Source: an optimization exercise on an open RTL-to-GDS flow (aim: small area, a short achievable clock period and few clock cycles). Production flows keep margins and buffers that such runs may drop. The RTL was checked by simulation tests, not by an equivalence proof against the original design. The series may have gaps, and a smaller design here may also do less where the tests do not look.

--- flow/run.sh ---
#!/bin/bash
# synth_recipe.tcl (not shown) runs the flow's synth.tcl, then flattens the netlist and writes it again
# the make line also repeats each setting of config.mk as NAME=value (left out here)
make -C /OpenROAD-flow-scripts/flow DESIGN_CONFIG=/design/flow/config.mk WORK_HOME=/design/flow/orfs CLKGATE_MAP_FILE= SYNTH_SCRIPT=/design/flow/synth_recipe.tcl finish
--- flow/config.mk ---
export PLATFORM = sky130hd
export DESIGN_NAME = dna_vt_consensus
export DESIGN_NICKNAME = dna_vt_consensus
export VERILOG_FILES = /design/flow/design.v
export SDC_FILE = /design/flow/constraint.sdc
export NUM_CORES = 4
export LEC_CHECK = 0
export CAP_MARGIN = 20
export CORE_MARGIN = 2
export CORE_UTILIZATION = 50
export CTS_BUF_LIST = sky130_fd_sc_hd__clkbuf_4 sky130_fd_sc_hd__clkbuf_8 sky130_fd_sc_hd__clkbuf_16
export CTS_CLUSTER_DIAMETER = 30
export CTS_CLUSTER_SIZE = 6
export PLACE_DENSITY = 0.6
export SETUP_SLACK_MARGIN = 3
export SLEW_MARGIN = 20
--- flow/constraint.sdc ---
create_clock -name core_clock -period 62.0 [get_ports {clk}]
set_input_delay 12.4000 -clock core_clock [delete_from_list [all_inputs] [get_ports {clk}]]
set_output_delay 12.4000 -clock core_clock [all_outputs]
set_load 0.01 [all_outputs]
--- flow/design.v ---
module hard_decoder #(
    parameter DATA_WIDTH = 32
)(
    input logic[31:0] received,
    input logic [31:0] N,
    input logic [31:0] n,
    input logic [31:0] a,
    output logic [127:0] out
);
    localparam W = DATA_WIDTH;
    logic [W:0] r_ext;                  
    assign r_ext = {1'b0, received[W-1:0]};
    logic [31:0] ds_c [0:W];            
    logic [31:0] sy_c [0:W];            
    assign ds_c[0] = 32'd0;
    assign sy_c[0] = 32'd0;
    genvar g;
    generate
        for (g = 0; g < W; g++) begin : sums
            wire in_n = (32'(g) < N);
            assign ds_c[g+1] = ds_c[g] + ((in_n && received[g]) ? 32'd1 : 32'd0);
            assign sy_c[g+1] = sy_c[g] + ((in_n && received[g]) ? 32'(g+1) : 32'd0);
        end
    endgenerate
    logic [31:0] digit_sum, syndrome, diff, temp;
    assign digit_sum = ds_c[W];
    assign syndrome  = sy_c[W];
    assign diff = (syndrome > a) ? syndrome - a : a - syndrome;
    assign temp = (n > N) ? n - N : N - n;
    logic valid_in, is_ins, is_del, is_sub;
    assign valid_in = (temp <= 1) && (diff <= n + 1);
    assign is_ins = valid_in && (N == n + 1);
    assign is_del = valid_in && (N == n - 1);
    assign is_sub = valid_in && (N == n);
    logic [31:0] xi_c [0:W], ci_i_c [0:W];    
    logic [31:0] xd_c [0:W], ci_d_c [0:W];    
    assign xi_c[0] = diff - digit_sum;
    assign ci_i_c[0] = 32'd0;
    assign xd_c[0] = diff - (digit_sum + 1);
    assign ci_d_c[0] = 32'd0;
    logic [31:0] xr_c [0:W], ci_r_c [0:W];
    assign xr_c[W] = diff;
    assign ci_r_c[W] = N - 1;
    generate
        for (g = 0; g < W; g++) begin : scans
            wire in_n = (32'(g) < N);
            wire step_i = in_n && (xi_c[g] > 0);
            assign xi_c[g+1]   = (step_i && !received[g]) ? xi_c[g] - 1 : xi_c[g];
            assign ci_i_c[g+1] = step_i ? ci_i_c[g] + 1 : ci_i_c[g];
            wire step_d = in_n && (xd_c[g] > 0);
            assign xd_c[g+1]   = (step_d && received[g]) ? xd_c[g] - 1 : xd_c[g];
            assign ci_d_c[g+1] = step_d ? ci_d_c[g] + 1 : ci_d_c[g];
            wire step_r = in_n && (xr_c[g+1] > 0);
            assign xr_c[g]   = (step_r && received[g]) ? xr_c[g+1] - 1 : xr_c[g+1];
            assign ci_r_c[g] = step_r ? ci_r_c[g+1] - 1 : ci_r_c[g+1];
        end
    endgenerate
    logic [31:0] ci_ins, ci_del;
    logic deleted_bit;
    always_comb begin
        if (diff > digit_sum)      ci_ins = ci_i_c[W];    
        else if (diff < digit_sum) ci_ins = ci_r_c[0];    
        else                       ci_ins = 32'd0;        
        deleted_bit = (diff > digit_sum);
        if (diff > digit_sum)      ci_del = ci_d_c[W];    
        else if (diff == 0)        ci_del = N;            
        else if (diff < digit_sum) ci_del = ci_r_c[0];    
        else                       ci_del = 32'd0;        
    end
    logic [31:0] flip_idx;
    assign flip_idx = diff - 1;
    generate
        for (g = 0; g <= W; g++) begin : outs
            wire [31:0] gi = 32'(g);
            wire r_g  = r_ext[g];
            wire r_up = (g < W) ? r_ext[g+1] : 1'b0;
            wire r_dn = (g > 0) ? r_ext[g-1] : 1'b0;
            wire o_ins = (g < W && gi < N && gi >= ci_ins) ? r_up : r_g;
            wire o_del = (gi <= N) ? ((gi == ci_del) ? deleted_bit : ((gi > ci_del) ? r_dn : r_g)) : r_g;
            wire o_sub = (flip_idx == gi) ? !r_g : r_g;
            assign out[g] = is_ins ? o_ins : (is_del ? o_del : (is_sub ? o_sub : r_g));
        end
    endgenerate
    assign out[127:W+1] = '0;
endmodule
module vt_decode #(
	parameter k = 5,                 
	parameter n = find_n(k),         
	parameter SYNDROME_VAL = 0       
)(
	input wire [n-1:0] data_in,      
	output reg [k-1:0] recovered,     
	output reg good_syndrome         
);
	function integer find_n(input integer k);
		integer n_guess;
		begin
			n_guess = k;
			while (k > (n_guess - $clog2(n_guess) - 1)) begin
				n_guess = n_guess + 1;
			end
			find_n = n_guess;
		end
	endfunction
	integer i;
	integer sum;
	integer parity_sum;
	integer m;
	integer index;
	reg [n-1:0] parity_index;
	integer temp;
	integer j;
	reg [n-1:0] is_parity;
	integer num_data_bits;
	always @(*) begin
		sum = 0;
		j = 0;
		recovered = '0;
		for (i = 0; i < n; i = i + 1) begin
			sum = sum + ((i+1) * data_in[i]);
			if (j < k && (((i + 1) & i) != 0)) begin
				recovered[j] = data_in[i];
				j = j+1;
			end
		end
		good_syndrome = (sum % (2 * n + 1)) == SYNDROME_VAL;
	end
endmodule
module dna_vt_consensus #(
	parameter int n = 10,
	parameter int a = 5,
	parameter int k = 5
)(
	input  logic         clk,
	input  logic         rst_n,
	input  logic         in_valid,
	output logic         in_ready,
	input  logic [31:0]  in_strand,
	input  logic [5:0]   in_len,
	input  logic         in_last,
	output logic         out_valid,
	output logic [n-1:0] out_codeword,
	output logic [k-1:0] out_data,
	output logic         out_syndrome_ok
);
	assign in_ready = 1'b1;
	logic        s_valid, s_last;
	logic [31:0] s_strand;
	logic [5:0]  s_len;
	always_ff @(posedge clk or negedge rst_n) begin
		if (!rst_n) begin
			s_valid  <= 1'b0;
			s_last   <= 1'b0;
			s_strand <= '0;
			s_len    <= '0;
		end else begin
			s_valid <= in_valid;
			if (in_valid) begin
				s_last   <= in_last;
				s_strand <= in_strand;
				s_len    <= in_len;
			end
		end
	end
	logic [127:0] temp_out;
	hard_decoder hard (
		.received(s_strand),
		.N({26'd0, s_len}),
		.n(32'(n)),
		.a(32'(a)),
		.out(temp_out)
	);
	logic signed [31:0] data_out [n-1:0];
	always_comb begin
		for (int i = 0; i < n; i++) begin
			if (32'(i) < {26'd0, s_len})
				data_out[i] = temp_out[i] ? -(32'sd1 <<< 23) : (32'sd1 <<< 23);
			else
				data_out[i] = 32'sd0;
		end
	end
	logic signed [31:0] sum_L [n-1:0];
	logic [n-1:0] bit_out;
	always_ff @(posedge clk or negedge rst_n) begin
		if (!rst_n) begin
			for (int i = 0; i < n; i++)
				sum_L[i] <= 32'sd0;
			bit_out   <= '0;
			out_valid <= 1'b0;
		end else begin
			out_valid <= 1'b0;
			if (s_valid) begin
				if (s_last) begin
					for (int i = 0; i < n; i++) begin
						bit_out[i] <= ((sum_L[i] + data_out[i]) > 0) ? 1'b0 : 1'b1;
						sum_L[i]   <= 32'sd0;
					end
					out_valid <= 1'b1;
				end else begin
					for (int i = 0; i < n; i++)
						sum_L[i] <= sum_L[i] + data_out[i];
				end
			end
		end
	end
	assign out_codeword = bit_out;
	vt_decode #(
		.k            (k),
		.n            (n),
		.SYNDROME_VAL (a)
	) u_vt_decode (
		.data_in      (bit_out),
		.recovered    (out_data),
		.good_syndrome(out_syndrome_ok)
	);
endmodule
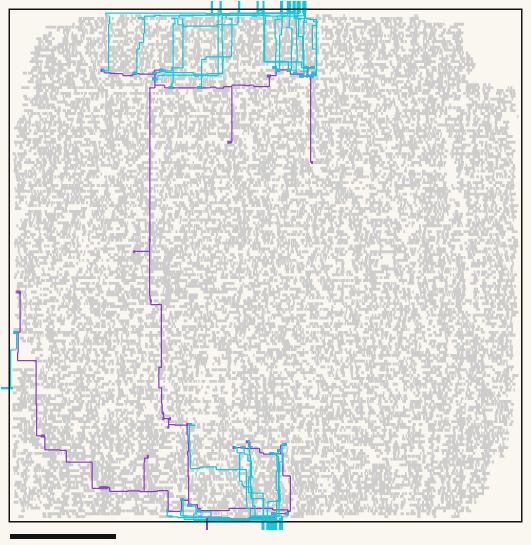
(run_1/port_nets.png)
The bar under the picture is 100 um long.
Cyan shows in_strand, bits 32, direction input, edge 17 top, 14 bottom, 1 left, end cells 32, buffers 32, wire 3310 um. Purple shows in_valid, bits 1, direction input, edge bottom, end cells 50, buffers 2, wire 1660 um.

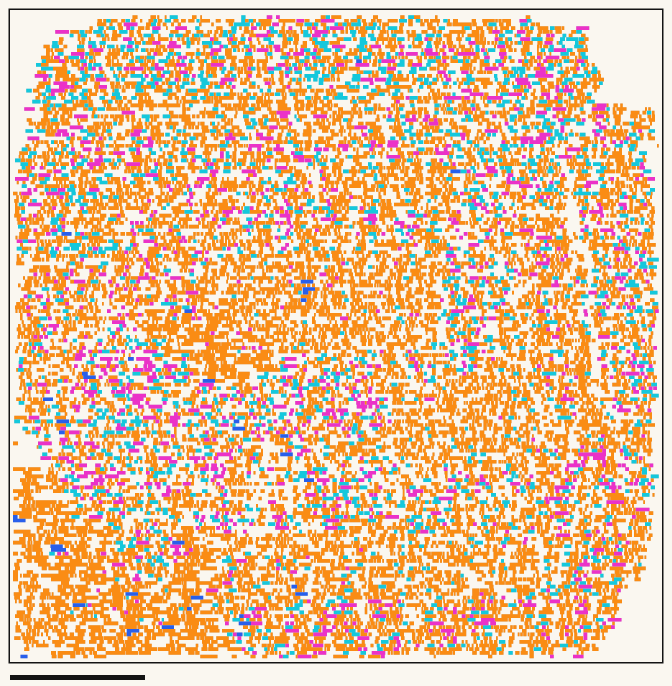
(run_1/drive_strength.png)
The bar under the picture is 100 um long.
Magenta shows drive 3 to 4, cells 1338, share 8.3%. Blue shows drive 6 and up, cells 38, share 0.24%. Cyan shows drive 2, cells 1859, share 11%. Orange shows drive 1 or less, cells 12931, share 80%.
Repair and plain buffers: 953
setup ws final: 5116 ps
Area Growth Syn to Fin: 9.453%
Final Cell Area: 0.1254 mm2

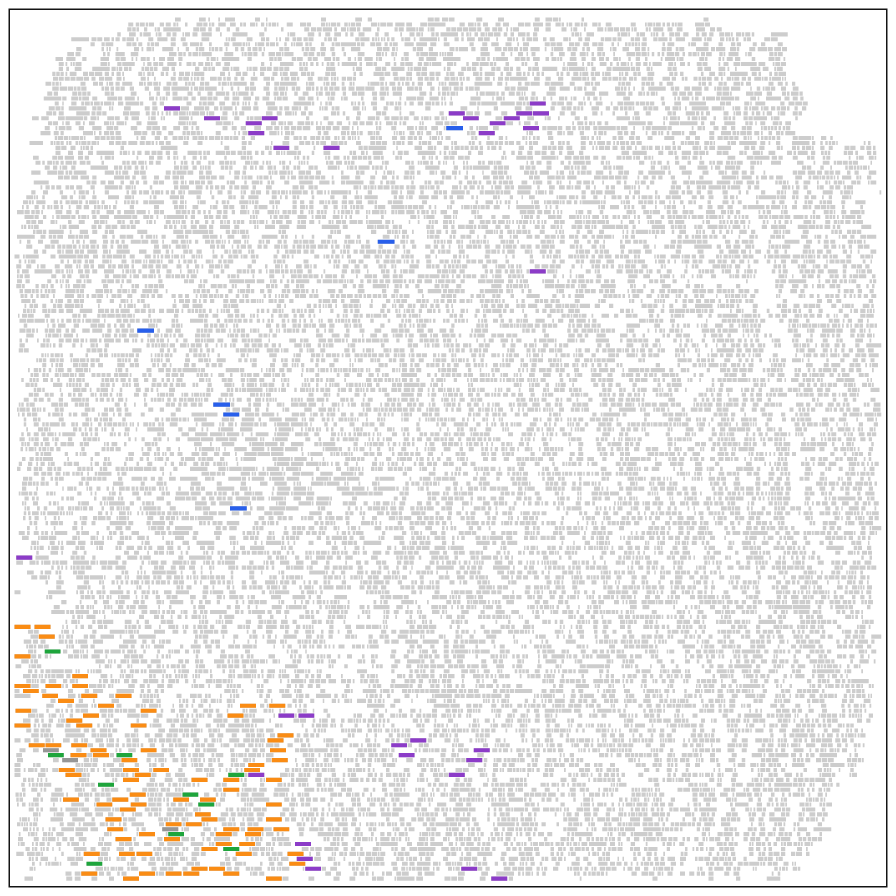
(run_1/registers.png)
Other sequential cells in the stronger grey, the rest of the logic in the fainter grey.
Green shows bit_out, placed flops 10, where bottom left. Purple shows s_strand, placed flops 32. Orange shows sum_L, placed flops 90, where bottom left. Blue shows s_len, placed flops 6.
fin util: 0.5511
Sequential Area: 0.003535 mm2

==> impl_results.md, run 1 <==
- Outcome: complete, no violations
- Clock Tree Root: clkbuf_16
- GP Congestion: roughly 1.1
- Largest net degree at the start of global routing: between 80 and 90
- 1st-iter DRT viols: roughly 16000
- Final hold slack: ~500 ps
- Post-route ant nets: 0
- Data required, critical path: about 62000 ps
- Count leader, synth: nand2_1
- Hold depth: 1
- Synthesis Warnings: 13
- DRT Pass-1 Iters: 8
- Worst-path clk slew: approximately 120 ps
- Global route overflow: 0
- Mux cell area share after synthesis: 0.04533
- DR top layer: met5
- Most common cell on crit path: inv_1
- # DRC: 0
- Synth Area per Inst: 7.278 um2
- Synthesized-area fraction occupied by adder cells: 0.05838
- Post-Place Setup Slack: -3653 ps
- Hold wc startpoint: sum_L[0][26]$_DFFE_PN0P_
- Post-synth ARST share: 1.000
- Syn Inst Count: between 15000 and 20000
- Final setup violation count: 0
- Cts bufs inserted: 17
- I/O Buffers: 58
- Number of global-route vias before repair: 114400
- Total Wirelength: about 470000 um
- Crit-path max FO: 22
- R2R setup slack: 5120 ps
- Vias: about 130k
- R2R depth: ~220
- Metal-1 WL: about 210000 um
- Antenna violations before repair: 17
- CTS tree: yes
- # placed instances: roughly 19000
- Highest Clock Rate: ~18 MHz
- Setup repair after global routing missed its margin: no
- Main combinational cell family by area after synthesis: simple AND/OR/NAND/NOR gates
- Post-DP HPWL: 379000 um
- Final Critical Period: roughly 57000 ps
- Share of layout cells above drive strength 1: 0.2001
- Post-synth cell types: approximately 240
- Leading area contributor after synthesis: xnor2_1
- Final Hold Viols: 0
- Worst setup path startpoint: s_len[2]$_DFFE_PN0P_
- First-pass GRT wire length: roughly 700000 um
- Synth Area in Simple Gates: 0.3521
- CTS Buffer Depth: 2
- Gr usage total: 0.3741
- Most common cell after layout, fill and taps aside: nand2_1
- Site Rows: ~180
- Reg-to-reg endpoint: bit_out[5]$_DFFE_PN0P_
- Reg-to-Reg Start: s_len[2]$_DFFE_PN0P_
- Synth area leaders: xnor2_1, xor2_1, nand2_1, nor2_1, ha_1
- CP endpoint: bit_out[5]$_DFFE_PN0P_
- Sink Count: 141
- Synth Area in Compound Gates: 0.3043
- GR met1 Demand/Resource: 0.5516
- Clock latency (worst-skew pair): 570 ps
- Non-Filler Instances: between 15000 and 20000
- Die ar.: between 0.2 and 0.25 mm2
- Commonest cells in the netlist: nand2_1, nor2_1, xnor2_1
- Post-synth EDFFs: 0
- Synthesized cell area: approximately 0.11 mm2
- Post-Synth XOR/XNOR Area: 0.1497
- Synth Register Bits: about 140
- Crit Path Category: reg2reg
- Crit share post-route: 0.9175
- Crit end category: flip-flop
- CP max stage delay: about 740 ps
- Post-cts sizing count: around 190
- Hold buffers post-CTS: 0
- Most frequent cells in the layout: nand2_1, nor2_1, xnor2_1, buf_4, nand3_1
- Final net count: 16670
- Synth top area share: 0.09290
- Tightest Pin Transition: roughly 1200 ps
- Met2 Wirelength: ~190000 um
- Die span in y: 482.6 um
- Core area: 0.2275 mm2
- CTS H-tree lvls: 4
- Arr. time, crit path: between 50000 and 60000 ps
Testbench counts for the RTL of run 1, summed over its fixed seeds: cycles 13,845.
-- run 1: cell type report --
| class | instances | area, um2 | area share |
|---|---|---|---|
| flip-flops and latches | 141 | 3535 | 0.02819 |
| well taps | 3009 | 3765 | 0.03003 |
| diodes | 8 | 20.02 | 0.0001597 |
| clock buffers | 17 | 425.4 | 0.003393 |
| clock inverters | 15 | 167.7 | 0.001337 |
| multi-input cells | 14430 | 107800 | 0.8596 |
| repair buffers | 953 | 7367 | 0.05876 |
| inverters | 611 | 2317 | 0.01848 |
-- run 1: sequential cells by signal, summed over array words and instances (netlist names) --
| name | count |
|---|---|
| bit_out | 10 |
| out_valid | 1 |
| s_last | 1 |
| s_len | 6 |
| s_strand | 32 |
| s_valid | 1 |
| sum_L | 90 |
-- run 1: critical path: cells and delay by family (launching register included) --
family	cells	cell delay (ps)
xor+xnor	12	2810
buf+inv	30	4880
fa+ha+maj	29	9250
simple gates	67	17750
flops	1	370
compound gates	74	18180
mux	9	3330
==> run_1/final_routing.png <==
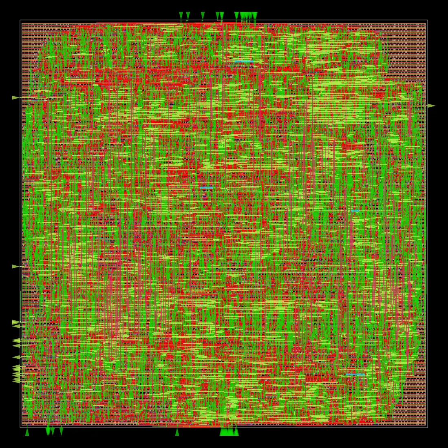

## Run 2: files that changed since run 1, shown whole
==> flow/design.v <==
module hard_decoder (
	input  logic [10:0] r,
	input  logic [5:0]  N,
	output logic [9:0]  c
);
	wire base = (N[5:2] == 4'b0010);
	wire is9  = base & N[0] & ~N[1];
	wire is10 = base & N[1] & ~N[0];
	wire is11 = base & N[1] & N[0];
	logic [9:0] dI, dS;
	logic [8:0] dD;
wire in_n22, in_n23, in_n24, in_n25, in_n26, in_n27, in_n28, in_n29, in_n30, in_n31, in_n32, in_n33, in_n34, in_n35, in_n36, in_n37, in_n38, in_n39, in_n40, in_n41, in_n42, in_n43, in_n44, in_n45, in_n47, in_n48, in_n49, in_n50, in_n51, in_n52, in_n53, in_n54, in_n55, in_n56, in_n57, in_n59, in_n60, in_n61, in_n62, in_n63, in_n64, in_n65, in_n66, in_n67, in_n69, in_n70, in_n71, in_n72, in_n73, in_n75, in_n76, in_n77, in_n79, in_n80, in_n81, in_n82, in_n83, in_n84, in_n85, in_n86, in_n87, in_n89, in_n91, in_n92, in_n93, in_n94, in_n96, in_n97, in_n98, in_n99, in_n100, in_n102, in_n103;
assign in_n22 = ~r[0] & ~r[3];
assign in_n23 = ~r[1] & ~r[2];
assign in_n24 = r[4] & ~in_n23;
assign in_n25 = in_n22 & ~in_n24;
assign in_n26 = r[1] & r[2];
assign in_n27 = r[3] & ~in_n23;
assign in_n28 = ~in_n26 & ~in_n27;
assign in_n29 = ~r[4] & in_n28;
assign in_n30 = ~in_n25 & ~in_n29;
assign in_n31 = ~r[5] & ~in_n30;
assign in_n32 = ~r[6] & ~r[7];
assign in_n33 = ~r[8] & in_n32;
assign in_n34 = ~r[9] & ~r[10];
assign in_n35 = in_n33 & in_n34;
assign in_n36 = ~in_n31 & in_n35;
assign in_n37 = ~r[5] & in_n22;
assign in_n38 = ~r[2] & in_n37;
assign in_n39 = ~r[2] & ~r[3];
assign in_n40 = ~r[4] & ~r[5];
assign in_n41 = ~in_n39 & ~in_n40;
assign in_n42 = r[0] & ~r[1];
assign in_n43 = ~r[4] & in_n42;
assign in_n44 = ~in_n41 & in_n43;
assign in_n45 = ~in_n38 & ~in_n44;
assign dI[0] = in_n36 & ~in_n45;
assign in_n47 = ~r[0] & ~r[4];
assign in_n48 = ~r[3] & in_n42;
assign in_n49 = ~in_n47 & ~in_n48;
assign in_n50 = ~r[5] & ~in_n49;
assign in_n51 = ~r[2] & in_n50;
assign in_n52 = ~in_n37 & in_n41;
assign in_n53 = r[5] & ~in_n47;
assign in_n54 = ~in_n23 & ~in_n26;
assign in_n55 = ~in_n53 & in_n54;
assign in_n56 = in_n35 & in_n55;
assign in_n57 = ~in_n52 & in_n56;
assign dI[1] = ~in_n51 & in_n57;
assign in_n59 = ~r[3] & ~in_n53;
assign in_n60 = ~r[0] & ~r[5];
assign in_n61 = ~r[1] & ~in_n60;
assign in_n62 = ~r[2] & ~in_n61;
assign in_n63 = ~in_n59 & ~in_n62;
assign in_n64 = ~in_n22 & in_n40;
assign in_n65 = r[1] & ~in_n64;
assign in_n66 = in_n35 & ~in_n39;
assign in_n67 = ~in_n65 & in_n66;
assign dI[2] = ~in_n63 & in_n67;
assign in_n69 = in_n23 & in_n47;
assign in_n70 = ~in_n50 & ~in_n69;
assign in_n71 = in_n35 & ~in_n70;
assign in_n72 = ~in_n57 & ~in_n71;
assign in_n73 = ~r[3] & ~r[4];
assign dI[3] = ~in_n72 & ~in_n73;
assign in_n75 = in_n53 & ~in_n73;
assign in_n76 = in_n28 & ~in_n75;
assign in_n77 = ~in_n37 & ~in_n76;
assign dI[4] = in_n36 & ~in_n77;
assign in_n79 = ~in_n30 & in_n36;
assign in_n80 = ~r[1] & in_n49;
assign in_n81 = ~in_n26 & ~in_n80;
assign in_n82 = ~r[7] & in_n81;
assign in_n83 = ~r[6] & in_n81;
assign in_n84 = r[7] & ~in_n83;
assign in_n85 = ~in_n32 & in_n34;
assign in_n86 = ~r[8] & in_n85;
assign in_n87 = in_n31 & in_n86;
assign dI[6] = ~in_n84 & in_n87;
assign in_n89 = in_n82 & dI[6];
assign dI[5] = in_n79 | in_n89;
assign in_n91 = r[8] & ~in_n82;
assign in_n92 = ~r[6] & in_n34;
assign in_n93 = ~in_n33 & in_n92;
assign in_n94 = in_n31 & in_n93;
assign dI[7] = ~in_n91 & in_n94;
assign in_n96 = ~in_n85 & in_n94;
assign in_n97 = ~r[9] & in_n81;
assign in_n98 = r[10] & ~in_n97;
assign in_n99 = in_n33 & ~in_n34;
assign in_n100 = in_n31 & in_n99;
assign dI[9] = ~in_n98 & in_n100;
assign in_n102 = r[9] & in_n81;
assign in_n103 = dI[9] & in_n102;
assign dI[8] = in_n96 | in_n103;
wire dn_n19, dn_n20, dn_n21, dn_n22, dn_n23, dn_n24, dn_n25, dn_n26, dn_n27, dn_n28, dn_n29, dn_n30, dn_n31, dn_n32, dn_n33, dn_n34, dn_n35, dn_n36, dn_n37, dn_n38, dn_n39, dn_n40, dn_n41, dn_n42, dn_n43, dn_n44, dn_n45, dn_n46, dn_n47, dn_n48, dn_n49, dn_n50, dn_n51, dn_n52, dn_n53, dn_n54, dn_n55, dn_n56, dn_n57, dn_n58, dn_n59, dn_n60, dn_n61, dn_n62, dn_n63, dn_n64, dn_n65, dn_n66, dn_n67, dn_n68, dn_n69, dn_n70, dn_n71, dn_n72, dn_n73, dn_n74, dn_n76, dn_n77, dn_n79, dn_n80, dn_n81, dn_n82, dn_n83, dn_n84, dn_n85, dn_n88, dn_n89, dn_n91, dn_n92, dn_n93, dn_n94, dn_n95, dn_n96, dn_n98, dn_n99, dn_n100, dn_n103, dn_n104, dn_n105, dn_n106;
assign dn_n19 = r[0] & r[2];
assign dn_n20 = r[0] & ~r[2];
assign dn_n21 = ~r[0] & r[2];
assign dn_n22 = ~dn_n20 & ~dn_n21;
assign dn_n23 = ~r[5] & ~dn_n22;
assign dn_n24 = ~dn_n19 & ~dn_n23;
assign dn_n25 = ~r[6] & ~dn_n24;
assign dn_n26 = ~r[2] & ~r[3];
assign dn_n27 = ~dn_n25 & ~dn_n26;
assign dn_n28 = r[3] & r[4];
assign dn_n29 = r[2] & dn_n28;
assign dn_n30 = ~dn_n27 & ~dn_n29;
assign dn_n31 = ~r[1] & dn_n30;
assign dn_n32 = ~r[3] & ~r[4];
assign dn_n33 = ~r[5] & dn_n32;
assign dn_n34 = ~r[0] & ~dn_n28;
assign dn_n35 = ~dn_n33 & ~dn_n34;
assign dn_n36 = ~dn_n31 & ~dn_n35;
assign dn_n37 = dn_n31 & dn_n35;
assign dn_n38 = ~dn_n36 & ~dn_n37;
assign dn_n39 = ~r[0] & ~r[2];
assign dn_n40 = r[4] & dn_n39;
assign dn_n41 = ~r[4] & dn_n20;
assign dn_n42 = ~dn_n40 & ~dn_n41;
assign dn_n43 = ~dn_n22 & dn_n42;
assign dn_n44 = ~r[7] & ~r[8];
assign dn_n45 = ~r[6] & dn_n44;
assign dn_n46 = r[3] & dn_n43;
assign dn_n47 = dn_n45 & ~dn_n46;
assign dn_n48 = dn_n43 & dn_n47;
assign dn_n49 = dn_n31 & dn_n40;
assign dn_n50 = r[5] & ~dn_n32;
assign dn_n51 = ~dn_n41 & dn_n50;
assign dn_n52 = dn_n45 & ~dn_n51;
assign dn_n53 = ~dn_n49 & dn_n52;
assign dn_n54 = ~dn_n48 & dn_n53;
assign dn_n55 = ~dn_n38 & dn_n54;
assign dn_n56 = ~r[8] & dn_n33;
assign dn_n57 = ~r[7] & dn_n56;
assign dn_n58 = r[2] & ~r[4];
assign dn_n59 = r[5] & ~dn_n58;
assign dn_n60 = r[2] & r[3];
assign dn_n61 = dn_n45 & ~dn_n60;
assign dn_n62 = ~dn_n59 & dn_n61;
assign dn_n63 = ~dn_n57 & ~dn_n62;
assign dn_n64 = dn_n55 & dn_n63;
assign dn_n65 = r[6] & dn_n44;
assign dn_n66 = dn_n33 & dn_n65;
assign dn_n67 = ~r[1] & dn_n39;
assign dn_n68 = dn_n66 & dn_n67;
assign dn_n69 = ~r[1] & ~r[2];
assign dn_n70 = r[1] & r[2];
assign dn_n71 = ~dn_n69 & ~dn_n70;
assign dn_n72 = dn_n23 & dn_n71;
assign dn_n73 = dn_n47 & dn_n72;
assign dn_n74 = ~dn_n68 & ~dn_n73;
assign dD[0] = dn_n64 | ~dn_n74;
assign dn_n76 = ~r[6] & r[7];
assign dn_n77 = ~dn_n21 & dn_n76;
assign dD[8] = dn_n56 & dn_n77;
assign dn_n79 = ~dn_n65 & ~dD[8];
assign dn_n80 = ~r[4] & ~r[5];
assign dn_n81 = dn_n20 & dn_n80;
assign dn_n82 = ~dn_n79 & dn_n81;
assign dn_n83 = dn_n31 & dn_n82;
assign dn_n84 = ~r[2] & dn_n80;
assign dn_n85 = dn_n55 & ~dn_n84;
assign dD[1] = dn_n83 | dn_n85;
assign dD[7] = dn_n66 | dn_n82;
assign dn_n88 = ~dn_n53 & ~dD[7];
assign dn_n89 = dn_n30 & dn_n71;
assign dD[2] = ~dn_n88 & dn_n89;
assign dn_n91 = ~r[1] & ~r[6];
assign dn_n92 = dn_n80 & ~dn_n91;
assign dn_n93 = ~dn_n42 & ~dn_n92;
assign dn_n94 = dn_n21 & dn_n92;
assign dn_n95 = ~dn_n26 & ~dn_n94;
assign dn_n96 = ~dn_n93 & dn_n95;
assign dD[3] = ~dn_n63 & dn_n96;
assign dn_n98 = ~r[1] & dn_n81;
assign dn_n99 = ~dn_n28 & ~dn_n32;
assign dn_n100 = ~dn_n98 & dn_n99;
assign dD[4] = dn_n53 & dn_n100;
assign dD[5] = dn_n53 & ~dn_n80;
assign dn_n103 = ~dn_n21 & dn_n66;
assign dn_n104 = r[4] & ~dn_n20;
assign dn_n105 = r[5] & ~dn_n104;
assign dn_n106 = dn_n47 & dn_n105;
assign dD[6] = dn_n103 | dn_n106;
	wire a0s, a0c, b0s, b0c;
	assign {a0c, a0s} = r[0] + r[2] + r[4];
	assign {b0c, b0s} = a0s + r[6] + r[8];
	wire a1s, a1c, b1s, b1c, d1s, d1c;
	assign {a1c, a1s} = r[1] + r[2] + r[5];
	assign {b1c, b1s} = r[6] + r[9] + a0c;
	assign {d1c, d1s} = a1s + b1s + b0c;
	wire a2s, a2c, b2s, b2c, d2s, d2c;
	assign {a2c, a2s} = r[3] + r[4] + r[5];
	assign {b2c, b2s} = r[6] + a1c + b1c;
	assign {d2c, d2s} = a2s + b2s + d1c;
	wire [5:0] w8 = {a2c, b2c, d2c, r[7], r[8], r[9]};
	wire any8 = |w8;
	wire two8 = |(w8 & (w8 - 6'd1));
	wire [3:0] s = {any8, d2s, d1s, b0s};
	always_comb
		for (int i = 0; i < 10; i++)
			dS[i] = !two8 && ((s == 4'(i + 6)) || (i <= 4 && s == 4'(4 - i)));
	assign c = r[9:0] ^ ({10{is11}} & dI | {10{is10}} & dS | {1'b0, {9{is9}} & dD});
endmodule
module vt_decode (
	input  logic [9:0] data_in,
	output logic [4:0] recovered,
	output logic       good_syndrome
);
	wire [9:0] c = data_in;
	wire a0s, a0c, b0s, b0c;
	assign {a0c, a0s} = c[0] + c[2] + c[4];
	assign {b0c, b0s} = a0s + c[6] + c[8];
	wire a1s, a1c, b1s, b1c, d1s, d1c;
	assign {a1c, a1s} = c[1] + c[2] + c[5];
	assign {b1c, b1s} = c[6] + c[9] + a0c;
	assign {d1c, d1s} = a1s + b1s + b0c;
	wire a2s, a2c, b2s, b2c, d2s, d2c;
	assign {a2c, a2s} = c[3] + c[4] + c[5];
	assign {b2c, b2s} = c[6] + a1c + b1c;
	assign {d2c, d2s} = a2s + b2s + d1c;
	wire [2:0] hi;
	assign hi = 3'(a2c) + 3'(b2c) + 3'(d2c) + 3'(c[7]) + 3'(c[8]) + 3'(c[9]);
	wire [5:0] s = {hi, d2s, d1s, b0s};
	assign recovered = {data_in[8], data_in[6], data_in[5], data_in[4], data_in[2]};
	assign good_syndrome = (s == 6'd5) || (s == 6'd26) || (s == 6'd47);
endmodule
module dna_vt_consensus (
	input  logic        clk,
	input  logic        rst_n,
	input  logic        in_valid,
	output logic        in_ready,
	input  logic [31:0] in_strand,
	input  logic [5:0]  in_len,
	input  logic        in_last,
	output logic        out_valid,
	output logic [9:0]  out_codeword,
	output logic [4:0]  out_data,
	output logic        out_syndrome_ok
);
	assign in_ready = 1'b1;
	logic        s_valid, s_last;
	logic [10:0] s_r;
	logic [5:0]  s_len;
	always_ff @(posedge clk or negedge rst_n)
		if (!rst_n) s_valid <= 1'b0;
		else        s_valid <= in_valid;
	always_ff @(posedge clk) begin
		s_last <= in_last;
		s_r    <= in_strand[10:0];
		s_len  <= in_len;
	end
	logic [9:0] c;
	hard_decoder hard (.r(s_r), .N(s_len), .c(c));
	logic       first;    
	logic [4:0] t [10];
	logic [9:0] cw_next;
	always_ff @(posedge clk or negedge rst_n)
		if (!rst_n) begin
			first     <= 1'b1;
			out_valid <= 1'b0;
		end else begin
			if (s_valid) first <= s_last;
			out_valid <= s_valid & s_last;
		end
	genvar gi;
	generate
		for (gi = 0; gi < 10; gi++) begin : cnt
			logic [4:0] b, g, tn;
			logic [5:0] p;
			logic en;
			assign b    = t[gi] | {5{first}};
			assign g    = b ^ {5{c[gi]}};
			assign en   = s_valid & (s_len > 6'(gi));
			assign p[0] = en & ~(c[gi] & (b == 5'b10000));
			for (genvar j = 0; j < 5; j++) begin : ch
				assign p[j+1] = p[j] & g[j];
				assign tn[j]  = b[j] ^ p[j];
			end
			always_ff @(posedge clk) t[gi] <= tn;
			assign out_codeword[gi] = t[gi][4];
			assign cw_next[gi] = tn[4];
		end
	endgenerate
	logic syn_ok;
	vt_decode u_vt_decode (
		.data_in      (cw_next),
		.recovered    (),
		.good_syndrome(syn_ok)
	);
	always_ff @(posedge clk) out_syndrome_ok <= syn_ok;
	assign out_data = {out_codeword[8], out_codeword[6], out_codeword[5], out_codeword[4], out_codeword[2]};
endmodule
==> flow/config.mk <==
export PLATFORM = sky130hd
export DESIGN_NAME = dna_vt_consensus
export DESIGN_NICKNAME = dna_vt_consensus
export VERILOG_FILES = /design/flow/design.v
export SDC_FILE = /design/flow/constraint.sdc
export NUM_CORES = 4
export LEC_CHECK = 0
export ABC_AREA = 1
export CAP_MARGIN = 20
export CORE_MARGIN = 2
export CORE_UTILIZATION = 50
export CTS_BUF_LIST = sky130_fd_sc_hd__clkbuf_4 sky130_fd_sc_hd__clkbuf_8 sky130_fd_sc_hd__clkbuf_16
export CTS_CLUSTER_DIAMETER = 30
export CTS_CLUSTER_SIZE = 6
export PLACE_DENSITY = 0.6
export SETUP_SLACK_MARGIN = 3
export SLEW_MARGIN = 20
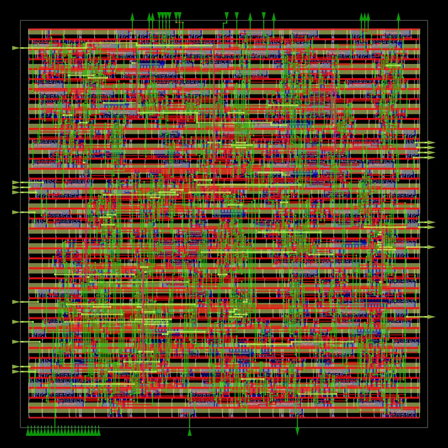
(run_2/final_routing.png)
Wirelength per Cell: 13.55 um
Total Wirelength: 13940 um
gr usage total: 0.2336
DR top layer: met4

==> impl_results.md, run 2 <==
- Comb_multi_in: 636 (was 14430)
- Cts bufs inserted: 9 (was 17)
- Hold buffers post-CTS: 0 (unchanged)
- Layout clock area frac: 0.04677 (was 0.004731)
- Final hold slack: 419.5 ps (was 495.5 ps)
- Synthesized cell area: 0.005751 mm2 (was 0.1145 mm2)
- Core area: 0.01132 mm2 (was 0.2275 mm2)
- Seq/total area: 0.2270 (was 0.02819)
- Skew final: 4.552 ps (was 50.33 ps)
- Fraction of area in multi-input gates: 0.5663 (was 0.8596)
- Die span in y: 111.2 um (was 482.6 um)
- # IOs: 60 (unchanged)
- I/O Buffers: 37 (was 58)
- Vias: 5490 (was 129900)
- Most common cell after layout, fill and taps aside: nand2_1 (unchanged)
- Share of layout cells above drive strength 1: 0.1084 (was 0.2001)
- Post-synth ARST share: 0.04167 (was 1.000)
- Most frequent cells in the layout: nand2_1, inv_1, nor2_1, nand3_1, dfxtp_1 (was nand2_1, nor2_1, xnor2_1, buf_4, nand3_1)
- Sink Count: 72 (was 141)
- CP max stage delay: 560 ps (was 740 ps)
- Slew headroom: 0.4365 (was 0.1851)
- Final net count: 952 (was 16670)
- Crit-path max FO: 3 (was 22)
- Synth Net Count: 931 (was 16250)
- Post-CTS setup buffers: 0 (was 56)
- Post-route ant nets: 0 (unchanged)
- Worst path depth: 1 (was 221)
- CTS Buffer Depth: 2 (unchanged)
- Worst path bufs/invs: 1 (was 30)
- Post-synth EDFFs: 0 (unchanged)
- Worst path cell trace: clkdlybuf4s50_1
- Die ar.: 0.01237 mm2 (was 0.2329 mm2)
- Post-DP HPWL: 10870 um (was 379000 um)
- Final setup violation count: 0 (unchanged)
- Worst setup SP type: flip-flop (unchanged)
- Antenna fix cells: 0 (was 8)
- Hold wc startpoint: s_last$_DFF_P_ (was sum_L[0][26]$_DFFE_PN0P_)
- # DRC: 0 (unchanged)
- GP Congestion: 0.9291 (was 1.068)
- Sequential Area: 0.001458 mm2 (was 0.003535 mm2)
- Setup repair after global routing missed its margin: no (unchanged)
- Multi-input gate area: 0.003636 mm2 (was 0.1078 mm2)
- R2R depth: 34 (was 221)
- Post-Place Setup Slack: 48690 ps (was -3653 ps)
- Die X: 111.2 um (was 482.6 um)
- Max-cap violations: 0 (unchanged)
- N_taps: 143 (was 3009)
- R2R setup slack: 54190 ps (was 5120 ps)
- Post-cts sizing count: 0 (was 194)
- Fill cells: 1090 (was 22610)
- Non-Filler Instances: 1029 (was 19180)
- Highest Clock Rate: 73.14 MHz (was 17.58 MHz)
- Crit end category: output port (was flip-flop)
- FFs & Latches: 72 (was 141)
- Via density: 5.335 (was 6.773)
- Outcome: complete, no violations (unchanged)
- CTS tree: yes (unchanged)
- Number of flip-flops in the largest register: 50 (was 90)
- CTS H-tree lvls: 3 (was 4)
- Reg-to-reg endpoint: out_syndrome_ok$_DFF_P_ (was bit_out[5]$_DFFE_PN0P_)
- Data buffer area share: 0.05885 (was 0.05876)
- Worst setup path startpoint: t[9][4]$_DFF_P_ (was s_len[2]$_DFFE_PN0P_)
- Worst hold path class: reg2reg (unchanged)
- Global route overflow: 0 (unchanged)
- Top_reg_cell synth: dfxtp_1 (was dfrtp_1)
- Clock Tree Root: clkbuf_16 (unchanged)
- Leading area contributor after synthesis: dfxtp_1 (was xnor2_1)
- Synth Register Bits: 72 (was 141)
- Crit Path Category: reg2out (was reg2reg)
- Clock latency (worst-skew pair): 340 ps (was 570 ps)
- Final Critical Period: 13670 ps (was 56880 ps)
- Crit share post-route: 0.2205 (was 0.9175)
- Largest regs: t (50), s_r (11), s_len (6) (was sum_L (90), s_strand (32), bit_out (10))
- Final setup TNS: 0 ps (unchanged)
- Clkbuf count: 10 (was 17)
- Top cell category: multi-input gates (unchanged)
- Fin util: 0.5672 (was 0.5511)
- Synth top area share: 0.2402 (was 0.09290)
- Site Rows: 39 (was 175)
- Antenna violations before repair: 0 (was 17)
- Count leader, synth: nand2_1 (unchanged)
- Tightest Pin Transition: 842.1 ps (was 1205 ps)
- Post-synth cell types: 46 (was 236)
- First-pass GRT wire length: 23740 um (was 698400 um)
- CP endpoint: out_codeword[9] (was bit_out[5]$_DFFE_PN0P_)
- Invs w/o clock: 124 (was 611)
- End of the worst hold path: first$_DFFE_PN1P_ (was sum_L[0][26]$_DFFE_PN0P_)
- Synth area leaders: dfxtp_1, nand2_1, nand3_1, inv_1, nor2_1 (was xnor2_1, xor2_1, nand2_1, nor2_1, ha_1)
- Slowest cell on crit path: clkdlybuf4s50_1 (was xnor2_1)
- Reg-to-Reg Start: s_r[2]$_DFF_P_ (was s_len[2]$_DFFE_PN0P_)
- Synthesis Warnings: 3 (was 13)
- Delay-heaviest family, CP: buffers and inverters (was compound AO/OA/AOI/OAI gates)
- Largest net degree at the start of global routing: 53 (was 81)
- Top reg by flops: t (was sum_L)
- Area after DPL: 0.006121 mm2 (was 0.1196 mm2)
- 1st-iter DRT viols: 447 (was 15630)
- # placed instances: 1013 (was 18880)
- Sequential area share after synthesis: 0.2535 (was 0.03080)
- Syn Inst Count: 860 (was 15740)
- Initial Util: 0.5080 (was 0.5035)
- Commonest cells in the netlist: nand2_1, inv_1, nor2_1 (was nand2_1, nor2_1, xnor2_1)
- Arr. time, crit path: 1270 ps (was 57310 ps)
- Synth Area per Inst: 6.687 um2 (was 7.278 um2)
- Number of global-route vias before repair: 5168 (was 114400)
- Worst-path clk slew: 60 ps (was 120 ps)
- Final Max Slew Viols: 0 (unchanged)
- Data required, critical path: 49600 ps (was 62430 ps)
- Final Hold Viols: 0 (unchanged)
- DRT Pass-1 Iters: 5 (was 8)
- Hold depth: 2 (was 1)
Testbench counts for the RTL of run 2, summed over its fixed seeds: cycles 13,845.
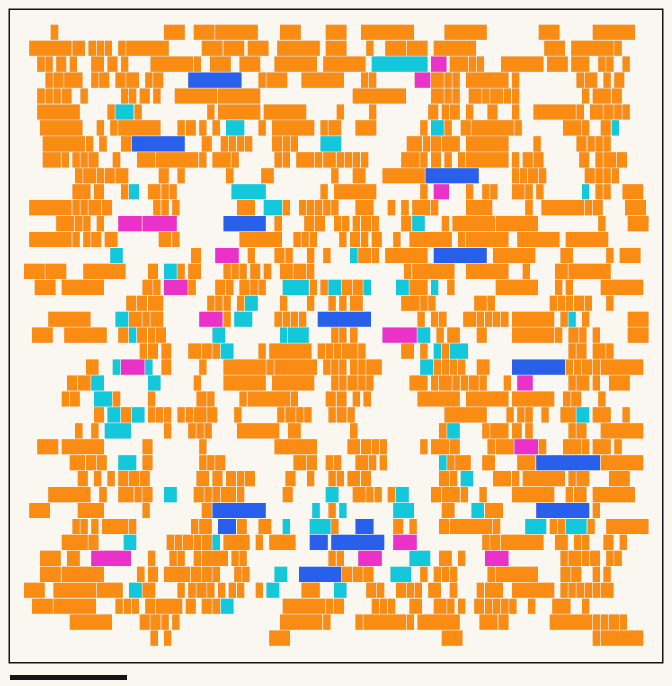
(run_2/drive_strength.png)
The bar under the picture is 20 um long.
Cyan shows drive 2, cells 65, share 7.3%. Orange shows drive 1 or less, cells 790, share 89%. Blue shows drive 6 and up, cells 15, share 1.7%. Magenta shows drive 3 to 4, cells 16, share 1.8%.
setup ws final: 48330 ps
Area Growth Syn to Fin: 11.66%
Repair and plain buffers: 38
Final Cell Area: 0.006421 mm2

## run 2: cell types whose count changed in the layout (fill, tap and decap cells not counted), sizes merged, moves of 312 or more
cell,change
xor2,-611
xnor2,-1230
nor4,-319
nand2,-1228
a21oi,-714
ha,-358
inv,-479
nor2,-1334
o21ai,-615
nor3,-676
a31oi,-312
nand3,-594
buf,-894
## run 2: routing by layer
metal | track usage | share of wire | vias up
li1 | - | - | 2794
met1 | 0.3076 | 0.47 | 2526
met2 | 0.3837 | 0.48 | 152
met3 | 0.04702 | 0.047 | 18
met4 | 0.07901 | 0.013 | 0
met5 | 0 | 0 | -
## run 2: cells by family after synthesis
kind of cell | after synthesis | synth area share
AO/OA/AOI/OAI | 55 | 0.06136
other | 1 | 0.0006521
AND/OR/NAND/NOR | 518 | 0.4308
XOR/XNOR | 33 | 0.05157
buffers and inverters | 152 | 0.1142
adder cells (fa/ha/maj) | 29 | 0.08790
flip-flops | 72 | 0.2535
==> run_2/port_nets.png <==
The bar under the picture is 20 um long.
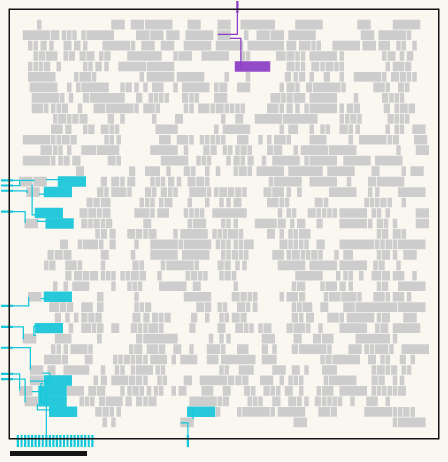

## Run 3: what changed since run 2
==> flow/flow/run.sh (new file) <==
#!/bin/bash
# Standard layout with two changes: after the standard synthesis the
# combinational logic is re-mapped for area (flow/recover.sh; registers and
# full-adder cells are
# kept as synthesized), and the ports are buffered with buf_2 cells.
set -euo pipefail
R=orfs/results/sky130hd/dna_vt_consensus/base
bash standard.sh synth > synth.log 2>&1
cp $R/1_2_yosys.v synth_standard.v
grep -m1 -o 'abc -script.*' orfs/logs/sky130hd/dna_vt_consensus/base/1_2_yosys.log | grep -o -- '-dont_use [^ ]*' | tr '\n' ' ' > dont_use.txt
python3 flow/libmodels.py $FLOW_HOME/platforms/sky130hd/lib/sky130_fd_sc_hd__tt_025C_1v80.lib cell_models.v sky130_fd_sc_hd__fa_1,sky130_fd_sc_hd__fa_2,sky130_fd_sc_hd__fa_4 > libmodels.log 2>&1
bash flow/recover.sh synth_standard.v $R/1_2_yosys.v cell_models.v dont_use.txt > recover.log 2>&1
BUFFER_PORTS_ARGS="-buffer_cell sky130_fd_sc_hd__buf_2" bash standard.sh finish > finish.log 2>&1
==> flow/flow/area.abc (new file) <==
strash
&get -n
&deepsyn -T 60
&dch
&nf -p -F 8 -A 4 -C 32 -R 1000
&put
topo
==> flow/flow/libmodels.py (new file) <==
# Write Verilog models (assign per output from the liberty function) of the
# combinational cells of a liberty file.
import re, sys
KEEP = set(sys.argv[3].split(',')) if len(sys.argv) > 3 else set()
lib = open(sys.argv[1]).read()
out = []
for m in re.finditer(r'\n\s*cell\s*\(\s*"?([\w]+)"?\s*\)\s*\{', lib):
    name = m.group(1)
    # find cell body by brace matching
    i = m.end(); depth = 1
    while depth:
        if lib[i] == '{': depth += 1
        elif lib[i] == '}': depth -= 1
        i += 1
    body = lib[m.end():i]
    seq = bool(re.search(r'\n\s*(ff|latch|statetable)\s*\(', body))
    pins = []
    for pm in re.finditer(r'\n\s*pin\s*\(\s*"?(\w+)"?\s*\)\s*\{', body):
        j = pm.end(); d = 1
        while d:
            if body[j] == '{': d += 1
            elif body[j] == '}': d -= 1
            j += 1
        pb = body[pm.end():j]
        dm = re.search(r'direction\s*:\s*"?(\w+)"?', pb)
        fm = re.search(r'function\s*:\s*"([^"]*)"', pb)
        pins.append((pm.group(1), dm.group(1) if dm else None, fm.group(1) if fm else None))
    seen=set(); pins=[x for x in pins if not (x[0] in seen or seen.add(x[0]))]
    ins = [p for p, d, f in pins if d == 'input']
    outs = [(p, f) for p, d, f in pins if d == 'output' and f]
    if seq or not ins or name in KEEP:
        allo = [p for p, d, f in pins if d == 'output']
        if not allo: continue
        s = '(* blackbox *)\nmodule %s(%s);\n' % (name, ', '.join(ins + allo))
        s += ''.join('  input %s;\n' % p for p in ins) + ''.join('  output %s;\n' % p for p in allo) + 'endmodule\n'
        out.append(s); continue
    if not outs: continue
    if any(re.search(r'VPWR|VGND|KAPWR|SLEEP', f) for p, f in outs): continue
    ports = ins + [p for p, f in outs]
    s = 'module %s(%s);\n' % (name, ', '.join(ports))
    s += ''.join('  input %s;\n' % p for p in ins)
    s += ''.join('  output %s;\n' % p for p, f in outs)
    for p, f in outs:
        e = f.replace('!', '~').replace('*', '&').replace('+', '|')
        e = re.sub(r'\)\s*\(', ') & (', e)
        s += '  assign %s = %s;\n' % (p, e)
    s += 'endmodule\n'
    out.append(s)
open(sys.argv[2], 'w').write('\n'.join(out))
print(len(out), 'models')
==> flow/flow/recover.sh (new file) <==
#!/bin/bash
# Area recovery on the standard synthesis: re-map the combinational logic of
# netlist IN with ABC for area only (ABC script flow/area.abc) and write OUT.
# Flip-flops, tie cells and full adders stay as they are (same instances,
# names and cell
# types); the other combinational cells are read as their liberty functions.
# usage: recover.sh IN OUT MODELS DONTUSE_FILE
set -euo pipefail
IN=$1; OUT=$2; MODELS=$3; DONTUSE=$4
F=$(dirname $(readlink -f $0))
LIB=$FLOW_HOME/platforms/sky130hd/lib/sky130_fd_sc_hd__tt_025C_1v80.lib
cat > recover.ys <<EOY
read_verilog $MODELS
read_verilog $IN
hierarchy -top $FLOW_TOP
proc
flatten
techmap
opt_clean -purge
opt -fast
abc -liberty $LIB $(cat $DONTUSE) -script $F/area.abc
splitnets
opt_clean -purge
hilomap -singleton -hicell sky130_fd_sc_hd__conb_1 HI -locell sky130_fd_sc_hd__conb_1 LO
insbuf -buf sky130_fd_sc_hd__buf_4 A X
tee -o recover_stat.txt stat -liberty $LIB
write_verilog -noattr -nohex -nodec $OUT
EOY
yosys -s recover.ys
==> flow/standard.sh (new file) <==
#!/bin/bash
# synth_recipe.tcl (not shown) runs the flow's synth.tcl, then flattens the netlist and writes it again
# the make line also repeats each setting of config.mk as NAME=value (left out here)
make -C /OpenROAD-flow-scripts/flow DESIGN_CONFIG=/design/flow/config.mk WORK_HOME=/design/flow/orfs CLKGATE_MAP_FILE= SYNTH_SCRIPT=/design/flow/synth_recipe.tcl "${@:-finish}"
removed: flow/run.sh
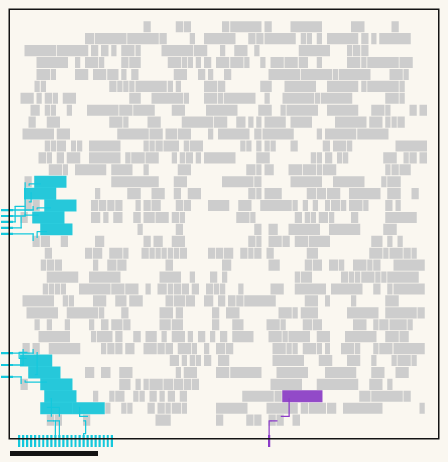
(run_3/port_nets.png)
The bar under the picture is 20 um long.
Purple shows in_valid, bits 1, direction input, edge bottom, end cells 1, buffers 1, wire 11.3 um. Cyan shows in_strand, bits 32, direction input, edge 24 bottom, 8 left, end cells 11, buffers 11, wire 108 um.
I/O Buffers: 37
# IOs: 60

==> impl_results.md, run 3 <==
- Outcome: complete, no violations (unchanged)
- Die X: 97.67 um (was 111.2 um)
- Clock latency (worst-skew pair): 350 ps (was 340 ps)
- Top reg by flops: t (unchanged)
- Final Cell Area: 0.004798 mm2 (was 0.006421 mm2)
- R2R setup slack: 53070 ps (was 54190 ps)
- GP Congestion: 0.8918 (was 0.9291)
- Worst path depth: 1 (unchanged)
- Share of layout cells above drive strength 1: 0.09532 (was 0.1084)
- Crit Path Category: reg2out (unchanged)
- Final hold slack: 474.1 ps (was 419.5 ps)
- Antenna fix cells: 0 (unchanged)
- Die span in y: 97.67 um (was 111.2 um)
- Crit end category: output port (unchanged)
- Top cell category: multi-input gates (unchanged)
- Syn Inst Count: 538 (was 860)
- Hold depth: 1 (was 2)
- Synthesis Warnings: 3 (unchanged)
- Non-Filler Instances: 685 (was 1029)
- FFs & Latches: 72 (unchanged)
- First-pass GRT wire length: 15930 um (was 23740 um)
- Data required, critical path: 49600 ps (about the same)
- Highest Clock Rate: 75.17 MHz (was 73.14 MHz)
- Synth Area per Inst: 8.154 um2 (was 6.687 um2)
- Slowest cell on crit path: dfxtp_1 (was clkdlybuf4s50_1)
- Area after DPL: 0.004602 mm2 (was 0.006121 mm2)
- Final Critical Period: 13300 ps (was 13670 ps)
- Global route overflow: 0 (unchanged)
- Synthesized cell area: 0.004387 mm2 (was 0.005751 mm2)
- Tightest Pin Transition: 772.1 ps (was 842.1 ps)
- Post-Place Setup Slack: 49070 ps (was 48690 ps)
- Worst path bufs/invs: 1 (unchanged)
- CTS H-tree lvls: 3 (unchanged)
- Multi-input gate area: 0.002696 mm2 (was 0.003636 mm2)
- Post-route ant nets: 0 (unchanged)
- Final setup violation count: 0 (unchanged)
- Worst hold path class: reg2reg (unchanged)
- Final Max Slew Viols: 0 (unchanged)
- Synth Net Count: 599 (was 931)
- Wirelength per Cell: 13.97 um (was 13.55 um)
- Post-CTS setup buffers: 0 (unchanged)
- # DRC: 0 (unchanged)
- Die ar.: 0.009538 mm2 (was 0.01237 mm2)
- Worst-path clk slew: 80 ps (was 60 ps)
- Worst setup SP type: flip-flop (unchanged)
- Most frequent cells in the layout: nor2_1, dfxtp_1, xor2_1, nand2_1 (was nand2_1, inv_1, nor2_1, nand3_1, dfxtp_1)
- Largest regs: t (50), s_r (11), s_len (6) (unchanged)
- Fill cells: 853 (was 1090)
- CTS tree: yes (unchanged)
- DRT Pass-1 Iters: 5 (unchanged)
- Slew headroom: 0.4845 (was 0.4365)
- Most common cell after layout, fill and taps aside: nor2_1 (was nand2_1)
- N_taps: 108 (was 143)
- Setup repair after global routing missed its margin: no (unchanged)
- # placed instances: 669 (was 1013)
- Initial Util: 0.5105 (was 0.5080)
- Largest net degree at the start of global routing: 53 (unchanged)
- Setup ws final: 48700 ps (was 48330 ps)
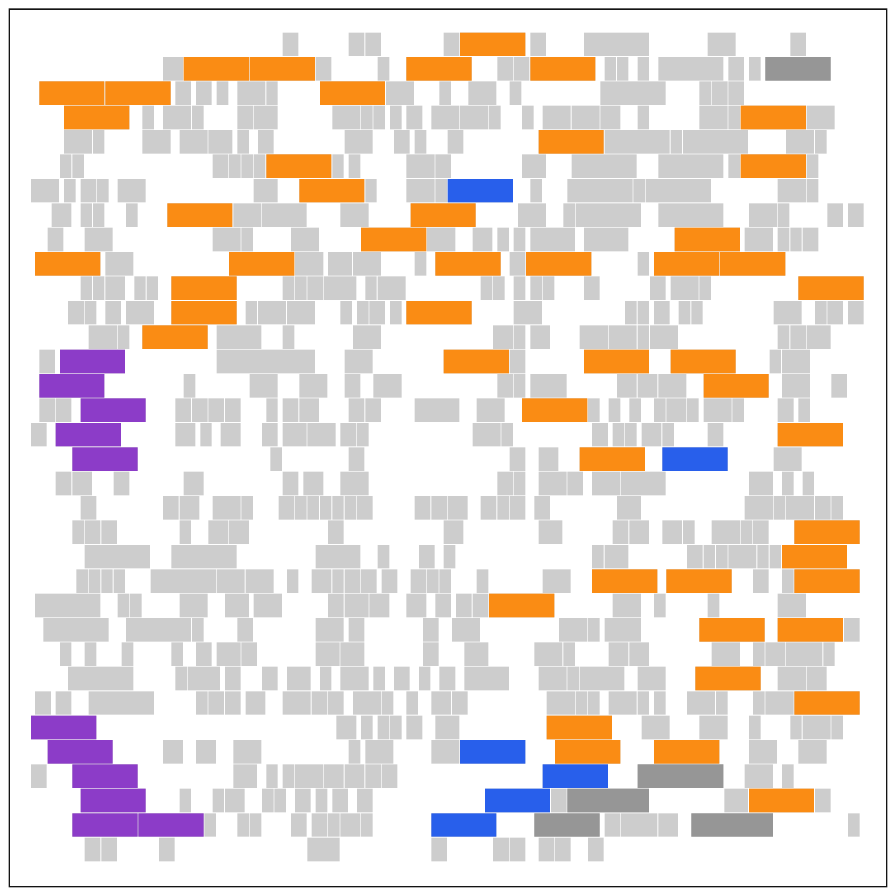
(run_3/registers.png)
Other sequential cells in the stronger grey, the rest of the logic in the fainter grey.
Sequential Area: 0.001458 mm2
fin util: 0.5584

[run 3: worst reg2reg max path, delay by kind of cell (launching register included)]
kind,cells,cell delay [ps]
compound gates,5,970
buf+inv,4,260
xor+xnor,2,560
fa+ha+maj,11,4540
flops,1,830
simple gates,7,1700
[run 3: worst paths after layout]
kind	startpoint	endpoint
worst max-delay path	t[5][4]$_DFF_P_	out_data[2]
worst min-delay path	s_last$_DFF_P_	out_valid$_DFF_PN0_
worst max register to register	s_r[2]$_DFF_P_	out_syndrome_ok$_DFF_P_
worst min register to register	s_last$_DFF_P_	out_valid$_DFF_PN0_
max in group asynchronous	rst_n	first$_DFFE_PN1P_
min in group asynchronous	rst_n	s_valid$_DFF_PN0_
[run 3: layer usage]
| metal | wire length, um | GRT usage |
|---|---|---|
| met5 | 0 | 0 |
| met4 | 122 | 0.05983 |
| met3 | 406 | 0.03381 |
| met2 | 4632 | 0.3523 |
| met1 | 4410 | 0.2710 |
==> run_3/final_routing.png <==
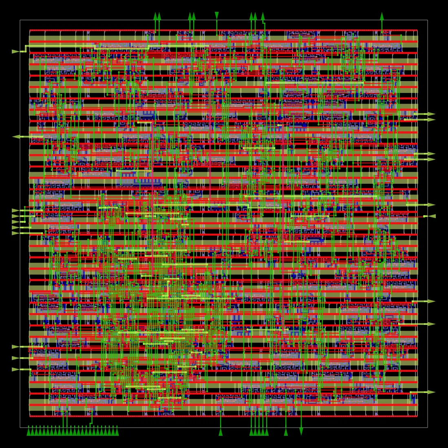

## Run 4: what changed since run 3
--- a/flow/config.mk
+++ b/flow/config.mk
@@ -9,9 +9,9 @@
 export CAP_MARGIN = 20
 export CORE_MARGIN = 2
 export CORE_UTILIZATION = 50
-export CTS_BUF_LIST = sky130_fd_sc_hd__clkbuf_4 sky130_fd_sc_hd__clkbuf_8 sky130_fd_sc_hd__clkbuf_16
-export CTS_CLUSTER_DIAMETER = 30
-export CTS_CLUSTER_SIZE = 6
+export CTS_BUF_LIST = sky130_fd_sc_hd__clkbuf_16
+export CTS_CLUSTER_DIAMETER = 500
+export CTS_CLUSTER_SIZE = 100
 export PLACE_DENSITY = 0.6
 export SETUP_SLACK_MARGIN = 3
 export SLEW_MARGIN = 20
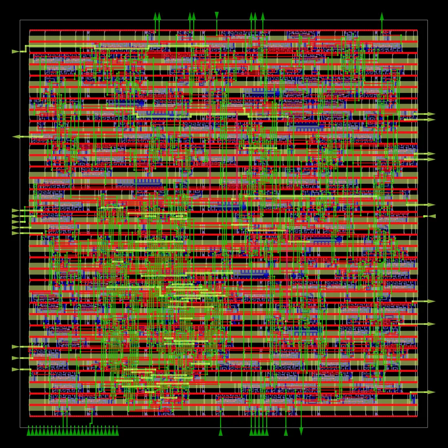
(run_4/final_routing.png)
gr usage total: 0.2071
DR WL met3: 442 um
Metal-1 WL: 4447 um
Met2 Wirelength: 4661 um

==> impl_results.md, run 4 <==
- R2R setup slack: 53060 ps (was 53070 ps)
- Sink Count: 72 (unchanged)
- Global route overflow: 0 (unchanged)
- Share of layout cells above drive strength 1: 0.09185 (was 0.09532)
- Wirelength per Cell: 14.06 um (was 13.97 um)
- Syn Inst Count: 538 (unchanged)
- Delay-heaviest family, CP: flip-flops (unchanged)
- Clock latency (worst-skew pair): 330 ps (was 350 ps)
- Outcome: complete, no violations (unchanged)
- Worst path depth: 1 (unchanged)
- Largest net degree at the start of global routing: 53 (unchanged)
- CP max stage delay: 390 ps (about the same)
- Worst-path clk slew: 60 ps (was 80 ps)
- First-pass GRT wire length: 15970 um (was 15930 um)
- Top reg by flops: t (unchanged)
- Synthesized cell area: 0.004387 mm2 (unchanged)
- DRT Pass-1 Iters: 5 (unchanged)
- Largest regs: t (50), s_r (11), s_len (6) (unchanged)
- Antenna violations before repair: 0 (unchanged)
- Worst setup path startpoint: t[5][4]$_DFF_P_ (unchanged)
- Total Wirelength: 9630 um (was 9571 um)
- CP endpoint: out_data[2] (unchanged)
- Crit end category: output port (unchanged)
- Hold wc startpoint: s_last$_DFF_P_ (unchanged)
- Crit Path Category: reg2out (unchanged)
- Most common cell after layout, fill and taps aside: nor2_1 (unchanged)
- Worst path bufs/invs: 1 (unchanged)
- Post-cts sizing count: 0 (unchanged)
- Number of flip-flops in the largest register: 50 (unchanged)
- GP Congestion: 0.8918 (unchanged)
- Synthesis Warnings: 3 (unchanged)
- # IOs: 60 (unchanged)
- Final Critical Period: 13280 ps (was 13300 ps)
- Reg-to-Reg Start: s_r[2]$_DFF_P_ (unchanged)
- Area Growth Syn to Fin: 11.52% (was 9.384%)
- Die span in y: 97.67 um (unchanged)
- Worst path cell trace: buf_2 (unchanged)
- Synth Net Count: 599 (unchanged)
- Via density: 5.460 (was 5.422)
- CTS tree: yes (unchanged)
- 1st-iter DRT viols: 179 (was 171)
- R2R depth: 29 (unchanged)
- Slew headroom: 0.4861 (was 0.4845)
- Crit share post-route: 0.2142 (was 0.2146)
- Final setup TNS: 0 ps (unchanged)
- Data required, critical path: 49600 ps (about the same)
- CTS H-tree lvls: 3 (unchanged)
- Reg-to-reg endpoint: out_syndrome_ok$_DFF_P_ (unchanged)
- Fin util: 0.5693 (was 0.5584)
- Skew final: 7.800 ps (was 12.50 ps)
- Antenna fix cells: 0 (unchanged)
- Cts bufs inserted: 9 (unchanged)
- Vias: 3740 (was 3714)
- Site Rows: 34 (unchanged)
- Initial Util: 0.5105 (unchanged)
- I/O Buffers: 37 (unchanged)
- Crit-path max FO: 4 (unchanged)
- Arr. time, crit path: 880 ps (was 900 ps)
- Number of global-route vias before repair: 3468 (was 3466)
- Final setup violation count: 0 (unchanged)
- Final Cell Area: 0.004892 mm2 (was 0.004798 mm2)
- Post-CTS setup buffers: 0 (unchanged)
- End of the worst hold path: out_valid$_DFF_PN0_ (unchanged)
- Clock Tree Root: clkbuf_16 (was clkbuf_8)
- Slowest cell on crit path: dfxtp_1 (unchanged)
- Worst hold path class: reg2reg (unchanged)
- Core area: 0.008593 mm2 (unchanged)
- Final net count: 633 (unchanged)
- Worst setup SP type: flip-flop (unchanged)
- Max-cap violations: 0 (unchanged)
- Die ar.: 0.009538 mm2 (unchanged)
- Area after DPL: 0.004602 mm2 (unchanged)
- Most frequent cells in the layout: nor2_1, dfxtp_1, xor2_1, nand2_1 (unchanged)
- Synth Area per Inst: 8.154 um2 (unchanged)
- CTS Buffer Depth: 2 (unchanged)
- Hold depth: 1 (unchanged)
- Post-route ant nets: 0 (unchanged)
- Tightest Pin Transition: 769.8 ps (was 772.1 ps)
- Post-DP HPWL: 7371 um (unchanged)
- Setup repair after global routing missed its margin: no (unchanged)
- Final Max Slew Viols: 0 (unchanged)
- Die X: 97.67 um (unchanged)
- Hold buffers post-CTS: 0 (unchanged)
- # DRC: 0 (unchanged)
- Final Hold Viols: 0 (unchanged)
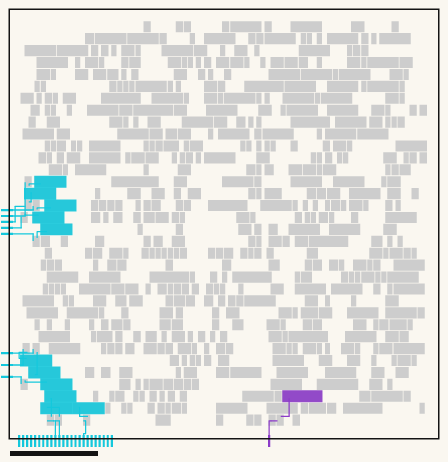
(run_4/port_nets.png)
The bar under the picture is 20 um long.
Purple shows in_valid, bits 1, direction input, edge bottom, end cells 1, buffers 1, wire 11.3 um. Cyan shows in_strand, bits 32, direction input, edge 24 bottom, 8 left, end cells 11, buffers 11, wire 108 um.

run 4: cell types whose count changed in the layout (fill, tap and decap cells not counted):
cell / previous run / this run
clkbuf_4: 2 / 0
clkbuf_8: 9 / 0
inv_1: 0 / 2
clkbuf_16: 0 / 9
run 4: worst register-to-register path: cells and delay by family (launching register included):
kind	cells	cell delay [ps]
buffers and inverters	4	260
DFF	1	820
and+or+nand+nor	7	1720
AOI/OAI and AO/OA	5	970
xor gates and xnor gates	2	570
adders and majority gates	11	4540
run 4: area by class of cell:
type	count	area, um2
clock buffer	9	225.2
clock inverter	7	65.06
fill	842	3701
inverter	32	120.1
multi-input combinational	419	2696
sequential	72	1458
tap	108	135.1
timing repair buffer	38	192.7
run 4: per-layer routing:
metal / vias to the layer above / part of all wire / global-route usage
li1: 1876 / - / -
met1: 1756 / 0.46 / 0.2706
met2: 101 / 0.48 / 0.3544
met3: 7 / 0.046 / 0.03813
met4: 0 / 0.0081 / 0.05342
met5: - / 0 / 0
run 4: per-stage QoR:
step                      hold WS [ps]  cells  worst slack, ps
after CTS                        472.7    685            48710
final                            469.7    685            48720
after global placement           446.3    669            49070
after floorplan                  439.7    538            49140
after global routing             517.7    685            48680
after detailed placement         459.4    669            49070
==> run_4/drive_strength.png <==
The bar under the picture is 20 um long.
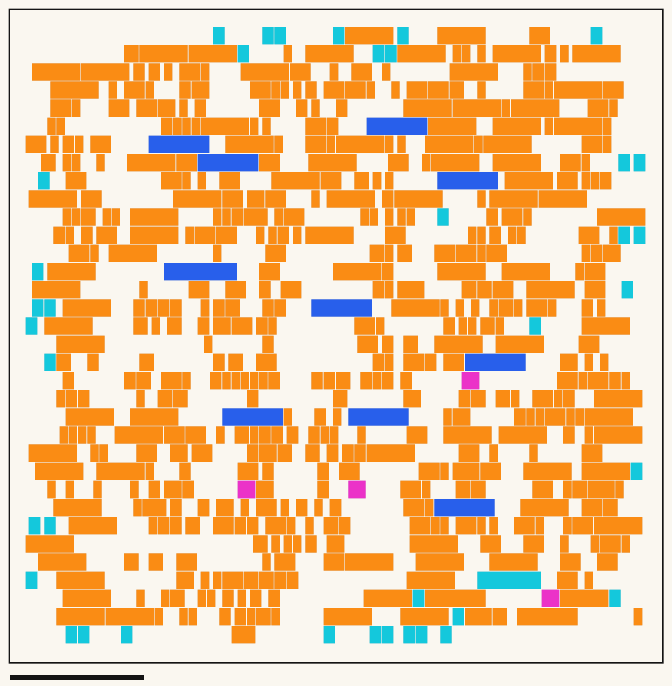

## Run 5: what changed since run 4
==> flow/flow/run.sh (replaced) <==
#!/bin/bash
# Standard layout with two changes: after the standard synthesis the
# combinational logic is re-mapped for area (flow/recover.sh; registers are
# kept as synthesized), and the ports are buffered with buf_2 cells.
set -euo pipefail
R=orfs/results/sky130hd/dna_vt_consensus/base
bash standard.sh synth > synth.log 2>&1
cp $R/1_2_yosys.v synth_standard.v
grep -m1 -o 'abc -script.*' orfs/logs/sky130hd/dna_vt_consensus/base/1_2_yosys.log | grep -o -- '-dont_use [^ ]*' | tr '\n' ' ' > dont_use.txt
python3 flow/libmodels.py $FLOW_HOME/platforms/sky130hd/lib/sky130_fd_sc_hd__tt_025C_1v80.lib cell_models.v > libmodels.log 2>&1
bash flow/recover.sh synth_standard.v $R/1_2_yosys.v cell_models.v dont_use.txt > recover.log 2>&1
BUFFER_PORTS_ARGS="-buffer_cell sky130_fd_sc_hd__buf_2" bash standard.sh finish > finish.log 2>&1
==> flow/flow/area.abc (replaced) <==
strash
&get -n
&dch
&nf -R 1000
&put
topo
--- a/flow/flow/libmodels.py
+++ b/flow/flow/libmodels.py
@@ -1,7 +1,6 @@
 # Write Verilog models (assign per output from the liberty function) of the
 # combinational cells of a liberty file.
 import re, sys
-KEEP = set(sys.argv[3].split(',')) if len(sys.argv) > 3 else set()
 lib = open(sys.argv[1]).read()
 out = []
 for m in re.finditer(r'\n\s*cell\s*\(\s*"?([\w]+)"?\s*\)\s*\{', lib):
@@ -28,7 +27,7 @@
     seen=set(); pins=[x for x in pins if not (x[0] in seen or seen.add(x[0]))]
     ins = [p for p, d, f in pins if d == 'input']
     outs = [(p, f) for p, d, f in pins if d == 'output' and f]
-    if seq or not ins or name in KEEP:
+    if seq or not ins:
         allo = [p for p, d, f in pins if d == 'output']
         if not allo: continue
         s = '(* blackbox *)\nmodule %s(%s);\n' % (name, ', '.join(ins + allo))
--- a/flow/flow/recover.sh
+++ b/flow/flow/recover.sh
@@ -1,9 +1,8 @@
 #!/bin/bash
 # Area recovery on the standard synthesis: re-map the combinational logic of
 # netlist IN with ABC for area only (ABC script flow/area.abc) and write OUT.
-# Flip-flops, tie cells and full adders stay as they are (same instances,
-# names and cell
-# types); the other combinational cells are read as their liberty functions.
+# Flip-flops and tie cells stay as they are (same instances, names and cell
+# types); the combinational cells are read as their liberty functions.
 # usage: recover.sh IN OUT MODELS DONTUSE_FILE
 set -euo pipefail
 IN=$1; OUT=$2; MODELS=$3; DONTUSE=$4
--- a/flow/config.mk
+++ b/flow/config.mk
@@ -9,9 +9,9 @@
 export CAP_MARGIN = 20
 export CORE_MARGIN = 2
 export CORE_UTILIZATION = 50
-export CTS_BUF_LIST = sky130_fd_sc_hd__clkbuf_16
-export CTS_CLUSTER_DIAMETER = 500
-export CTS_CLUSTER_SIZE = 100
+export CTS_BUF_LIST = sky130_fd_sc_hd__clkbuf_4 sky130_fd_sc_hd__clkbuf_8 sky130_fd_sc_hd__clkbuf_16
+export CTS_CLUSTER_DIAMETER = 30
+export CTS_CLUSTER_SIZE = 6
 export PLACE_DENSITY = 0.6
 export SETUP_SLACK_MARGIN = 3
 export SLEW_MARGIN = 20
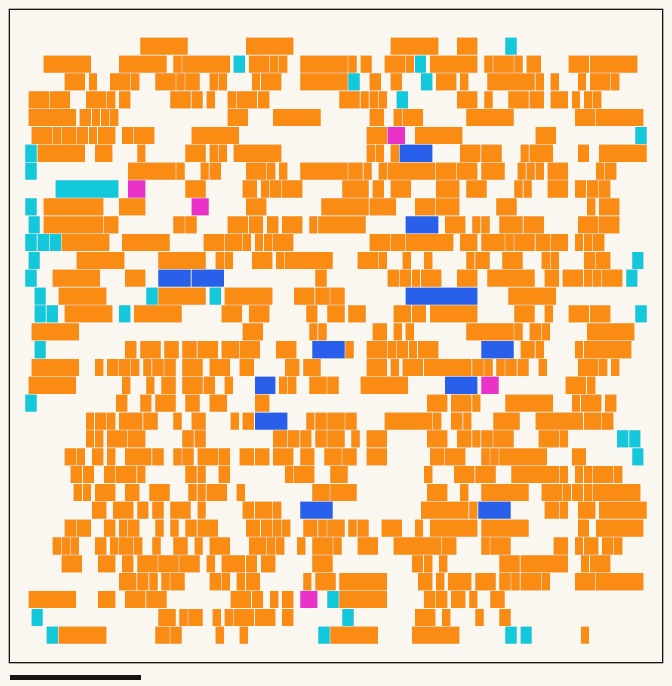
(run_5/drive_strength.png)
The bar under the picture is 20 um long.
Cyan shows drive 2, cells 38, share 6.1%. Blue shows drive 6 and up, cells 12, share 1.9%. Orange shows drive 1 or less, cells 572, share 91%. Magenta shows drive 3 to 4, cells 5, share 0.80%.

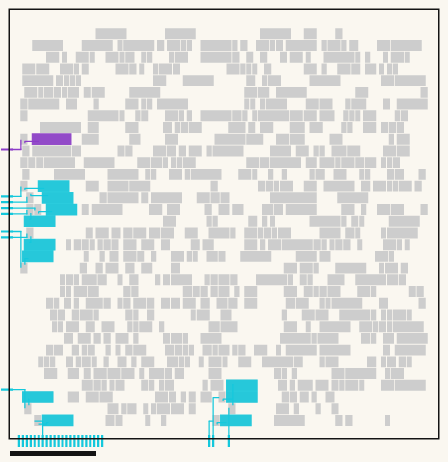
(run_5/port_nets.png)
The bar under the picture is 20 um long.

==> impl_results.md, run 5 <==
- Outcome: complete, no violations (unchanged)
- Initial Util: 0.5188 (was 0.5105)
- Worst-path clk slew: 90 ps (was 60 ps)
- Core area: 0.008763 mm2 (was 0.008593 mm2)
- Crit Path Category: reg2out (unchanged)
- CTS Buffer Depth: 2 (unchanged)
- Reg-to-Reg Start: s_r[2]$_DFF_P_ (unchanged)
- Repair and plain buffers: 38 (unchanged)
- Largest net degree at the start of global routing: 48 (was 53)
- I/O Buffers: 37 (unchanged)
- Crit share post-route: 0.2147 (was 0.2142)
- Final setup violation count: 0 (unchanged)
- Worst setup path startpoint: t[4][4]$_DFF_P_ (was t[5][4]$_DFF_P_)
- GP Congestion: 0.9320 (was 0.8918)
- Layout clock area frac: 0.04155 (was 0.05934)
- Invs w/o clock: 7 (was 32)
- Number of global-route vias before repair: 3680 (was 3468)
- Post-Place Setup Slack: 49070 ps (about the same)
- Synthesis Warnings: 3 (unchanged)
- Synth Net Count: 630 (was 599)
- 1st-iter DRT viols: 311 (was 179)
- Synthesized cell area: 0.004547 mm2 (was 0.004387 mm2)
- End of the worst hold path: first$_DFFE_PN1P_ (was out_valid$_DFF_PN0_)
- Most used routing layer: met2 (unchanged)
- Sequential Area: 0.001458 mm2 (unchanged)
- GR met1 Demand/Resource: 0.2986 (was 0.2706)
- Setup ws final: 48690 ps (was 48720 ps)
- Seq/total area: 0.2934 (was 0.2980)
- Vias: 4090 (was 3740)
- Hold wc startpoint: s_last$_DFF_P_ (unchanged)
- Most frequent cells in the layout: nor2_1, dfxtp_1, nand2_1, xnor2_1, xor2_1 (was nor2_1, dfxtp_1, xor2_1, nand2_1)
- Met2 Use GR: 0.3269 (was 0.3544)
- Hold buffers post-CTS: 0 (unchanged)
- CP endpoint: out_codeword[4] (was out_data[2])
- Hold depth: 1 (unchanged)
- CTS tree: yes (unchanged)
- Fraction of area in multi-input gates: 0.5938 (was 0.5512)
- Fill cells: 848 (was 842)
- Worst setup SP type: flip-flop (unchanged)
- Slew headroom: 0.4850 (was 0.4861)
- Die span in y: 99.36 um (was 97.67 um)
- Worst path depth: 1 (unchanged)
- Final net count: 664 (was 633)
- CP max stage delay: 410 ps (was 390 ps)
- Area Growth Syn to Fin: 9.274% (was 11.52%)
- Final setup TNS: 0 ps (unchanged)
- Synth Area per Inst: 7.733 um2 (was 8.154 um2)
- Wirelength per Cell: 13.72 um (was 14.06 um)
- Most common cell after layout, fill and taps aside: nor2_1 (unchanged)
- Comb_multi_in: 494 (was 419)
- Skew final: 13.65 ps (was 7.800 ps)
- GR Util met3: 0.03795 (was 0.03813)
- # IOs: 60 (unchanged)
- Post-cts sizing count: 0 (unchanged)
- Post-route ant nets: 0 (unchanged)
- Cts bufs inserted: 9 (unchanged)
- Arr. time, crit path: 910 ps (was 880 ps)
- Clock Tree Root: clkbuf_8 (was clkbuf_16)
- Share of layout cells above drive strength 1: 0.08772 (was 0.09185)
- Reg-to-reg endpoint: out_syndrome_ok$_DFF_P_ (unchanged)
- Via density: 5.565 (was 5.460)
- Worst path bufs/invs: 1 (unchanged)
- Setup repair after global routing missed its margin: no (unchanged)
- Site Rows: 34 (unchanged)
- Data required, critical path: 49600 ps (about the same)
- Die X: 99.36 um (was 97.67 um)
- Delay-heaviest family, CP: flip-flops (unchanged)
- Final hold slack: 466.7 ps (was 469.7 ps)
- Largest regs: t (50), s_r (11), s_len (6) (unchanged)
- Worst path cell trace: buf_2 (unchanged)
- Tightest Pin Transition: 767.0 ps (was 769.8 ps)
- Number of flip-flops in the largest register: 50 (unchanged)
- Post-CTS setup buffers: 0 (unchanged)
- Crit end category: output port (unchanged)
- Antenna fix cells: 0 (unchanged)
- Global route overflow: 0 (unchanged)
- Crit-path max FO: 4 (unchanged)
- Post-DP HPWL: 7461 um (was 7371 um)
- Gr usage total: 0.2122 (was 0.2071)
- # DRC: 0 (unchanged)
- R2R setup slack: 53780 ps (was 53060 ps)
- Data buffer area share: 0.03878 (was 0.03939)
- FFs & Latches: 72 (unchanged)
- Clkbuf count: 12 (was 9)
- Worst hold path class: reg2reg (unchanged)
- Sink Count: 72 (unchanged)
- Syn Inst Count: 588 (was 538)
- DRT Pass-1 Iters: 6 (was 5)
- Final Hold Viols: 0 (unchanged)
- Final Max Slew Viols: 0 (unchanged)
- Slowest cell on crit path: dfxtp_1 (unchanged)
- Total Wirelength: 10080 um (was 9630 um)
- Max-cap violations: 0 (unchanged)
- Top cell category: multi-input gates (unchanged)
- Multi-input gate area: 0.002950 mm2 (was 0.002696 mm2)
- Top reg by flops: t (unchanged)
- Final Critical Period: 13310 ps (was 13280 ps)
- First-pass GRT wire length: 17060 um (was 15970 um)
- R2R depth: 32 (was 29)
- CTS H-tree lvls: 3 (unchanged)
- Antenna violations before repair: 0 (unchanged)
- Clock latency (worst-skew pair): 350 ps (was 330 ps)
- Highest Clock Rate: 75.12 MHz (was 75.30 MHz)
- Die ar.: 0.009872 mm2 (was 0.009538 mm2)
- N_taps: 108 (unchanged)
==> run 5: metrics by stage <==
| stage | utilization | cell area (um2) | instances |
|---|---|---|---|
| 6_report | 0.5670 | 4969 | 735 |
| 3_3_place_gp | 0.5434 | 4762 | 719 |
| 5_1_grt | 0.5670 | 4969 | 735 |
| 4_1_cts | 0.5670 | 4969 | 735 |
| 3_5_place_dp | 0.5434 | 4762 | 719 |
| 2_1_floorplan | - | 4547 | 588 |
==> run 5: layer usage <==
metal | vias to the layer above | share of wire
li1 | 2086 | -
met1 | 1856 | 0.48
met2 | 135 | 0.45
met3 | 13 | 0.056
met4 | 0 | 0.013
met5 | - | 0
==> run_5/wire_density.png <==
20 x 20 tiles, from dark purple (low) to yellow (high), scaled to the fullest tile. Values are wire area over tile area, all layers added.
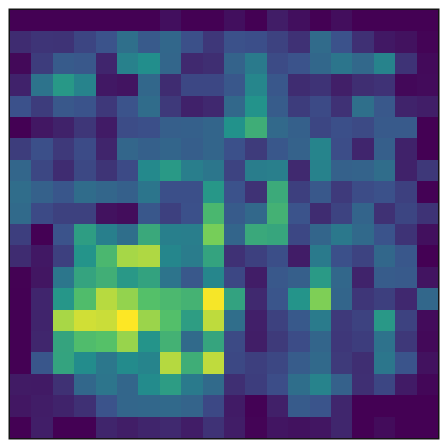

## Run 6: what changed since run 5
==> flow/flow/run.sh (replaced) <==
#!/bin/bash
# Standard layout with two changes:
# - after the standard synthesis, the combinational logic is re-mapped for
#   area (flow/recover.sh); registers, tie cells and full-adder cells are
#   kept as synthesized, with their names and cell types;
# - the ports are buffered with buf_2 cells.
# Each tool writes its full output to its own log file in this folder.
set -euo pipefail
R=orfs/results/sky130hd/dna_vt_consensus/base
LIB=$FLOW_HOME/platforms/sky130hd/lib/sky130_fd_sc_hd__tt_025C_1v80.lib
bash standard.sh synth > synth.log 2>&1
cp $R/1_2_yosys.v synth_standard.v
# the standard synthesis's don't-use cells, as it passed them to ABC
grep -m1 -o 'abc -script.*' orfs/logs/sky130hd/dna_vt_consensus/base/1_2_yosys.log | grep -o -- '-dont_use [^ ]*' | tr '\n' ' ' > dont_use.txt
python3 flow/libmodels.py $LIB cell_models.v sky130_fd_sc_hd__fa_1,sky130_fd_sc_hd__fa_2,sky130_fd_sc_hd__fa_4 > libmodels.log 2>&1
bash flow/recover.sh synth_standard.v $R/1_2_yosys.v cell_models.v dont_use.txt > recover.log 2>&1
BUFFER_PORTS_ARGS="-buffer_cell sky130_fd_sc_hd__buf_2" bash standard.sh finish > finish.log 2>&1
==> flow/flow/area.abc (replaced) <==
strash
&get -n
&deepsyn -T 60
&dch
&nf -p -F 8 -A 4 -C 32 -R 1000
&put
topo
--- a/flow/flow/libmodels.py
+++ b/flow/flow/libmodels.py
@@ -1,6 +1,7 @@
 # Write Verilog models (assign per output from the liberty function) of the
 # combinational cells of a liberty file.
 import re, sys
+KEEP = set(sys.argv[3].split(',')) if len(sys.argv) > 3 else set()
 lib = open(sys.argv[1]).read()
 out = []
 for m in re.finditer(r'\n\s*cell\s*\(\s*"?([\w]+)"?\s*\)\s*\{', lib):
@@ -27,7 +28,7 @@
     seen=set(); pins=[x for x in pins if not (x[0] in seen or seen.add(x[0]))]
     ins = [p for p, d, f in pins if d == 'input']
     outs = [(p, f) for p, d, f in pins if d == 'output' and f]
-    if seq or not ins:
+    if seq or not ins or name in KEEP:
         allo = [p for p, d, f in pins if d == 'output']
         if not allo: continue
         s = '(* blackbox *)\nmodule %s(%s);\n' % (name, ', '.join(ins + allo))
--- a/flow/flow/recover.sh
+++ b/flow/flow/recover.sh
@@ -1,8 +1,9 @@
 #!/bin/bash
 # Area recovery on the standard synthesis: re-map the combinational logic of
 # netlist IN with ABC for area only (ABC script flow/area.abc) and write OUT.
-# Flip-flops and tie cells stay as they are (same instances, names and cell
-# types); the combinational cells are read as their liberty functions.
+# Cells that MODELS declares as black boxes (flip-flops, tie cells, full
+# adders) stay as they are, with their instance names and cell types; the
+# other cells are read as their liberty functions.
 # usage: recover.sh IN OUT MODELS DONTUSE_FILE
 set -euo pipefail
 IN=$1; OUT=$2; MODELS=$3; DONTUSE=$4
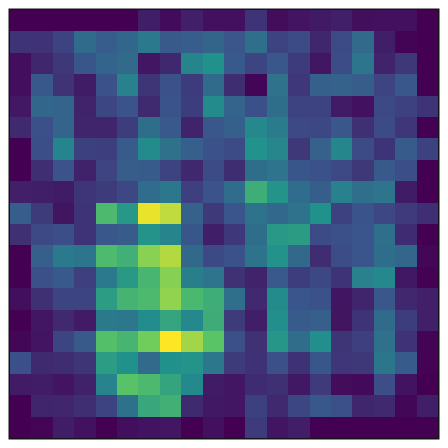
(run_6/wire_density.png)
20 x 20 tiles, from dark purple (low) to yellow (high), scaled to the fullest tile. Values are wire area over tile area, all layers added.
The mean over all tiles is 0.16. The densest ninth of the die: middle. 10% of the tiles are over half the peak.
gr usage total: 0.2067
Total Wirelength: 9571 um
Wirelength per Cell: 13.97 um
vias: 3714

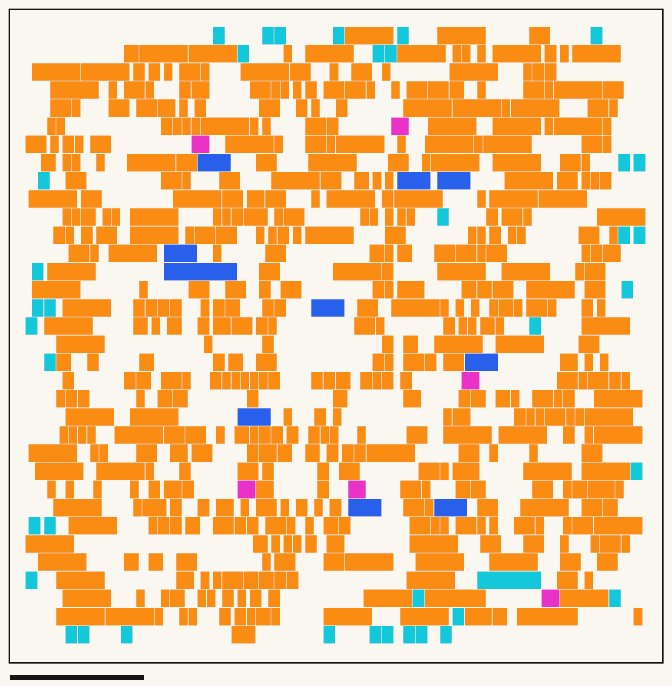
(run_6/drive_strength.png)
The bar under the picture is 20 um long.
setup ws final: 48700 ps
Area Growth Syn to Fin: 9.384%
Final Cell Area: 0.004798 mm2

==> impl_results.md, run 6 <==
- Synth Area per Inst: 8.154 um2 (was 7.733 um2)
- Non-Filler Instances: 685 (was 735)
- Most common cell after layout, fill and taps aside: nor2_1 (unchanged)
- Skew final: 12.50 ps (was 13.65 ps)
- Die ar.: 0.009538 mm2 (was 0.009872 mm2)
- Top reg by flops: t (unchanged)
- Delay-heaviest family, CP: flip-flops (unchanged)
- Final setup violation count: 0 (unchanged)
- CP max stage delay: 390 ps (was 410 ps)
- Worst-path clk slew: 80 ps (was 90 ps)
- # placed instances: 669 (was 719)
- R2R depth: 29 (was 32)
- Largest net degree at the start of global routing: 53 (was 48)
- Number of global-route vias before repair: 3466 (was 3680)
- CTS tree: yes (unchanged)
- Worst path bufs/invs: 1 (unchanged)
- Core area: 0.008593 mm2 (was 0.008763 mm2)
- Clock latency (worst-skew pair): 350 ps (about the same)
- Clock Tree Root: clkbuf_8 (unchanged)
- Sink Count: 72 (unchanged)
- Post-cts sizing count: 0 (unchanged)
- Worst hold path class: reg2reg (unchanged)
- Tightest Pin Transition: 772.1 ps (was 767.0 ps)
- Post-CTS setup buffers: 0 (unchanged)
- Site Rows: 34 (unchanged)
- Final Max Slew Viols: 0 (unchanged)
- Synthesis Warnings: 3 (unchanged)
- Final Hold Viols: 0 (unchanged)
- 1st-iter DRT viols: 171 (was 311)
- Largest regs: t (50), s_r (11), s_len (6) (unchanged)
- GP Congestion: 0.8918 (was 0.9320)
- Arr. time, crit path: 900 ps (was 910 ps)
- Die span in y: 97.67 um (was 99.36 um)
- Die X: 97.67 um (was 99.36 um)
- Synthesized cell area: 0.004387 mm2 (was 0.004547 mm2)
- Reg-to-reg endpoint: out_syndrome_ok$_DFF_P_ (unchanged)
- Area after DPL: 0.004602 mm2 (was 0.004762 mm2)
- Antenna fix cells: 0 (unchanged)
- Most frequent cells in the layout: nor2_1, dfxtp_1, xor2_1, nand2_1 (was nor2_1, dfxtp_1, nand2_1, xnor2_1, xor2_1)
- Antenna violations before repair: 0 (unchanged)
- Worst path depth: 1 (unchanged)
- Crit Path Category: reg2out (unchanged)
- Share of layout cells above drive strength 1: 0.09532 (was 0.08772)
- Reg-to-Reg Start: s_r[2]$_DFF_P_ (unchanged)
- Setup repair after global routing missed its margin: no (unchanged)
- Final setup TNS: 0 ps (unchanged)
- Post-Place Setup Slack: 49070 ps (about the same)
- Cts bufs inserted: 9 (unchanged)
- Post-DP HPWL: 7371 um (was 7461 um)
- DRT Pass-1 Iters: 5 (was 6)
- Synth Net Count: 599 (was 630)
- Initial Util: 0.5105 (was 0.5188)
- Final hold slack: 474.1 ps (was 466.7 ps)
- Crit-path max FO: 4 (unchanged)
- Crit end category: output port (unchanged)
- Worst setup path startpoint: t[5][4]$_DFF_P_ (was t[4][4]$_DFF_P_)
- Number of flip-flops in the largest register: 50 (unchanged)
- First-pass GRT wire length: 15930 um (was 17060 um)
- Final Critical Period: 13300 ps (was 13310 ps)
- Worst path cell trace: buf_2 (unchanged)
- # IOs: 60 (unchanged)
- Post-route ant nets: 0 (unchanged)
- Outcome: complete, no violations (unchanged)
- Hold buffers post-CTS: 0 (unchanged)
- R2R setup slack: 53070 ps (was 53780 ps)
- Slew headroom: 0.4845 (was 0.4850)
- Final net count: 633 (was 664)
- Slowest cell on crit path: dfxtp_1 (unchanged)
- Worst setup SP type: flip-flop (unchanged)
- Highest Clock Rate: 75.17 MHz (was 75.12 MHz)
- # DRC: 0 (unchanged)
- I/O Buffers: 37 (unchanged)
- Global route overflow: 0 (unchanged)
- CP endpoint: out_data[2] (was out_codeword[4])
- Max-cap violations: 0 (unchanged)
-- run 6: layout make-up --
type | count | area (um2)
multi-input cells | 419 | 2696
inverters | 32 | 120.1
clock buffers | 11 | 138.9
repair buffers | 38 | 192.7
clock inverters | 5 | 57.56
fillers | 853 | 3795
well taps | 108 | 135.1
flip-flops and latches | 72 | 1458
-- run 6: metal layers --
metal  routed length, um  GRT usage  share of wire  vias to the layer above
li1                    -          -              -                     1877
met1                4410     0.2710           0.46                     1737
met2                4632     0.3523           0.48                       90
met3                 406    0.03381          0.042                       10
met4                 122    0.05983          0.013                        0
met5                   0          0              0                        -
-- run 6: how the worst min path moves through the flow --
stage	from	end	slack, ps	cells past startpoint
finish	s_last$_DFF_P_	out_valid$_DFF_PN0_	470	1
global route	s_last$_DFF_P_	out_valid$_DFF_PN0_	520	1
CTS	s_last$_DFF_P_	out_valid$_DFF_PN0_	480	1
detailed placement	s_last$_DFF_P_	out_valid$_DFF_PN0_	460	1
global placement	s_last$_DFF_P_	out_valid$_DFF_PN0_	450	1
floorplan	s_last$_DFF_P_	out_valid$_DFF_PN0_	440	1
## Run 7: what changed since run 6
--- a/flow/config.mk
+++ b/flow/config.mk
@@ -9,9 +9,9 @@
 export CAP_MARGIN = 20
 export CORE_MARGIN = 2
 export CORE_UTILIZATION = 50
-export CTS_BUF_LIST = sky130_fd_sc_hd__clkbuf_4 sky130_fd_sc_hd__clkbuf_8 sky130_fd_sc_hd__clkbuf_16
+export CTS_BUF_LIST = sky130_fd_sc_hd__clkbuf_4 sky130_fd_sc_hd__clkbuf_8
 export CTS_CLUSTER_DIAMETER = 30
-export CTS_CLUSTER_SIZE = 6
+export CTS_CLUSTER_SIZE = 5
 export PLACE_DENSITY = 0.6
 export SETUP_SLACK_MARGIN = 3
 export SLEW_MARGIN = 20
==> impl_results.md, run 7 <==
- Worst path depth: 1 (unchanged)
- First-pass GRT wire length: 15930 um (unchanged)
- Synthesis Warnings: 3 (unchanged)
- Delay-heaviest family, CP: flip-flops (unchanged)
- Top reg by flops: t (unchanged)
- Clock latency (worst-skew pair): 350 ps (about the same)
- Area Growth Syn to Fin: 9.384% (unchanged)
- Global route overflow: 0 (unchanged)
- Crit-path max FO: 4 (unchanged)
- Largest regs: t (50), s_r (11), s_len (6) (unchanged)
- Via density: 5.422 (unchanged)
- Skew final: 12.50 ps (unchanged)
- Non-Filler Instances: 685 (unchanged)
- Share of layout cells above drive strength 1: 0.09532 (unchanged)
- Clock Tree Root: clkbuf_8 (unchanged)
- Arr. time, crit path: 900 ps (about the same)
- Syn Inst Count: 538 (unchanged)
- Fill cells: 853 (unchanged)
- GR Util met3: 0.03381 (unchanged)
- Synthesized cell area: 0.004387 mm2 (unchanged)
- Area after DPL: 0.004602 mm2 (unchanged)
- Total Wirelength: 9571 um (unchanged)
- 1st-iter DRT viols: 171 (unchanged)
- CTS H-tree lvls: 3 (unchanged)
- Post-DP HPWL: 7371 um (unchanged)
- Core area: 0.008593 mm2 (unchanged)
- Synth Area per Inst: 8.154 um2 (unchanged)
- Gr usage total: 0.2067 (unchanged)
- Cts bufs inserted: 9 (unchanged)
- Synth Net Count: 599 (unchanged)
- Wirelength per Cell: 13.97 um (unchanged)
- Crit end category: output port (unchanged)
- Worst path cell trace: buf_2 (unchanged)
- Final hold slack: 474.1 ps (unchanged)
- # IOs: 60 (unchanged)
- Hold depth: 1 (unchanged)
- Slew headroom: 0.4845 (unchanged)
- Initial Util: 0.5105 (unchanged)
- Sink Count: 72 (unchanged)
- R2R depth: 29 (unchanged)
- Final setup TNS: 0 ps (unchanged)
- CP endpoint: out_data[2] (unchanged)
- Final Cell Area: 0.004798 mm2 (unchanged)
- GR met1 Demand/Resource: 0.2710 (unchanged)
- # placed instances: 669 (unchanged)
- Number of global-route vias before repair: 3466 (unchanged)
- Die X: 97.67 um (unchanged)
- Final Critical Period: 13300 ps (unchanged)
- CTS tree: yes (unchanged)
- Slowest cell on crit path: dfxtp_1 (unchanged)
- DRT Pass-1 Iters: 5 (unchanged)
- Crit share post-route: 0.2146 (unchanged)
- Worst setup path startpoint: t[5][4]$_DFF_P_ (unchanged)
- GP Congestion: 0.8918 (unchanged)
- Outcome: complete, no violations (unchanged)
- Met2 Use GR: 0.3523 (unchanged)
- Data required, critical path: 49600 ps (about the same)
- Worst hold path class: reg2reg (unchanged)
- Highest Clock Rate: 75.17 MHz (unchanged)
- Post-CTS setup buffers: 0 (unchanged)
- Crit Path Category: reg2out (unchanged)
- Most common cell after layout, fill and taps aside: nor2_1 (unchanged)
- Reg-to-Reg Start: s_r[2]$_DFF_P_ (unchanged)
- Final setup violation count: 0 (unchanged)
- Final Hold Viols: 0 (unchanged)
- Hold wc startpoint: s_last$_DFF_P_ (unchanged)
- Tightest Pin Transition: 772.1 ps (unchanged)
- CTS Buffer Depth: 2 (unchanged)
- Antenna fix cells: 0 (unchanged)
- Worst path bufs/invs: 1 (unchanged)
- Reg-to-reg endpoint: out_syndrome_ok$_DFF_P_ (unchanged)
- Most frequent cells in the layout: nor2_1, dfxtp_1, xor2_1, nand2_1 (unchanged)
- Final net count: 633 (unchanged)
- Most used routing layer: met2 (unchanged)
- Largest net degree at the start of global routing: 53 (unchanged)
- End of the worst hold path: out_valid$_DFF_PN0_ (unchanged)
- Hold buffers post-CTS: 0 (unchanged)
- Setup repair after global routing missed its margin: no (unchanged)
- Die ar.: 0.009538 mm2 (unchanged)
- Vias: 3714 (unchanged)
- Post-route ant nets: 0 (unchanged)
- Die span in y: 97.67 um (unchanged)
- Max-cap violations: 0 (unchanged)
- Site Rows: 34 (unchanged)
- CP max stage delay: 390 ps (about the same)
- Number of flip-flops in the largest register: 50 (unchanged)
- Final Max Slew Viols: 0 (unchanged)
- Fin util: 0.5584 (unchanged)
- I/O Buffers: 37 (unchanged)
- Post-cts sizing count: 0 (unchanged)
- R2R setup slack: 53070 ps (about the same)
- Antenna violations before repair: 0 (unchanged)
- Worst setup SP type: flip-flop (unchanged)
- # DRC: 0 (unchanged)
- Worst-path clk slew: 80 ps (about the same)
[run 7: final cells by class]
cell class                 count  area, um2  share of cell area
clock buffer                  11      138.9             0.02894
clock inverter                 5      57.56             0.01199
inverter                      32      120.1             0.02503
multi-input combinational    419       2696              0.5619
sequential                    72       1458              0.3038
tap                          108      135.1             0.02816
timing repair buffer          38      192.7             0.04016
[run 7: layer usage]
metal	vias up	wire [um]	part of all wire
met1	1737	4410	0.46
met5	-	0	0
met4	0	122	0.013
met2	90	4632	0.48
li1	1877	-	-
met3	10	406	0.042
[run 7: stage by stage]
stage	setup WS, ps
2_1_floorplan	49140
3_3_place_gp	49070
3_5_place_dp	49070
4_1_cts	48680
5_1_grt	48640
6_report	48700
## Run 8: what changed since run 7
--- a/flow/flow/run.sh
+++ b/flow/flow/run.sh
@@ -3,7 +3,7 @@
 # - after the standard synthesis, the combinational logic is re-mapped for
 #   area (flow/recover.sh); registers, tie cells and full-adder cells are
 #   kept as synthesized, with their names and cell types;
-# - the ports are buffered with buf_2 cells.
+# - the ports are buffered with buf_1 cells.
 # Each tool writes its full output to its own log file in this folder.
 set -euo pipefail
 R=orfs/results/sky130hd/dna_vt_consensus/base
@@ -14,4 +14,4 @@
 grep -m1 -o 'abc -script.*' orfs/logs/sky130hd/dna_vt_consensus/base/1_2_yosys.log | grep -o -- '-dont_use [^ ]*' | tr '\n' ' ' > dont_use.txt
 python3 flow/libmodels.py $LIB cell_models.v sky130_fd_sc_hd__fa_1,sky130_fd_sc_hd__fa_2,sky130_fd_sc_hd__fa_4 > libmodels.log 2>&1
 bash flow/recover.sh synth_standard.v $R/1_2_yosys.v cell_models.v dont_use.txt > recover.log 2>&1
-BUFFER_PORTS_ARGS="-buffer_cell sky130_fd_sc_hd__buf_2" bash standard.sh finish > finish.log 2>&1
+BUFFER_PORTS_ARGS="-buffer_cell sky130_fd_sc_hd__buf_1" bash standard.sh finish > finish.log 2>&1
--- a/flow/config.mk
+++ b/flow/config.mk
@@ -9,9 +9,9 @@
 export CAP_MARGIN = 20
 export CORE_MARGIN = 2
 export CORE_UTILIZATION = 50
-export CTS_BUF_LIST = sky130_fd_sc_hd__clkbuf_4 sky130_fd_sc_hd__clkbuf_8
+export CTS_BUF_LIST = sky130_fd_sc_hd__clkbuf_4 sky130_fd_sc_hd__clkbuf_8 sky130_fd_sc_hd__clkbuf_16
 export CTS_CLUSTER_DIAMETER = 30
-export CTS_CLUSTER_SIZE = 5
+export CTS_CLUSTER_SIZE = 6
 export PLACE_DENSITY = 0.6
 export SETUP_SLACK_MARGIN = 3
 export SLEW_MARGIN = 20
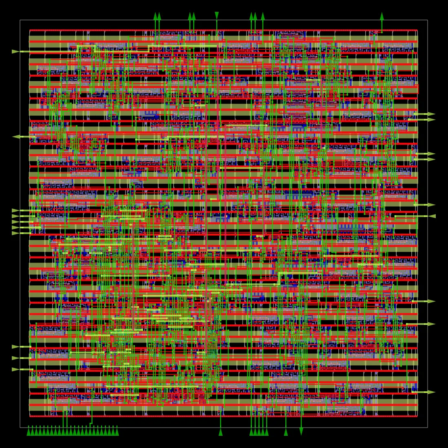
(run_8/final_routing.png)
Met2 Wirelength: 4654 um
DR WL met3: 465 um
Total Wirelength: 9766 um
gr usage total: 0.2169

==> impl_results.md, run 8 <==
- Arr. time, crit path: 910 ps (was 900 ps)
- Crit-path max FO: 4 (unchanged)
- # placed instances: 669 (unchanged)
- Worst path bufs/invs: 1 (unchanged)
- Worst hold path class: reg2reg (unchanged)
- Non-Filler Instances: 684 (was 685)
- CTS H-tree lvls: 3 (unchanged)
- CTS tree: yes (unchanged)
- Post-Place Setup Slack: 49060 ps (was 49070 ps)
- Initial Util: 0.5105 (unchanged)
- Synthesized cell area: 0.004387 mm2 (unchanged)
- Post-DP HPWL: 7393 um (was 7371 um)
- Sink Count: 72 (unchanged)
- Reg-to-Reg Start: s_r[2]$_DFF_P_ (unchanged)
- Max-cap violations: 0 (unchanged)
- Most used routing layer: met2 (unchanged)
- Skew final: 10.24 ps (was 12.50 ps)
- Final Critical Period: 13310 ps (was 13300 ps)
- GR met1 Demand/Resource: 0.2751 (was 0.2710)
- Area Growth Syn to Fin: 8.842% (was 9.384%)
- R2R setup slack: 52920 ps (was 53070 ps)
- Final hold slack: 467.0 ps (was 474.1 ps)
- Hold buffers post-CTS: 0 (unchanged)
- Final Hold Viols: 0 (unchanged)
- Share of layout cells above drive strength 1: 0.02951 (was 0.09532)
- Largest net degree at the start of global routing: 53 (unchanged)
- Slowest cell on crit path: dfxtp_1 (unchanged)
- Fill cells: 827 (was 853)
- Antenna fix cells: 0 (unchanged)
- Final Max Slew Viols: 0 (unchanged)
- Worst path depth: 1 (unchanged)
- Cts bufs inserted: 9 (unchanged)
- DRT Pass-1 Iters: 5 (unchanged)
- Core area: 0.008593 mm2 (unchanged)
- Number of flip-flops in the largest register: 50 (unchanged)
- Largest regs: t (50), s_r (11), s_len (6) (unchanged)
- Antenna violations before repair: 0 (unchanged)
- Site Rows: 34 (unchanged)
- Hold depth: 1 (unchanged)
- Wirelength per Cell: 14.28 um (was 13.97 um)
- CTS Buffer Depth: 2 (unchanged)
- Synth Area per Inst: 8.154 um2 (unchanged)
- Die span in y: 97.67 um (unchanged)
- R2R depth: 29 (unchanged)
- Final setup TNS: 0 ps (unchanged)
- Final Cell Area: 0.004775 mm2 (was 0.004798 mm2)
- Tightest Pin Transition: 807.3 ps (was 772.1 ps)
- Final net count: 633 (unchanged)
- Syn Inst Count: 538 (unchanged)
- Crit end category: output port (unchanged)
- Global route overflow: 0 (unchanged)
- Most common cell after layout, fill and taps aside: nor2_1 (unchanged)
- Setup repair after global routing missed its margin: no (unchanged)
- Crit share post-route: 0.2146 (about the same)
- Fin util: 0.5556 (was 0.5584)
- Via density: 5.496 (was 5.422)
- # DRC: 0 (unchanged)
- Metal-1 WL: 4435 um (was 4410 um)
- Data required, critical path: 49600 ps (about the same)
- Top reg by flops: t (unchanged)
- GP Congestion: 0.8851 (was 0.8918)
- Delay-heaviest family, CP: flip-flops (unchanged)
- Vias: 3759 (was 3714)
- Met2 Use GR: 0.3607 (was 0.3523)
- Number of global-route vias before repair: 3634 (was 3466)
- Synthesis Warnings: 3 (unchanged)
- Area after DPL: 0.004556 mm2 (was 0.004602 mm2)
- CP endpoint: out_data[0] (was out_data[2])
- Worst setup path startpoint: t[2][4]$_DFF_P_ (was t[5][4]$_DFF_P_)
- Crit Path Category: reg2out (unchanged)
- Die X: 97.67 um (unchanged)
- Highest Clock Rate: 75.14 MHz (was 75.17 MHz)
- First-pass GRT wire length: 16730 um (was 15930 um)
- 1st-iter DRT viols: 116 (was 171)
- Clock latency (worst-skew pair): 340 ps (was 350 ps)
- Slew headroom: 0.4611 (was 0.4845)
- Post-CTS setup buffers: 0 (unchanged)
- Post-route ant nets: 0 (unchanged)
- I/O Buffers: 37 (unchanged)
- Setup ws final: 48690 ps (was 48700 ps)
- Die ar.: 0.009538 mm2 (unchanged)
- CP max stage delay: 400 ps (was 390 ps)
- Outcome: complete, no violations (unchanged)
- Post-cts sizing count: 0 (unchanged)
- Final setup violation count: 0 (unchanged)
- Worst setup SP type: flip-flop (unchanged)
- Synth Net Count: 599 (unchanged)
- DR top layer: met4 (unchanged)
- # IOs: 60 (unchanged)
- Most frequent cells in the layout: nor2_1, dfxtp_1, xor2_1, nand2_1 (unchanged)
- Clock Tree Root: clkbuf_8 (unchanged)
- Reg-to-reg endpoint: out_syndrome_ok$_DFF_P_ (unchanged)
- GR Util met3: 0.04964 (was 0.03381)
- Worst-path clk slew: 80 ps (about the same)
- Worst path cell trace: buf_1 (was buf_2)
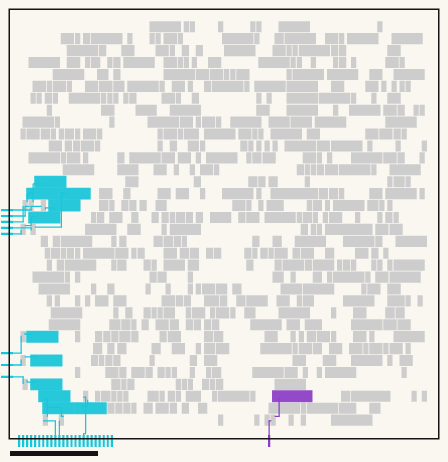
(run_8/port_nets.png)
The bar under the picture is 20 um long.
Cyan shows in_strand, bits 32, direction input, edge 24 bottom, 8 left, end cells 11, buffers 11, wire 111 um. Purple shows in_valid, bits 1, direction input, edge bottom, end cells 1, buffers 1, wire 9.00 um.

run 8: final cells by class:
type                       count  area (um2)  share of cell area
clock buffer                  10       137.6             0.02883
clock inverter                 5       81.33             0.01703
inverter                      32       120.1             0.02516
multi-input combinational    419        2696              0.5647
sequential                    72        1458              0.3053
tap                          108       135.1             0.02830
timing repair buffer          38       146.4             0.03066
run 8: how the worst min path moves through the flow:
stage	start	end	slack, ps
2_1_floorplan	s_last$_DFF_P_	out_valid$_DFF_PN0_	440
6_report	s_last$_DFF_P_	out_valid$_DFF_PN0_	470
3_3_place_gp	s_last$_DFF_P_	out_valid$_DFF_PN0_	440
4_1_cts	s_last$_DFF_P_	out_valid$_DFF_PN0_	470
3_5_place_dp	s_last$_DFF_P_	out_valid$_DFF_PN0_	450
5_1_grt	s_last$_DFF_P_	out_valid$_DFF_PN0_	510
==> run_8/registers.png <==
Other sequential cells in the stronger grey, the rest of the logic in the fainter grey.
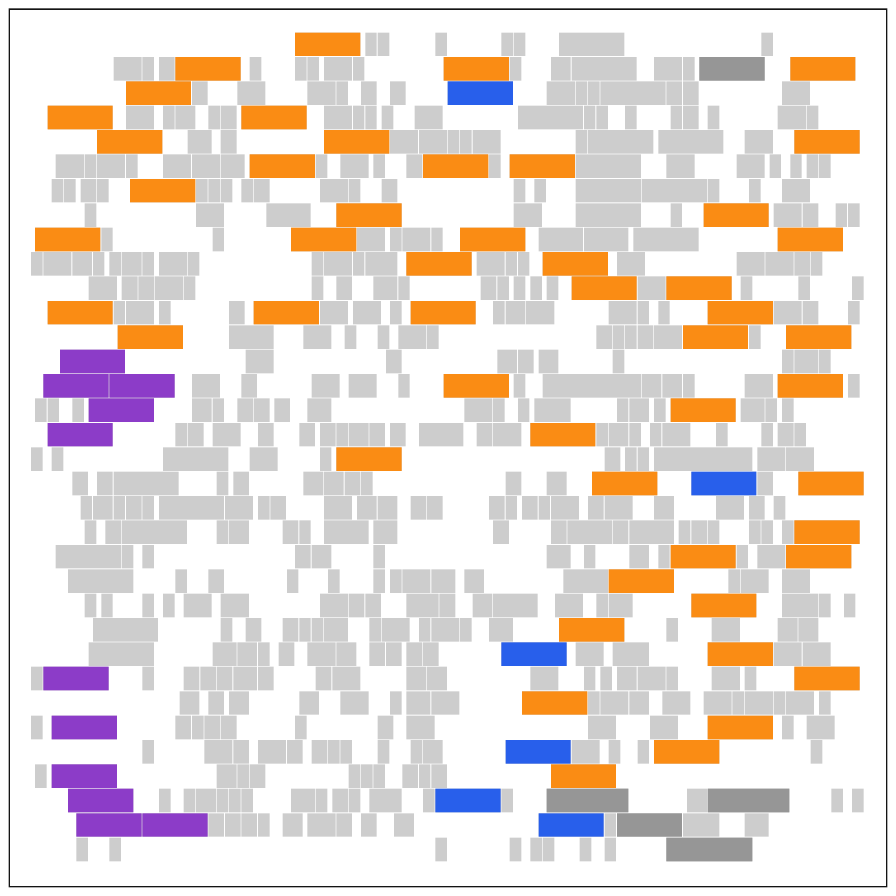

## Run 9: what changed since run 8
--- a/flow/design.v
+++ b/flow/design.v
@@ -268,16 +268,17 @@
 	generate
 		for (gi = 0; gi < 10; gi++) begin : cnt
 			logic [4:0] b, g, tn;
-			logic [5:0] p;
+			logic [4:0] p;
 			logic en;
 			assign b    = t[gi] | {5{first}};
 			assign g    = b ^ {5{c[gi]}};
 			assign en   = s_valid & (s_len > 6'(gi));
-			assign p[0] = en & ~(c[gi] & (b == 5'b10000));
-			for (genvar j = 0; j < 5; j++) begin : ch
+			assign p[0] = en;
+			for (genvar j = 0; j < 4; j++) begin : ch
 				assign p[j+1] = p[j] & g[j];
 				assign tn[j]  = b[j] ^ p[j];
 			end
+			assign tn[4] = (b[4] & c[gi]) | (b[4] ^ p[4]);
 			always_ff @(posedge clk) t[gi] <= tn;
 			assign out_codeword[gi] = t[gi][4];
 			assign cw_next[gi] = tn[4];
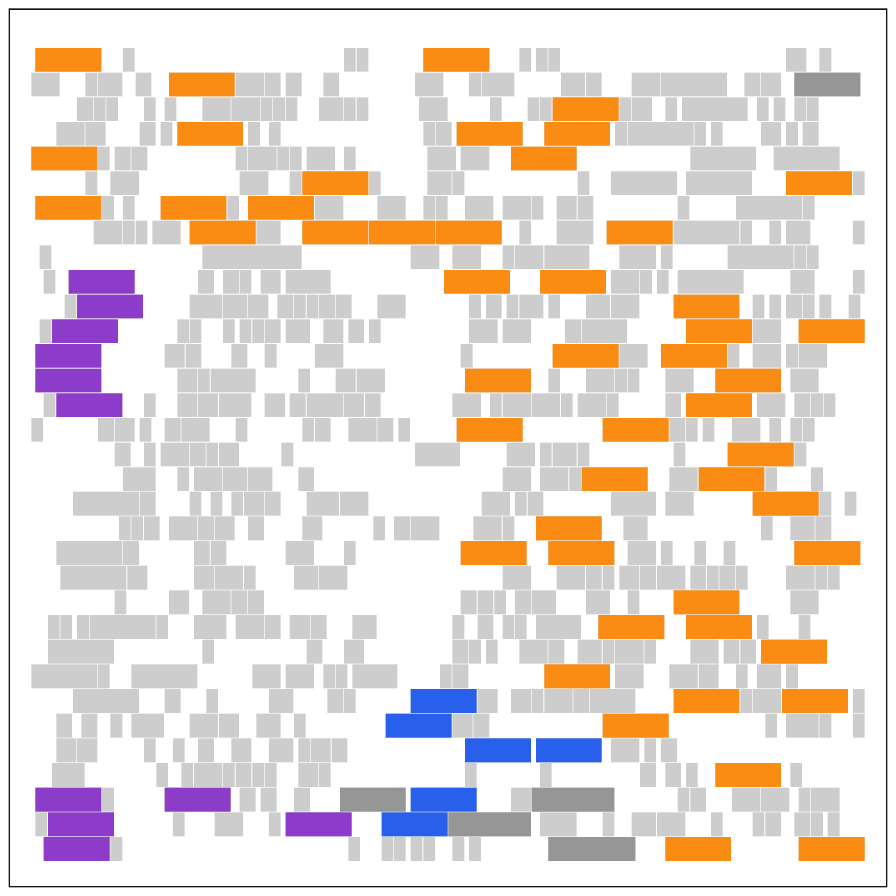
(run_9/registers.png)
Other sequential cells in the stronger grey, the rest of the logic in the fainter grey.
Orange shows t, placed flops 50, where spread over the die. Blue shows s_len, placed flops 6, where bottom middle. Purple shows s_r, placed flops 11.

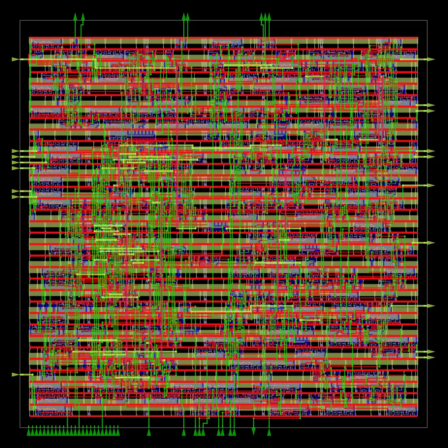
(run_9/final_routing.png)
DR WL met3: 412 um
Metal-1 WL: 4234 um

==> impl_results.md, run 9 <==
- Outcome: complete, no violations (unchanged)
- R2R setup slack: 52900 ps (was 52920 ps)
- Final Max Slew Viols: 0 (unchanged)
- Final Critical Period: 13290 ps (was 13310 ps)
- CTS tree: yes (unchanged)
- Die ar.: 0.009335 mm2 (was 0.009538 mm2)
- Cts bufs inserted: 9 (unchanged)
- Worst path cell trace: buf_1 (unchanged)
- Sequential Area: 0.001458 mm2 (unchanged)
- Syn Inst Count: 520 (was 538)
- CP endpoint: out_codeword[2] (was out_data[0])
- Worst path bufs/invs: 1 (unchanged)
- Share of layout cells above drive strength 1: 0.03220 (was 0.02951)
- Post-CTS setup buffers: 0 (unchanged)
- Core area: 0.008258 mm2 (was 0.008593 mm2)
- Via density: 5.401 (was 5.496)
- Invs w/o clock: 32 (unchanged)
- Comb_multi_in: 401 (was 419)
- Total Wirelength: 9272 um (was 9766 um)
- Top reg by flops: t (unchanged)
- R2R depth: 32 (was 29)
- CP max stage delay: 380 ps (was 400 ps)
- Number of flip-flops in the largest register: 50 (unchanged)
- Final hold slack: 480.6 ps (was 467.0 ps)
- Repair and plain buffers: 38 (unchanged)
- FFs & Latches: 72 (unchanged)
- Worst-path clk slew: 80 ps (about the same)
- Post-Place Setup Slack: 49080 ps (was 49060 ps)
- Vias: 3586 (was 3759)
- Top cell category: multi-input gates (unchanged)
- Tightest Pin Transition: 808.2 ps (was 807.3 ps)
- Clkbuf count: 13 (was 10)
- Global route overflow: 0 (unchanged)
- N_taps: 105 (was 108)
- Reg-to-Reg Start: s_r[2]$_DFF_P_ (unchanged)
- Post-route ant nets: 0 (unchanged)
- Most common cell after layout, fill and taps aside: nor2_1 (unchanged)
- GP Congestion: 0.9180 (was 0.8851)
- Hold wc startpoint: s_last$_DFF_P_ (unchanged)
- Data required, critical path: 49600 ps (about the same)
- Max-cap violations: 0 (unchanged)
- Synth Area per Inst: 8.248 um2 (was 8.154 um2)
- # IOs: 60 (unchanged)
- Crit end category: output port (unchanged)
- First-pass GRT wire length: 16100 um (was 16730 um)
- Antenna violations before repair: 0 (unchanged)
- Clock Tree Root: clkbuf_8 (unchanged)
- Antenna fix cells: 0 (unchanged)
- Die span in y: 96.62 um (was 97.67 um)
- # DRC: 0 (unchanged)
- Worst path depth: 1 (unchanged)
- Die X: 96.62 um (was 97.67 um)
- I/O Buffers: 37 (unchanged)
- Largest net degree at the start of global routing: 61 (was 53)
- Number of global-route vias before repair: 3377 (was 3634)
- Crit share post-route: 0.2143 (was 0.2146)
- CTS H-tree lvls: 3 (unchanged)
- Final net count: 615 (was 633)
- Multi-input gate area: 0.002599 mm2 (was 0.002696 mm2)
- Clock latency (worst-skew pair): 350 ps (was 340 ps)
- Fill cells: 810 (was 827)
- Synthesis Warnings: 3 (unchanged)
- Skew final: 14.51 ps (was 10.24 ps)
- Post-DP HPWL: 6971 um (was 7393 um)
- Area Growth Syn to Fin: 8.460% (was 8.842%)
- Worst hold path class: reg2reg (unchanged)
- Initial Util: 0.5194 (was 0.5105)
Testbench counts for the RTL of run 9, summed over its fixed seeds: cycles 13,845.
==> run 9: per-stage QoR <==
| stage | util | std cells | instance area (um2) |
|---|---|---|---|
| CTS | 0.5633 | 664 | 4652 |
| global placement | 0.5394 | 648 | 4454 |
| floorplan | - | 520 | 4289 |
| global route | 0.5633 | 664 | 4652 |
| detailed placement | 0.5394 | 648 | 4454 |
| finish | 0.5633 | 664 | 4652 |
==> run 9: metal layers <==
metal / vias to the layer above / share of wire / GRT usage
met1: 1650 / 0.46 / 0.2803
met2: 103 / 0.48 / 0.3355
met5: - / 0 / 0
met3: 20 / 0.044 / 0.04118
li1: 1813 / - / -
met4: 0 / 0.024 / 0.07476
==> run_9/drive_strength.png <==
The bar under the picture is 20 um long.
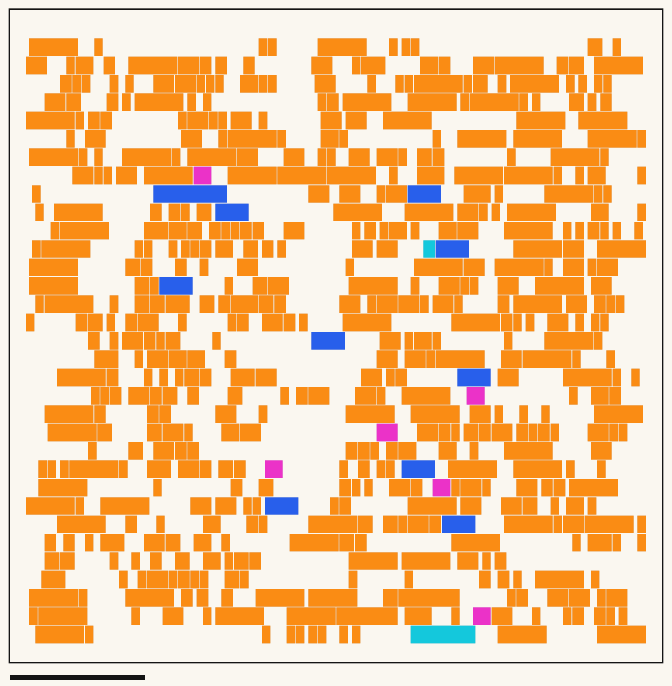

## Run 10: what changed since run 9
--- a/flow/design.v
+++ b/flow/design.v
@@ -209,22 +209,25 @@
 	output logic       good_syndrome
 );
 	wire [9:0] c = data_in;
-	wire a0s, a0c, b0s, b0c;
-	assign {a0c, a0s} = c[0] + c[2] + c[4];
-	assign {b0c, b0s} = a0s + c[6] + c[8];
-	wire a1s, a1c, b1s, b1c, d1s, d1c;
-	assign {a1c, a1s} = c[1] + c[2] + c[5];
-	assign {b1c, b1s} = c[6] + c[9] + a0c;
-	assign {d1c, d1s} = a1s + b1s + b0c;
-	wire a2s, a2c, b2s, b2c, d2s, d2c;
-	assign {a2c, a2s} = c[3] + c[4] + c[5];
-	assign {b2c, b2s} = c[6] + a1c + b1c;
-	assign {d2c, d2s} = a2s + b2s + d1c;
-	wire [2:0] hi;
-	assign hi = 3'(a2c) + 3'(b2c) + 3'(d2c) + 3'(c[7]) + 3'(c[8]) + 3'(c[9]);
-	wire [5:0] s = {hi, d2s, d1s, b0s};
+	wire [5:0] T;
+	wire s0, k1a, k1b;
+	assign {k1a, s0}   = c[0] + c[2] + c[4];
+	assign {k1b, T[0]} = s0 + !c[6] + c[8];
+	wire s1, s2, k2a, k2b, k2c;
+	assign {k2a, s1}   = c[1] + c[2] + c[5];
+	assign {k2b, s2}   = c[9] + k1a + k1b;
+	assign {k2c, T[1]} = s1 + s2;
+	wire s3, s4, k3a, k3b, k3c;
+	assign {k3a, s3}   = c[3] + c[4] + c[5];
+	assign {k3b, s4}   = k2a + k2b + k2c;
+	assign {k3c, T[2]} = s3 + s4;
+	wire s5, s6, k4a, k4b, k4c;
+	assign {k4a, s5}   = c[6] + c[7] + c[8];
+	assign {k4b, s6}   = c[9] + k3a + k3b;
+	assign {k4c, T[3]} = s5 + s6 + k3c;
+	assign {T[5], T[4]} = k4a + k4b + k4c;
 	assign recovered = {data_in[8], data_in[6], data_in[5], data_in[4], data_in[2]};
-	assign good_syndrome = (s == 6'd5) || (s == 6'd26) || (s == 6'd47);
+	assign good_syndrome = (T == 6'd6) || (T == 6'd27) || (T == 6'd48);
 endmodule
 module dna_vt_consensus (
 	input  logic        clk,
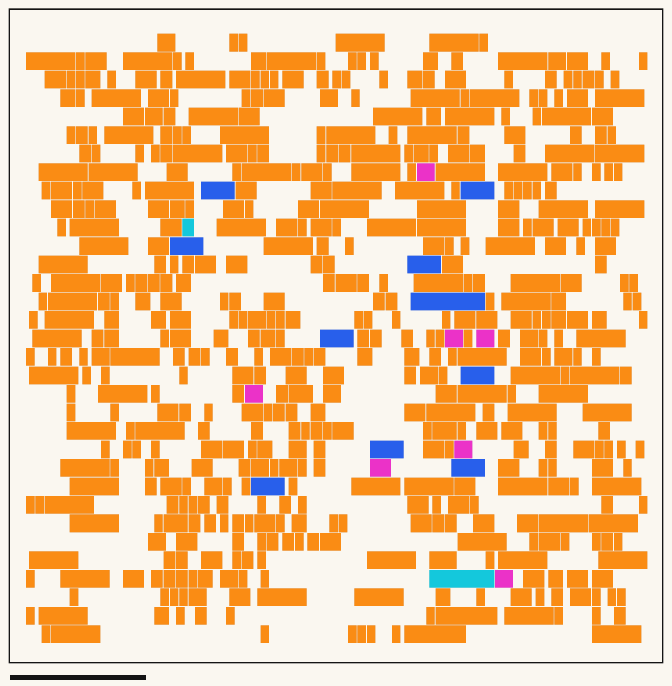
(run_10/drive_strength.png)
The bar under the picture is 20 um long.
Blue shows drive 6 and up, cells 10, share 1.8%. Cyan shows drive 2, cells 2, share 0.36%. Magenta shows drive 3 to 4, cells 7, share 1.3%. Orange shows drive 1 or less, cells 539, share 97%.

==> impl_results.md, run 10 <==
- Outcome: complete, no violations (unchanged)
- Worst path depth: 1 (unchanged)
- Slowest cell on crit path: dfxtp_1 (unchanged)
- Worst path cell trace: buf_1 (unchanged)
- Reg-to-Reg Start: s_r[2]$_DFF_P_ (unchanged)
- Synth Net Count: 578 (was 581)
- Setup repair after global routing missed its margin: no (unchanged)
- GP Congestion: 0.8499 (was 0.9180)
- Number of flip-flops in the largest register: 50 (unchanged)
- End of the worst hold path: out_valid$_DFF_PN0_ (unchanged)
- Gr usage total: 0.2180 (was 0.2087)
- Final net count: 613 (was 615)
- Clock Tree Root: clkbuf_8 (unchanged)
- Hold buffers post-CTS: 0 (unchanged)
- Post-route ant nets: 0 (unchanged)
- CP endpoint: out_codeword[4] (was out_codeword[2])
- Delay-heaviest family, CP: flip-flops (unchanged)
- CTS H-tree lvls: 3 (unchanged)
- DRT Pass-1 Iters: 5 (unchanged)
- Via density: 5.495 (was 5.401)
- I/O Buffers: 37 (unchanged)
- Cts bufs inserted: 9 (unchanged)
- Total Wirelength: 9390 um (was 9272 um)
Testbench counts for the RTL of run 10, summed over its fixed seeds: cycles 13,845.
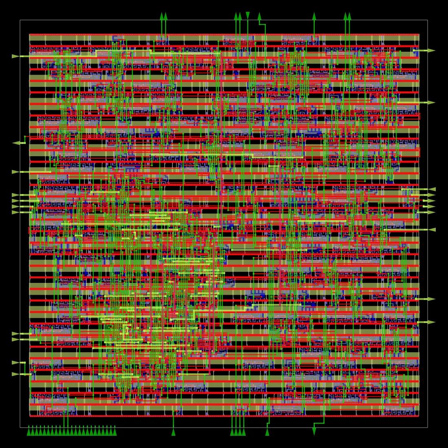
(run_10/final_routing.png)
Wirelength per Cell: 14.16 um
Metal-1 WL: 4320 um
DR WL met3: 518 um

run 10: cell count changes in the layout (fill, tap and decap cells not counted), moves of 3 or more:
cell,change
a221oi_1,+3
a31oi_1,-4
clkinv_1,-7
maj3_1,-3
nand2_1,+3
nor2_1,+5
o21ai_0,+11
xnor2_1,+11
xor2_1,-10
run 10: stage by stage:
| step | area, um2 | utilization | cells | hold slack (ps) |
|---|---|---|---|---|
| after floorplan | 4225 | - | 518 | 439.7 |
| after detailed placement | 4398 | 0.5353 | 647 | 486.2 |
| after global routing | 4596 | 0.5593 | 663 | 501.9 |
| final | 4596 | 0.5593 | 663 | 481.1 |
| after global placement | 4398 | 0.5353 | 647 | 449.9 |
| after CTS | 4596 | 0.5593 | 663 | 481.5 |
run 10: layout make-up:
cell class / instances / area [um2] / share of cell area
Clock buffer: 11 / 138.9 / 0.03022
Clock inverter: 5 / 58.81 / 0.01280
Inverter: 25 / 93.84 / 0.02042
Multi-Input combinational cell: 406 / 2561 / 0.5573
Sequential cell: 72 / 1458 / 0.3172
Tap cell: 105 / 131.4 / 0.02859
Timing Repair Buffer: 39 / 153.9 / 0.03349

==> layout pictures side by side <==
Sequential cells coloured by netlist name.
Other sequential cells in the stronger grey, the rest of the logic in the fainter grey.
(a)
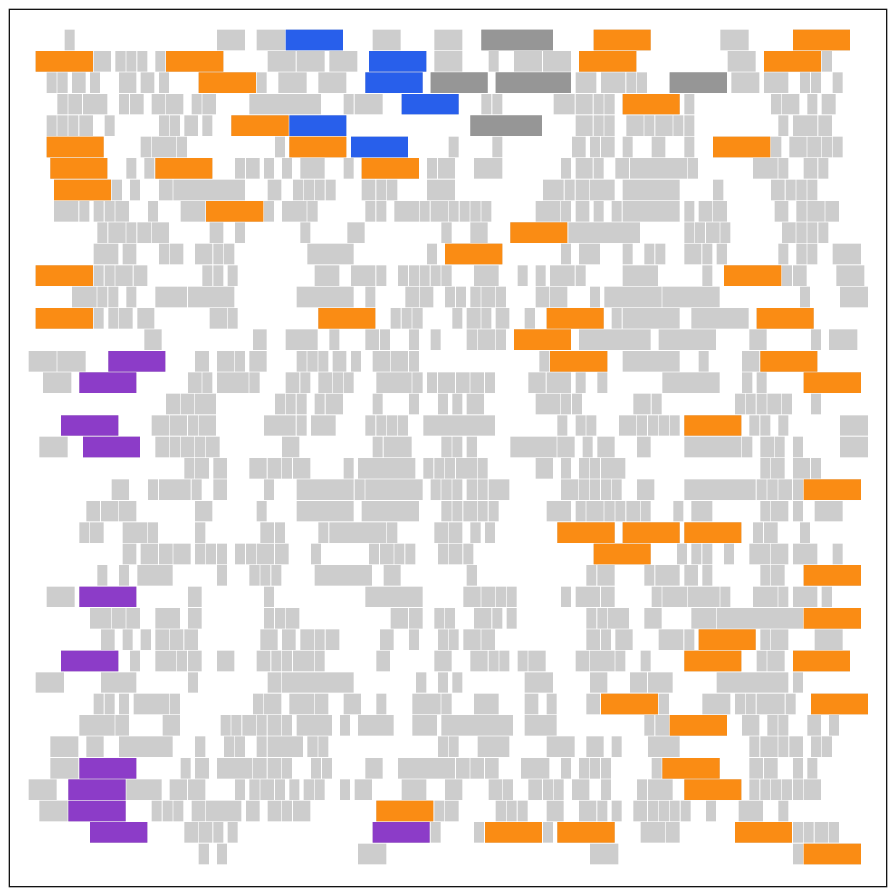
(b)
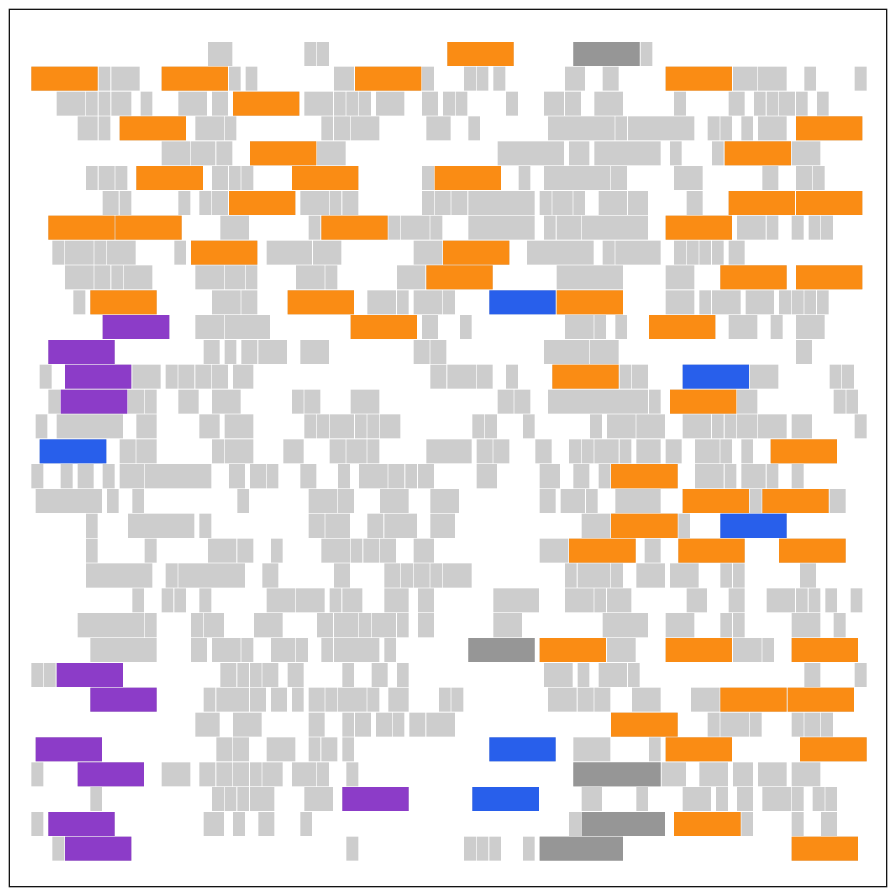
(c)
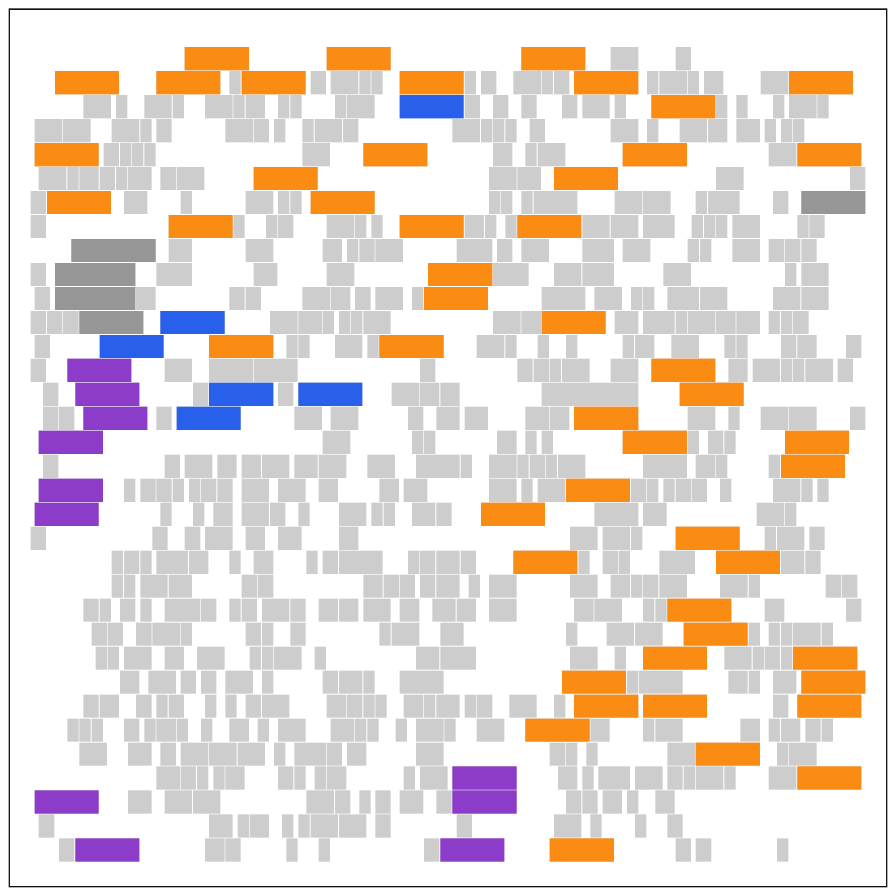
run 10: (b)
run 2: (a)
run 5: (c)
- most cells: (a)

Key to (b):
Blue shows s_len, placed flops 6. Orange shows t, placed flops 50, where spread over the die. Purple shows s_r, placed flops 11.
Another 5 sequential cells are not coloured.


==> gallery <==
Signal metal coverage by tile.
Plate I
19 x 19 tiles, from dark purple (low) to yellow (high), scaled to the fullest tile. Values are wire area over tile area, all layers added.
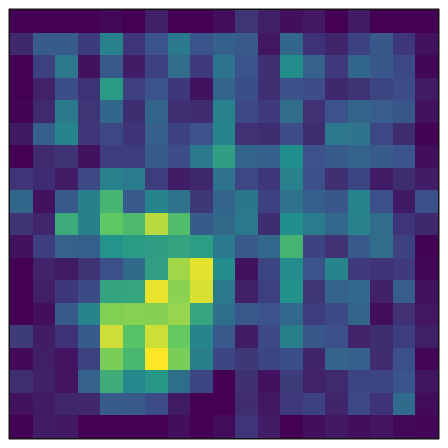
Plate II
24 x 24 tiles, from dark purple (low) to yellow (high), scaled to the fullest tile. Values are wire area over tile area, all layers added.
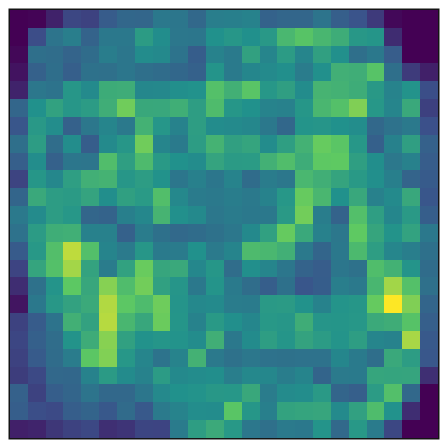
For run 10, see Plate I.
For run 1, see Plate II.

Key to Plate II:
The fullest tile reaches 0.73. The mean over all tiles is 0.34. 42% of the tiles are over half the peak. 2.3% of the tiles are nearly empty.

[static timing again, ports no longer ideal]
The results above use ideal ports. As a check the final layouts listed here were re-extracted and re-timed, cells and wires unchanged.
Step 1: set_driving_cell puts a clkbuf_16 on clk and a buf_2 on each other input, an assumption about the parent block.
Step 2 adds t to the input delays and takes it off the output delays; t is the mean of the earliest and latest rising clock arrival at the registers after step 1. Input paths then give back, and output paths get back, about the clock's delay inside the block.
a / b / c = no drivers / after step 1 / after step 2; a / b = the first two.
run	t, ns	setup WS [ns]	slew at the worst register clock pin (ns)	cell pins on the clock port's net
run 1	0.631	5.116 / 5.116 / 5.116	0.12 / 0.12	1
run 2	0.378	48.327 / 48.289 / 48.666	0.06 / 0.06	1
run 3	0.378	48.697 / 48.666 / 49.044	0.08 / 0.08	1
run 4	0.361	48.720 / 48.684 / 49.045	0.06 / 0.06	1
run 5	0.379	48.688 / 48.656 / 49.035	0.09 / 0.09	1
run 6	0.378	48.697 / 48.666 / 49.044	0.08 / 0.08	1
run 7	0.378	48.697 / 48.666 / 49.044	0.08 / 0.08	1
run 8	0.368	48.692 / 48.660 / 49.028	0.08 / 0.08	1
run 9	0.371	48.715 / 48.682 / 49.053	0.08 / 0.08	1
run 10	0.374	48.706 / 48.672 / 49.046	0.09 / 0.09	1
After both steps every run listed still meets setup and hold.
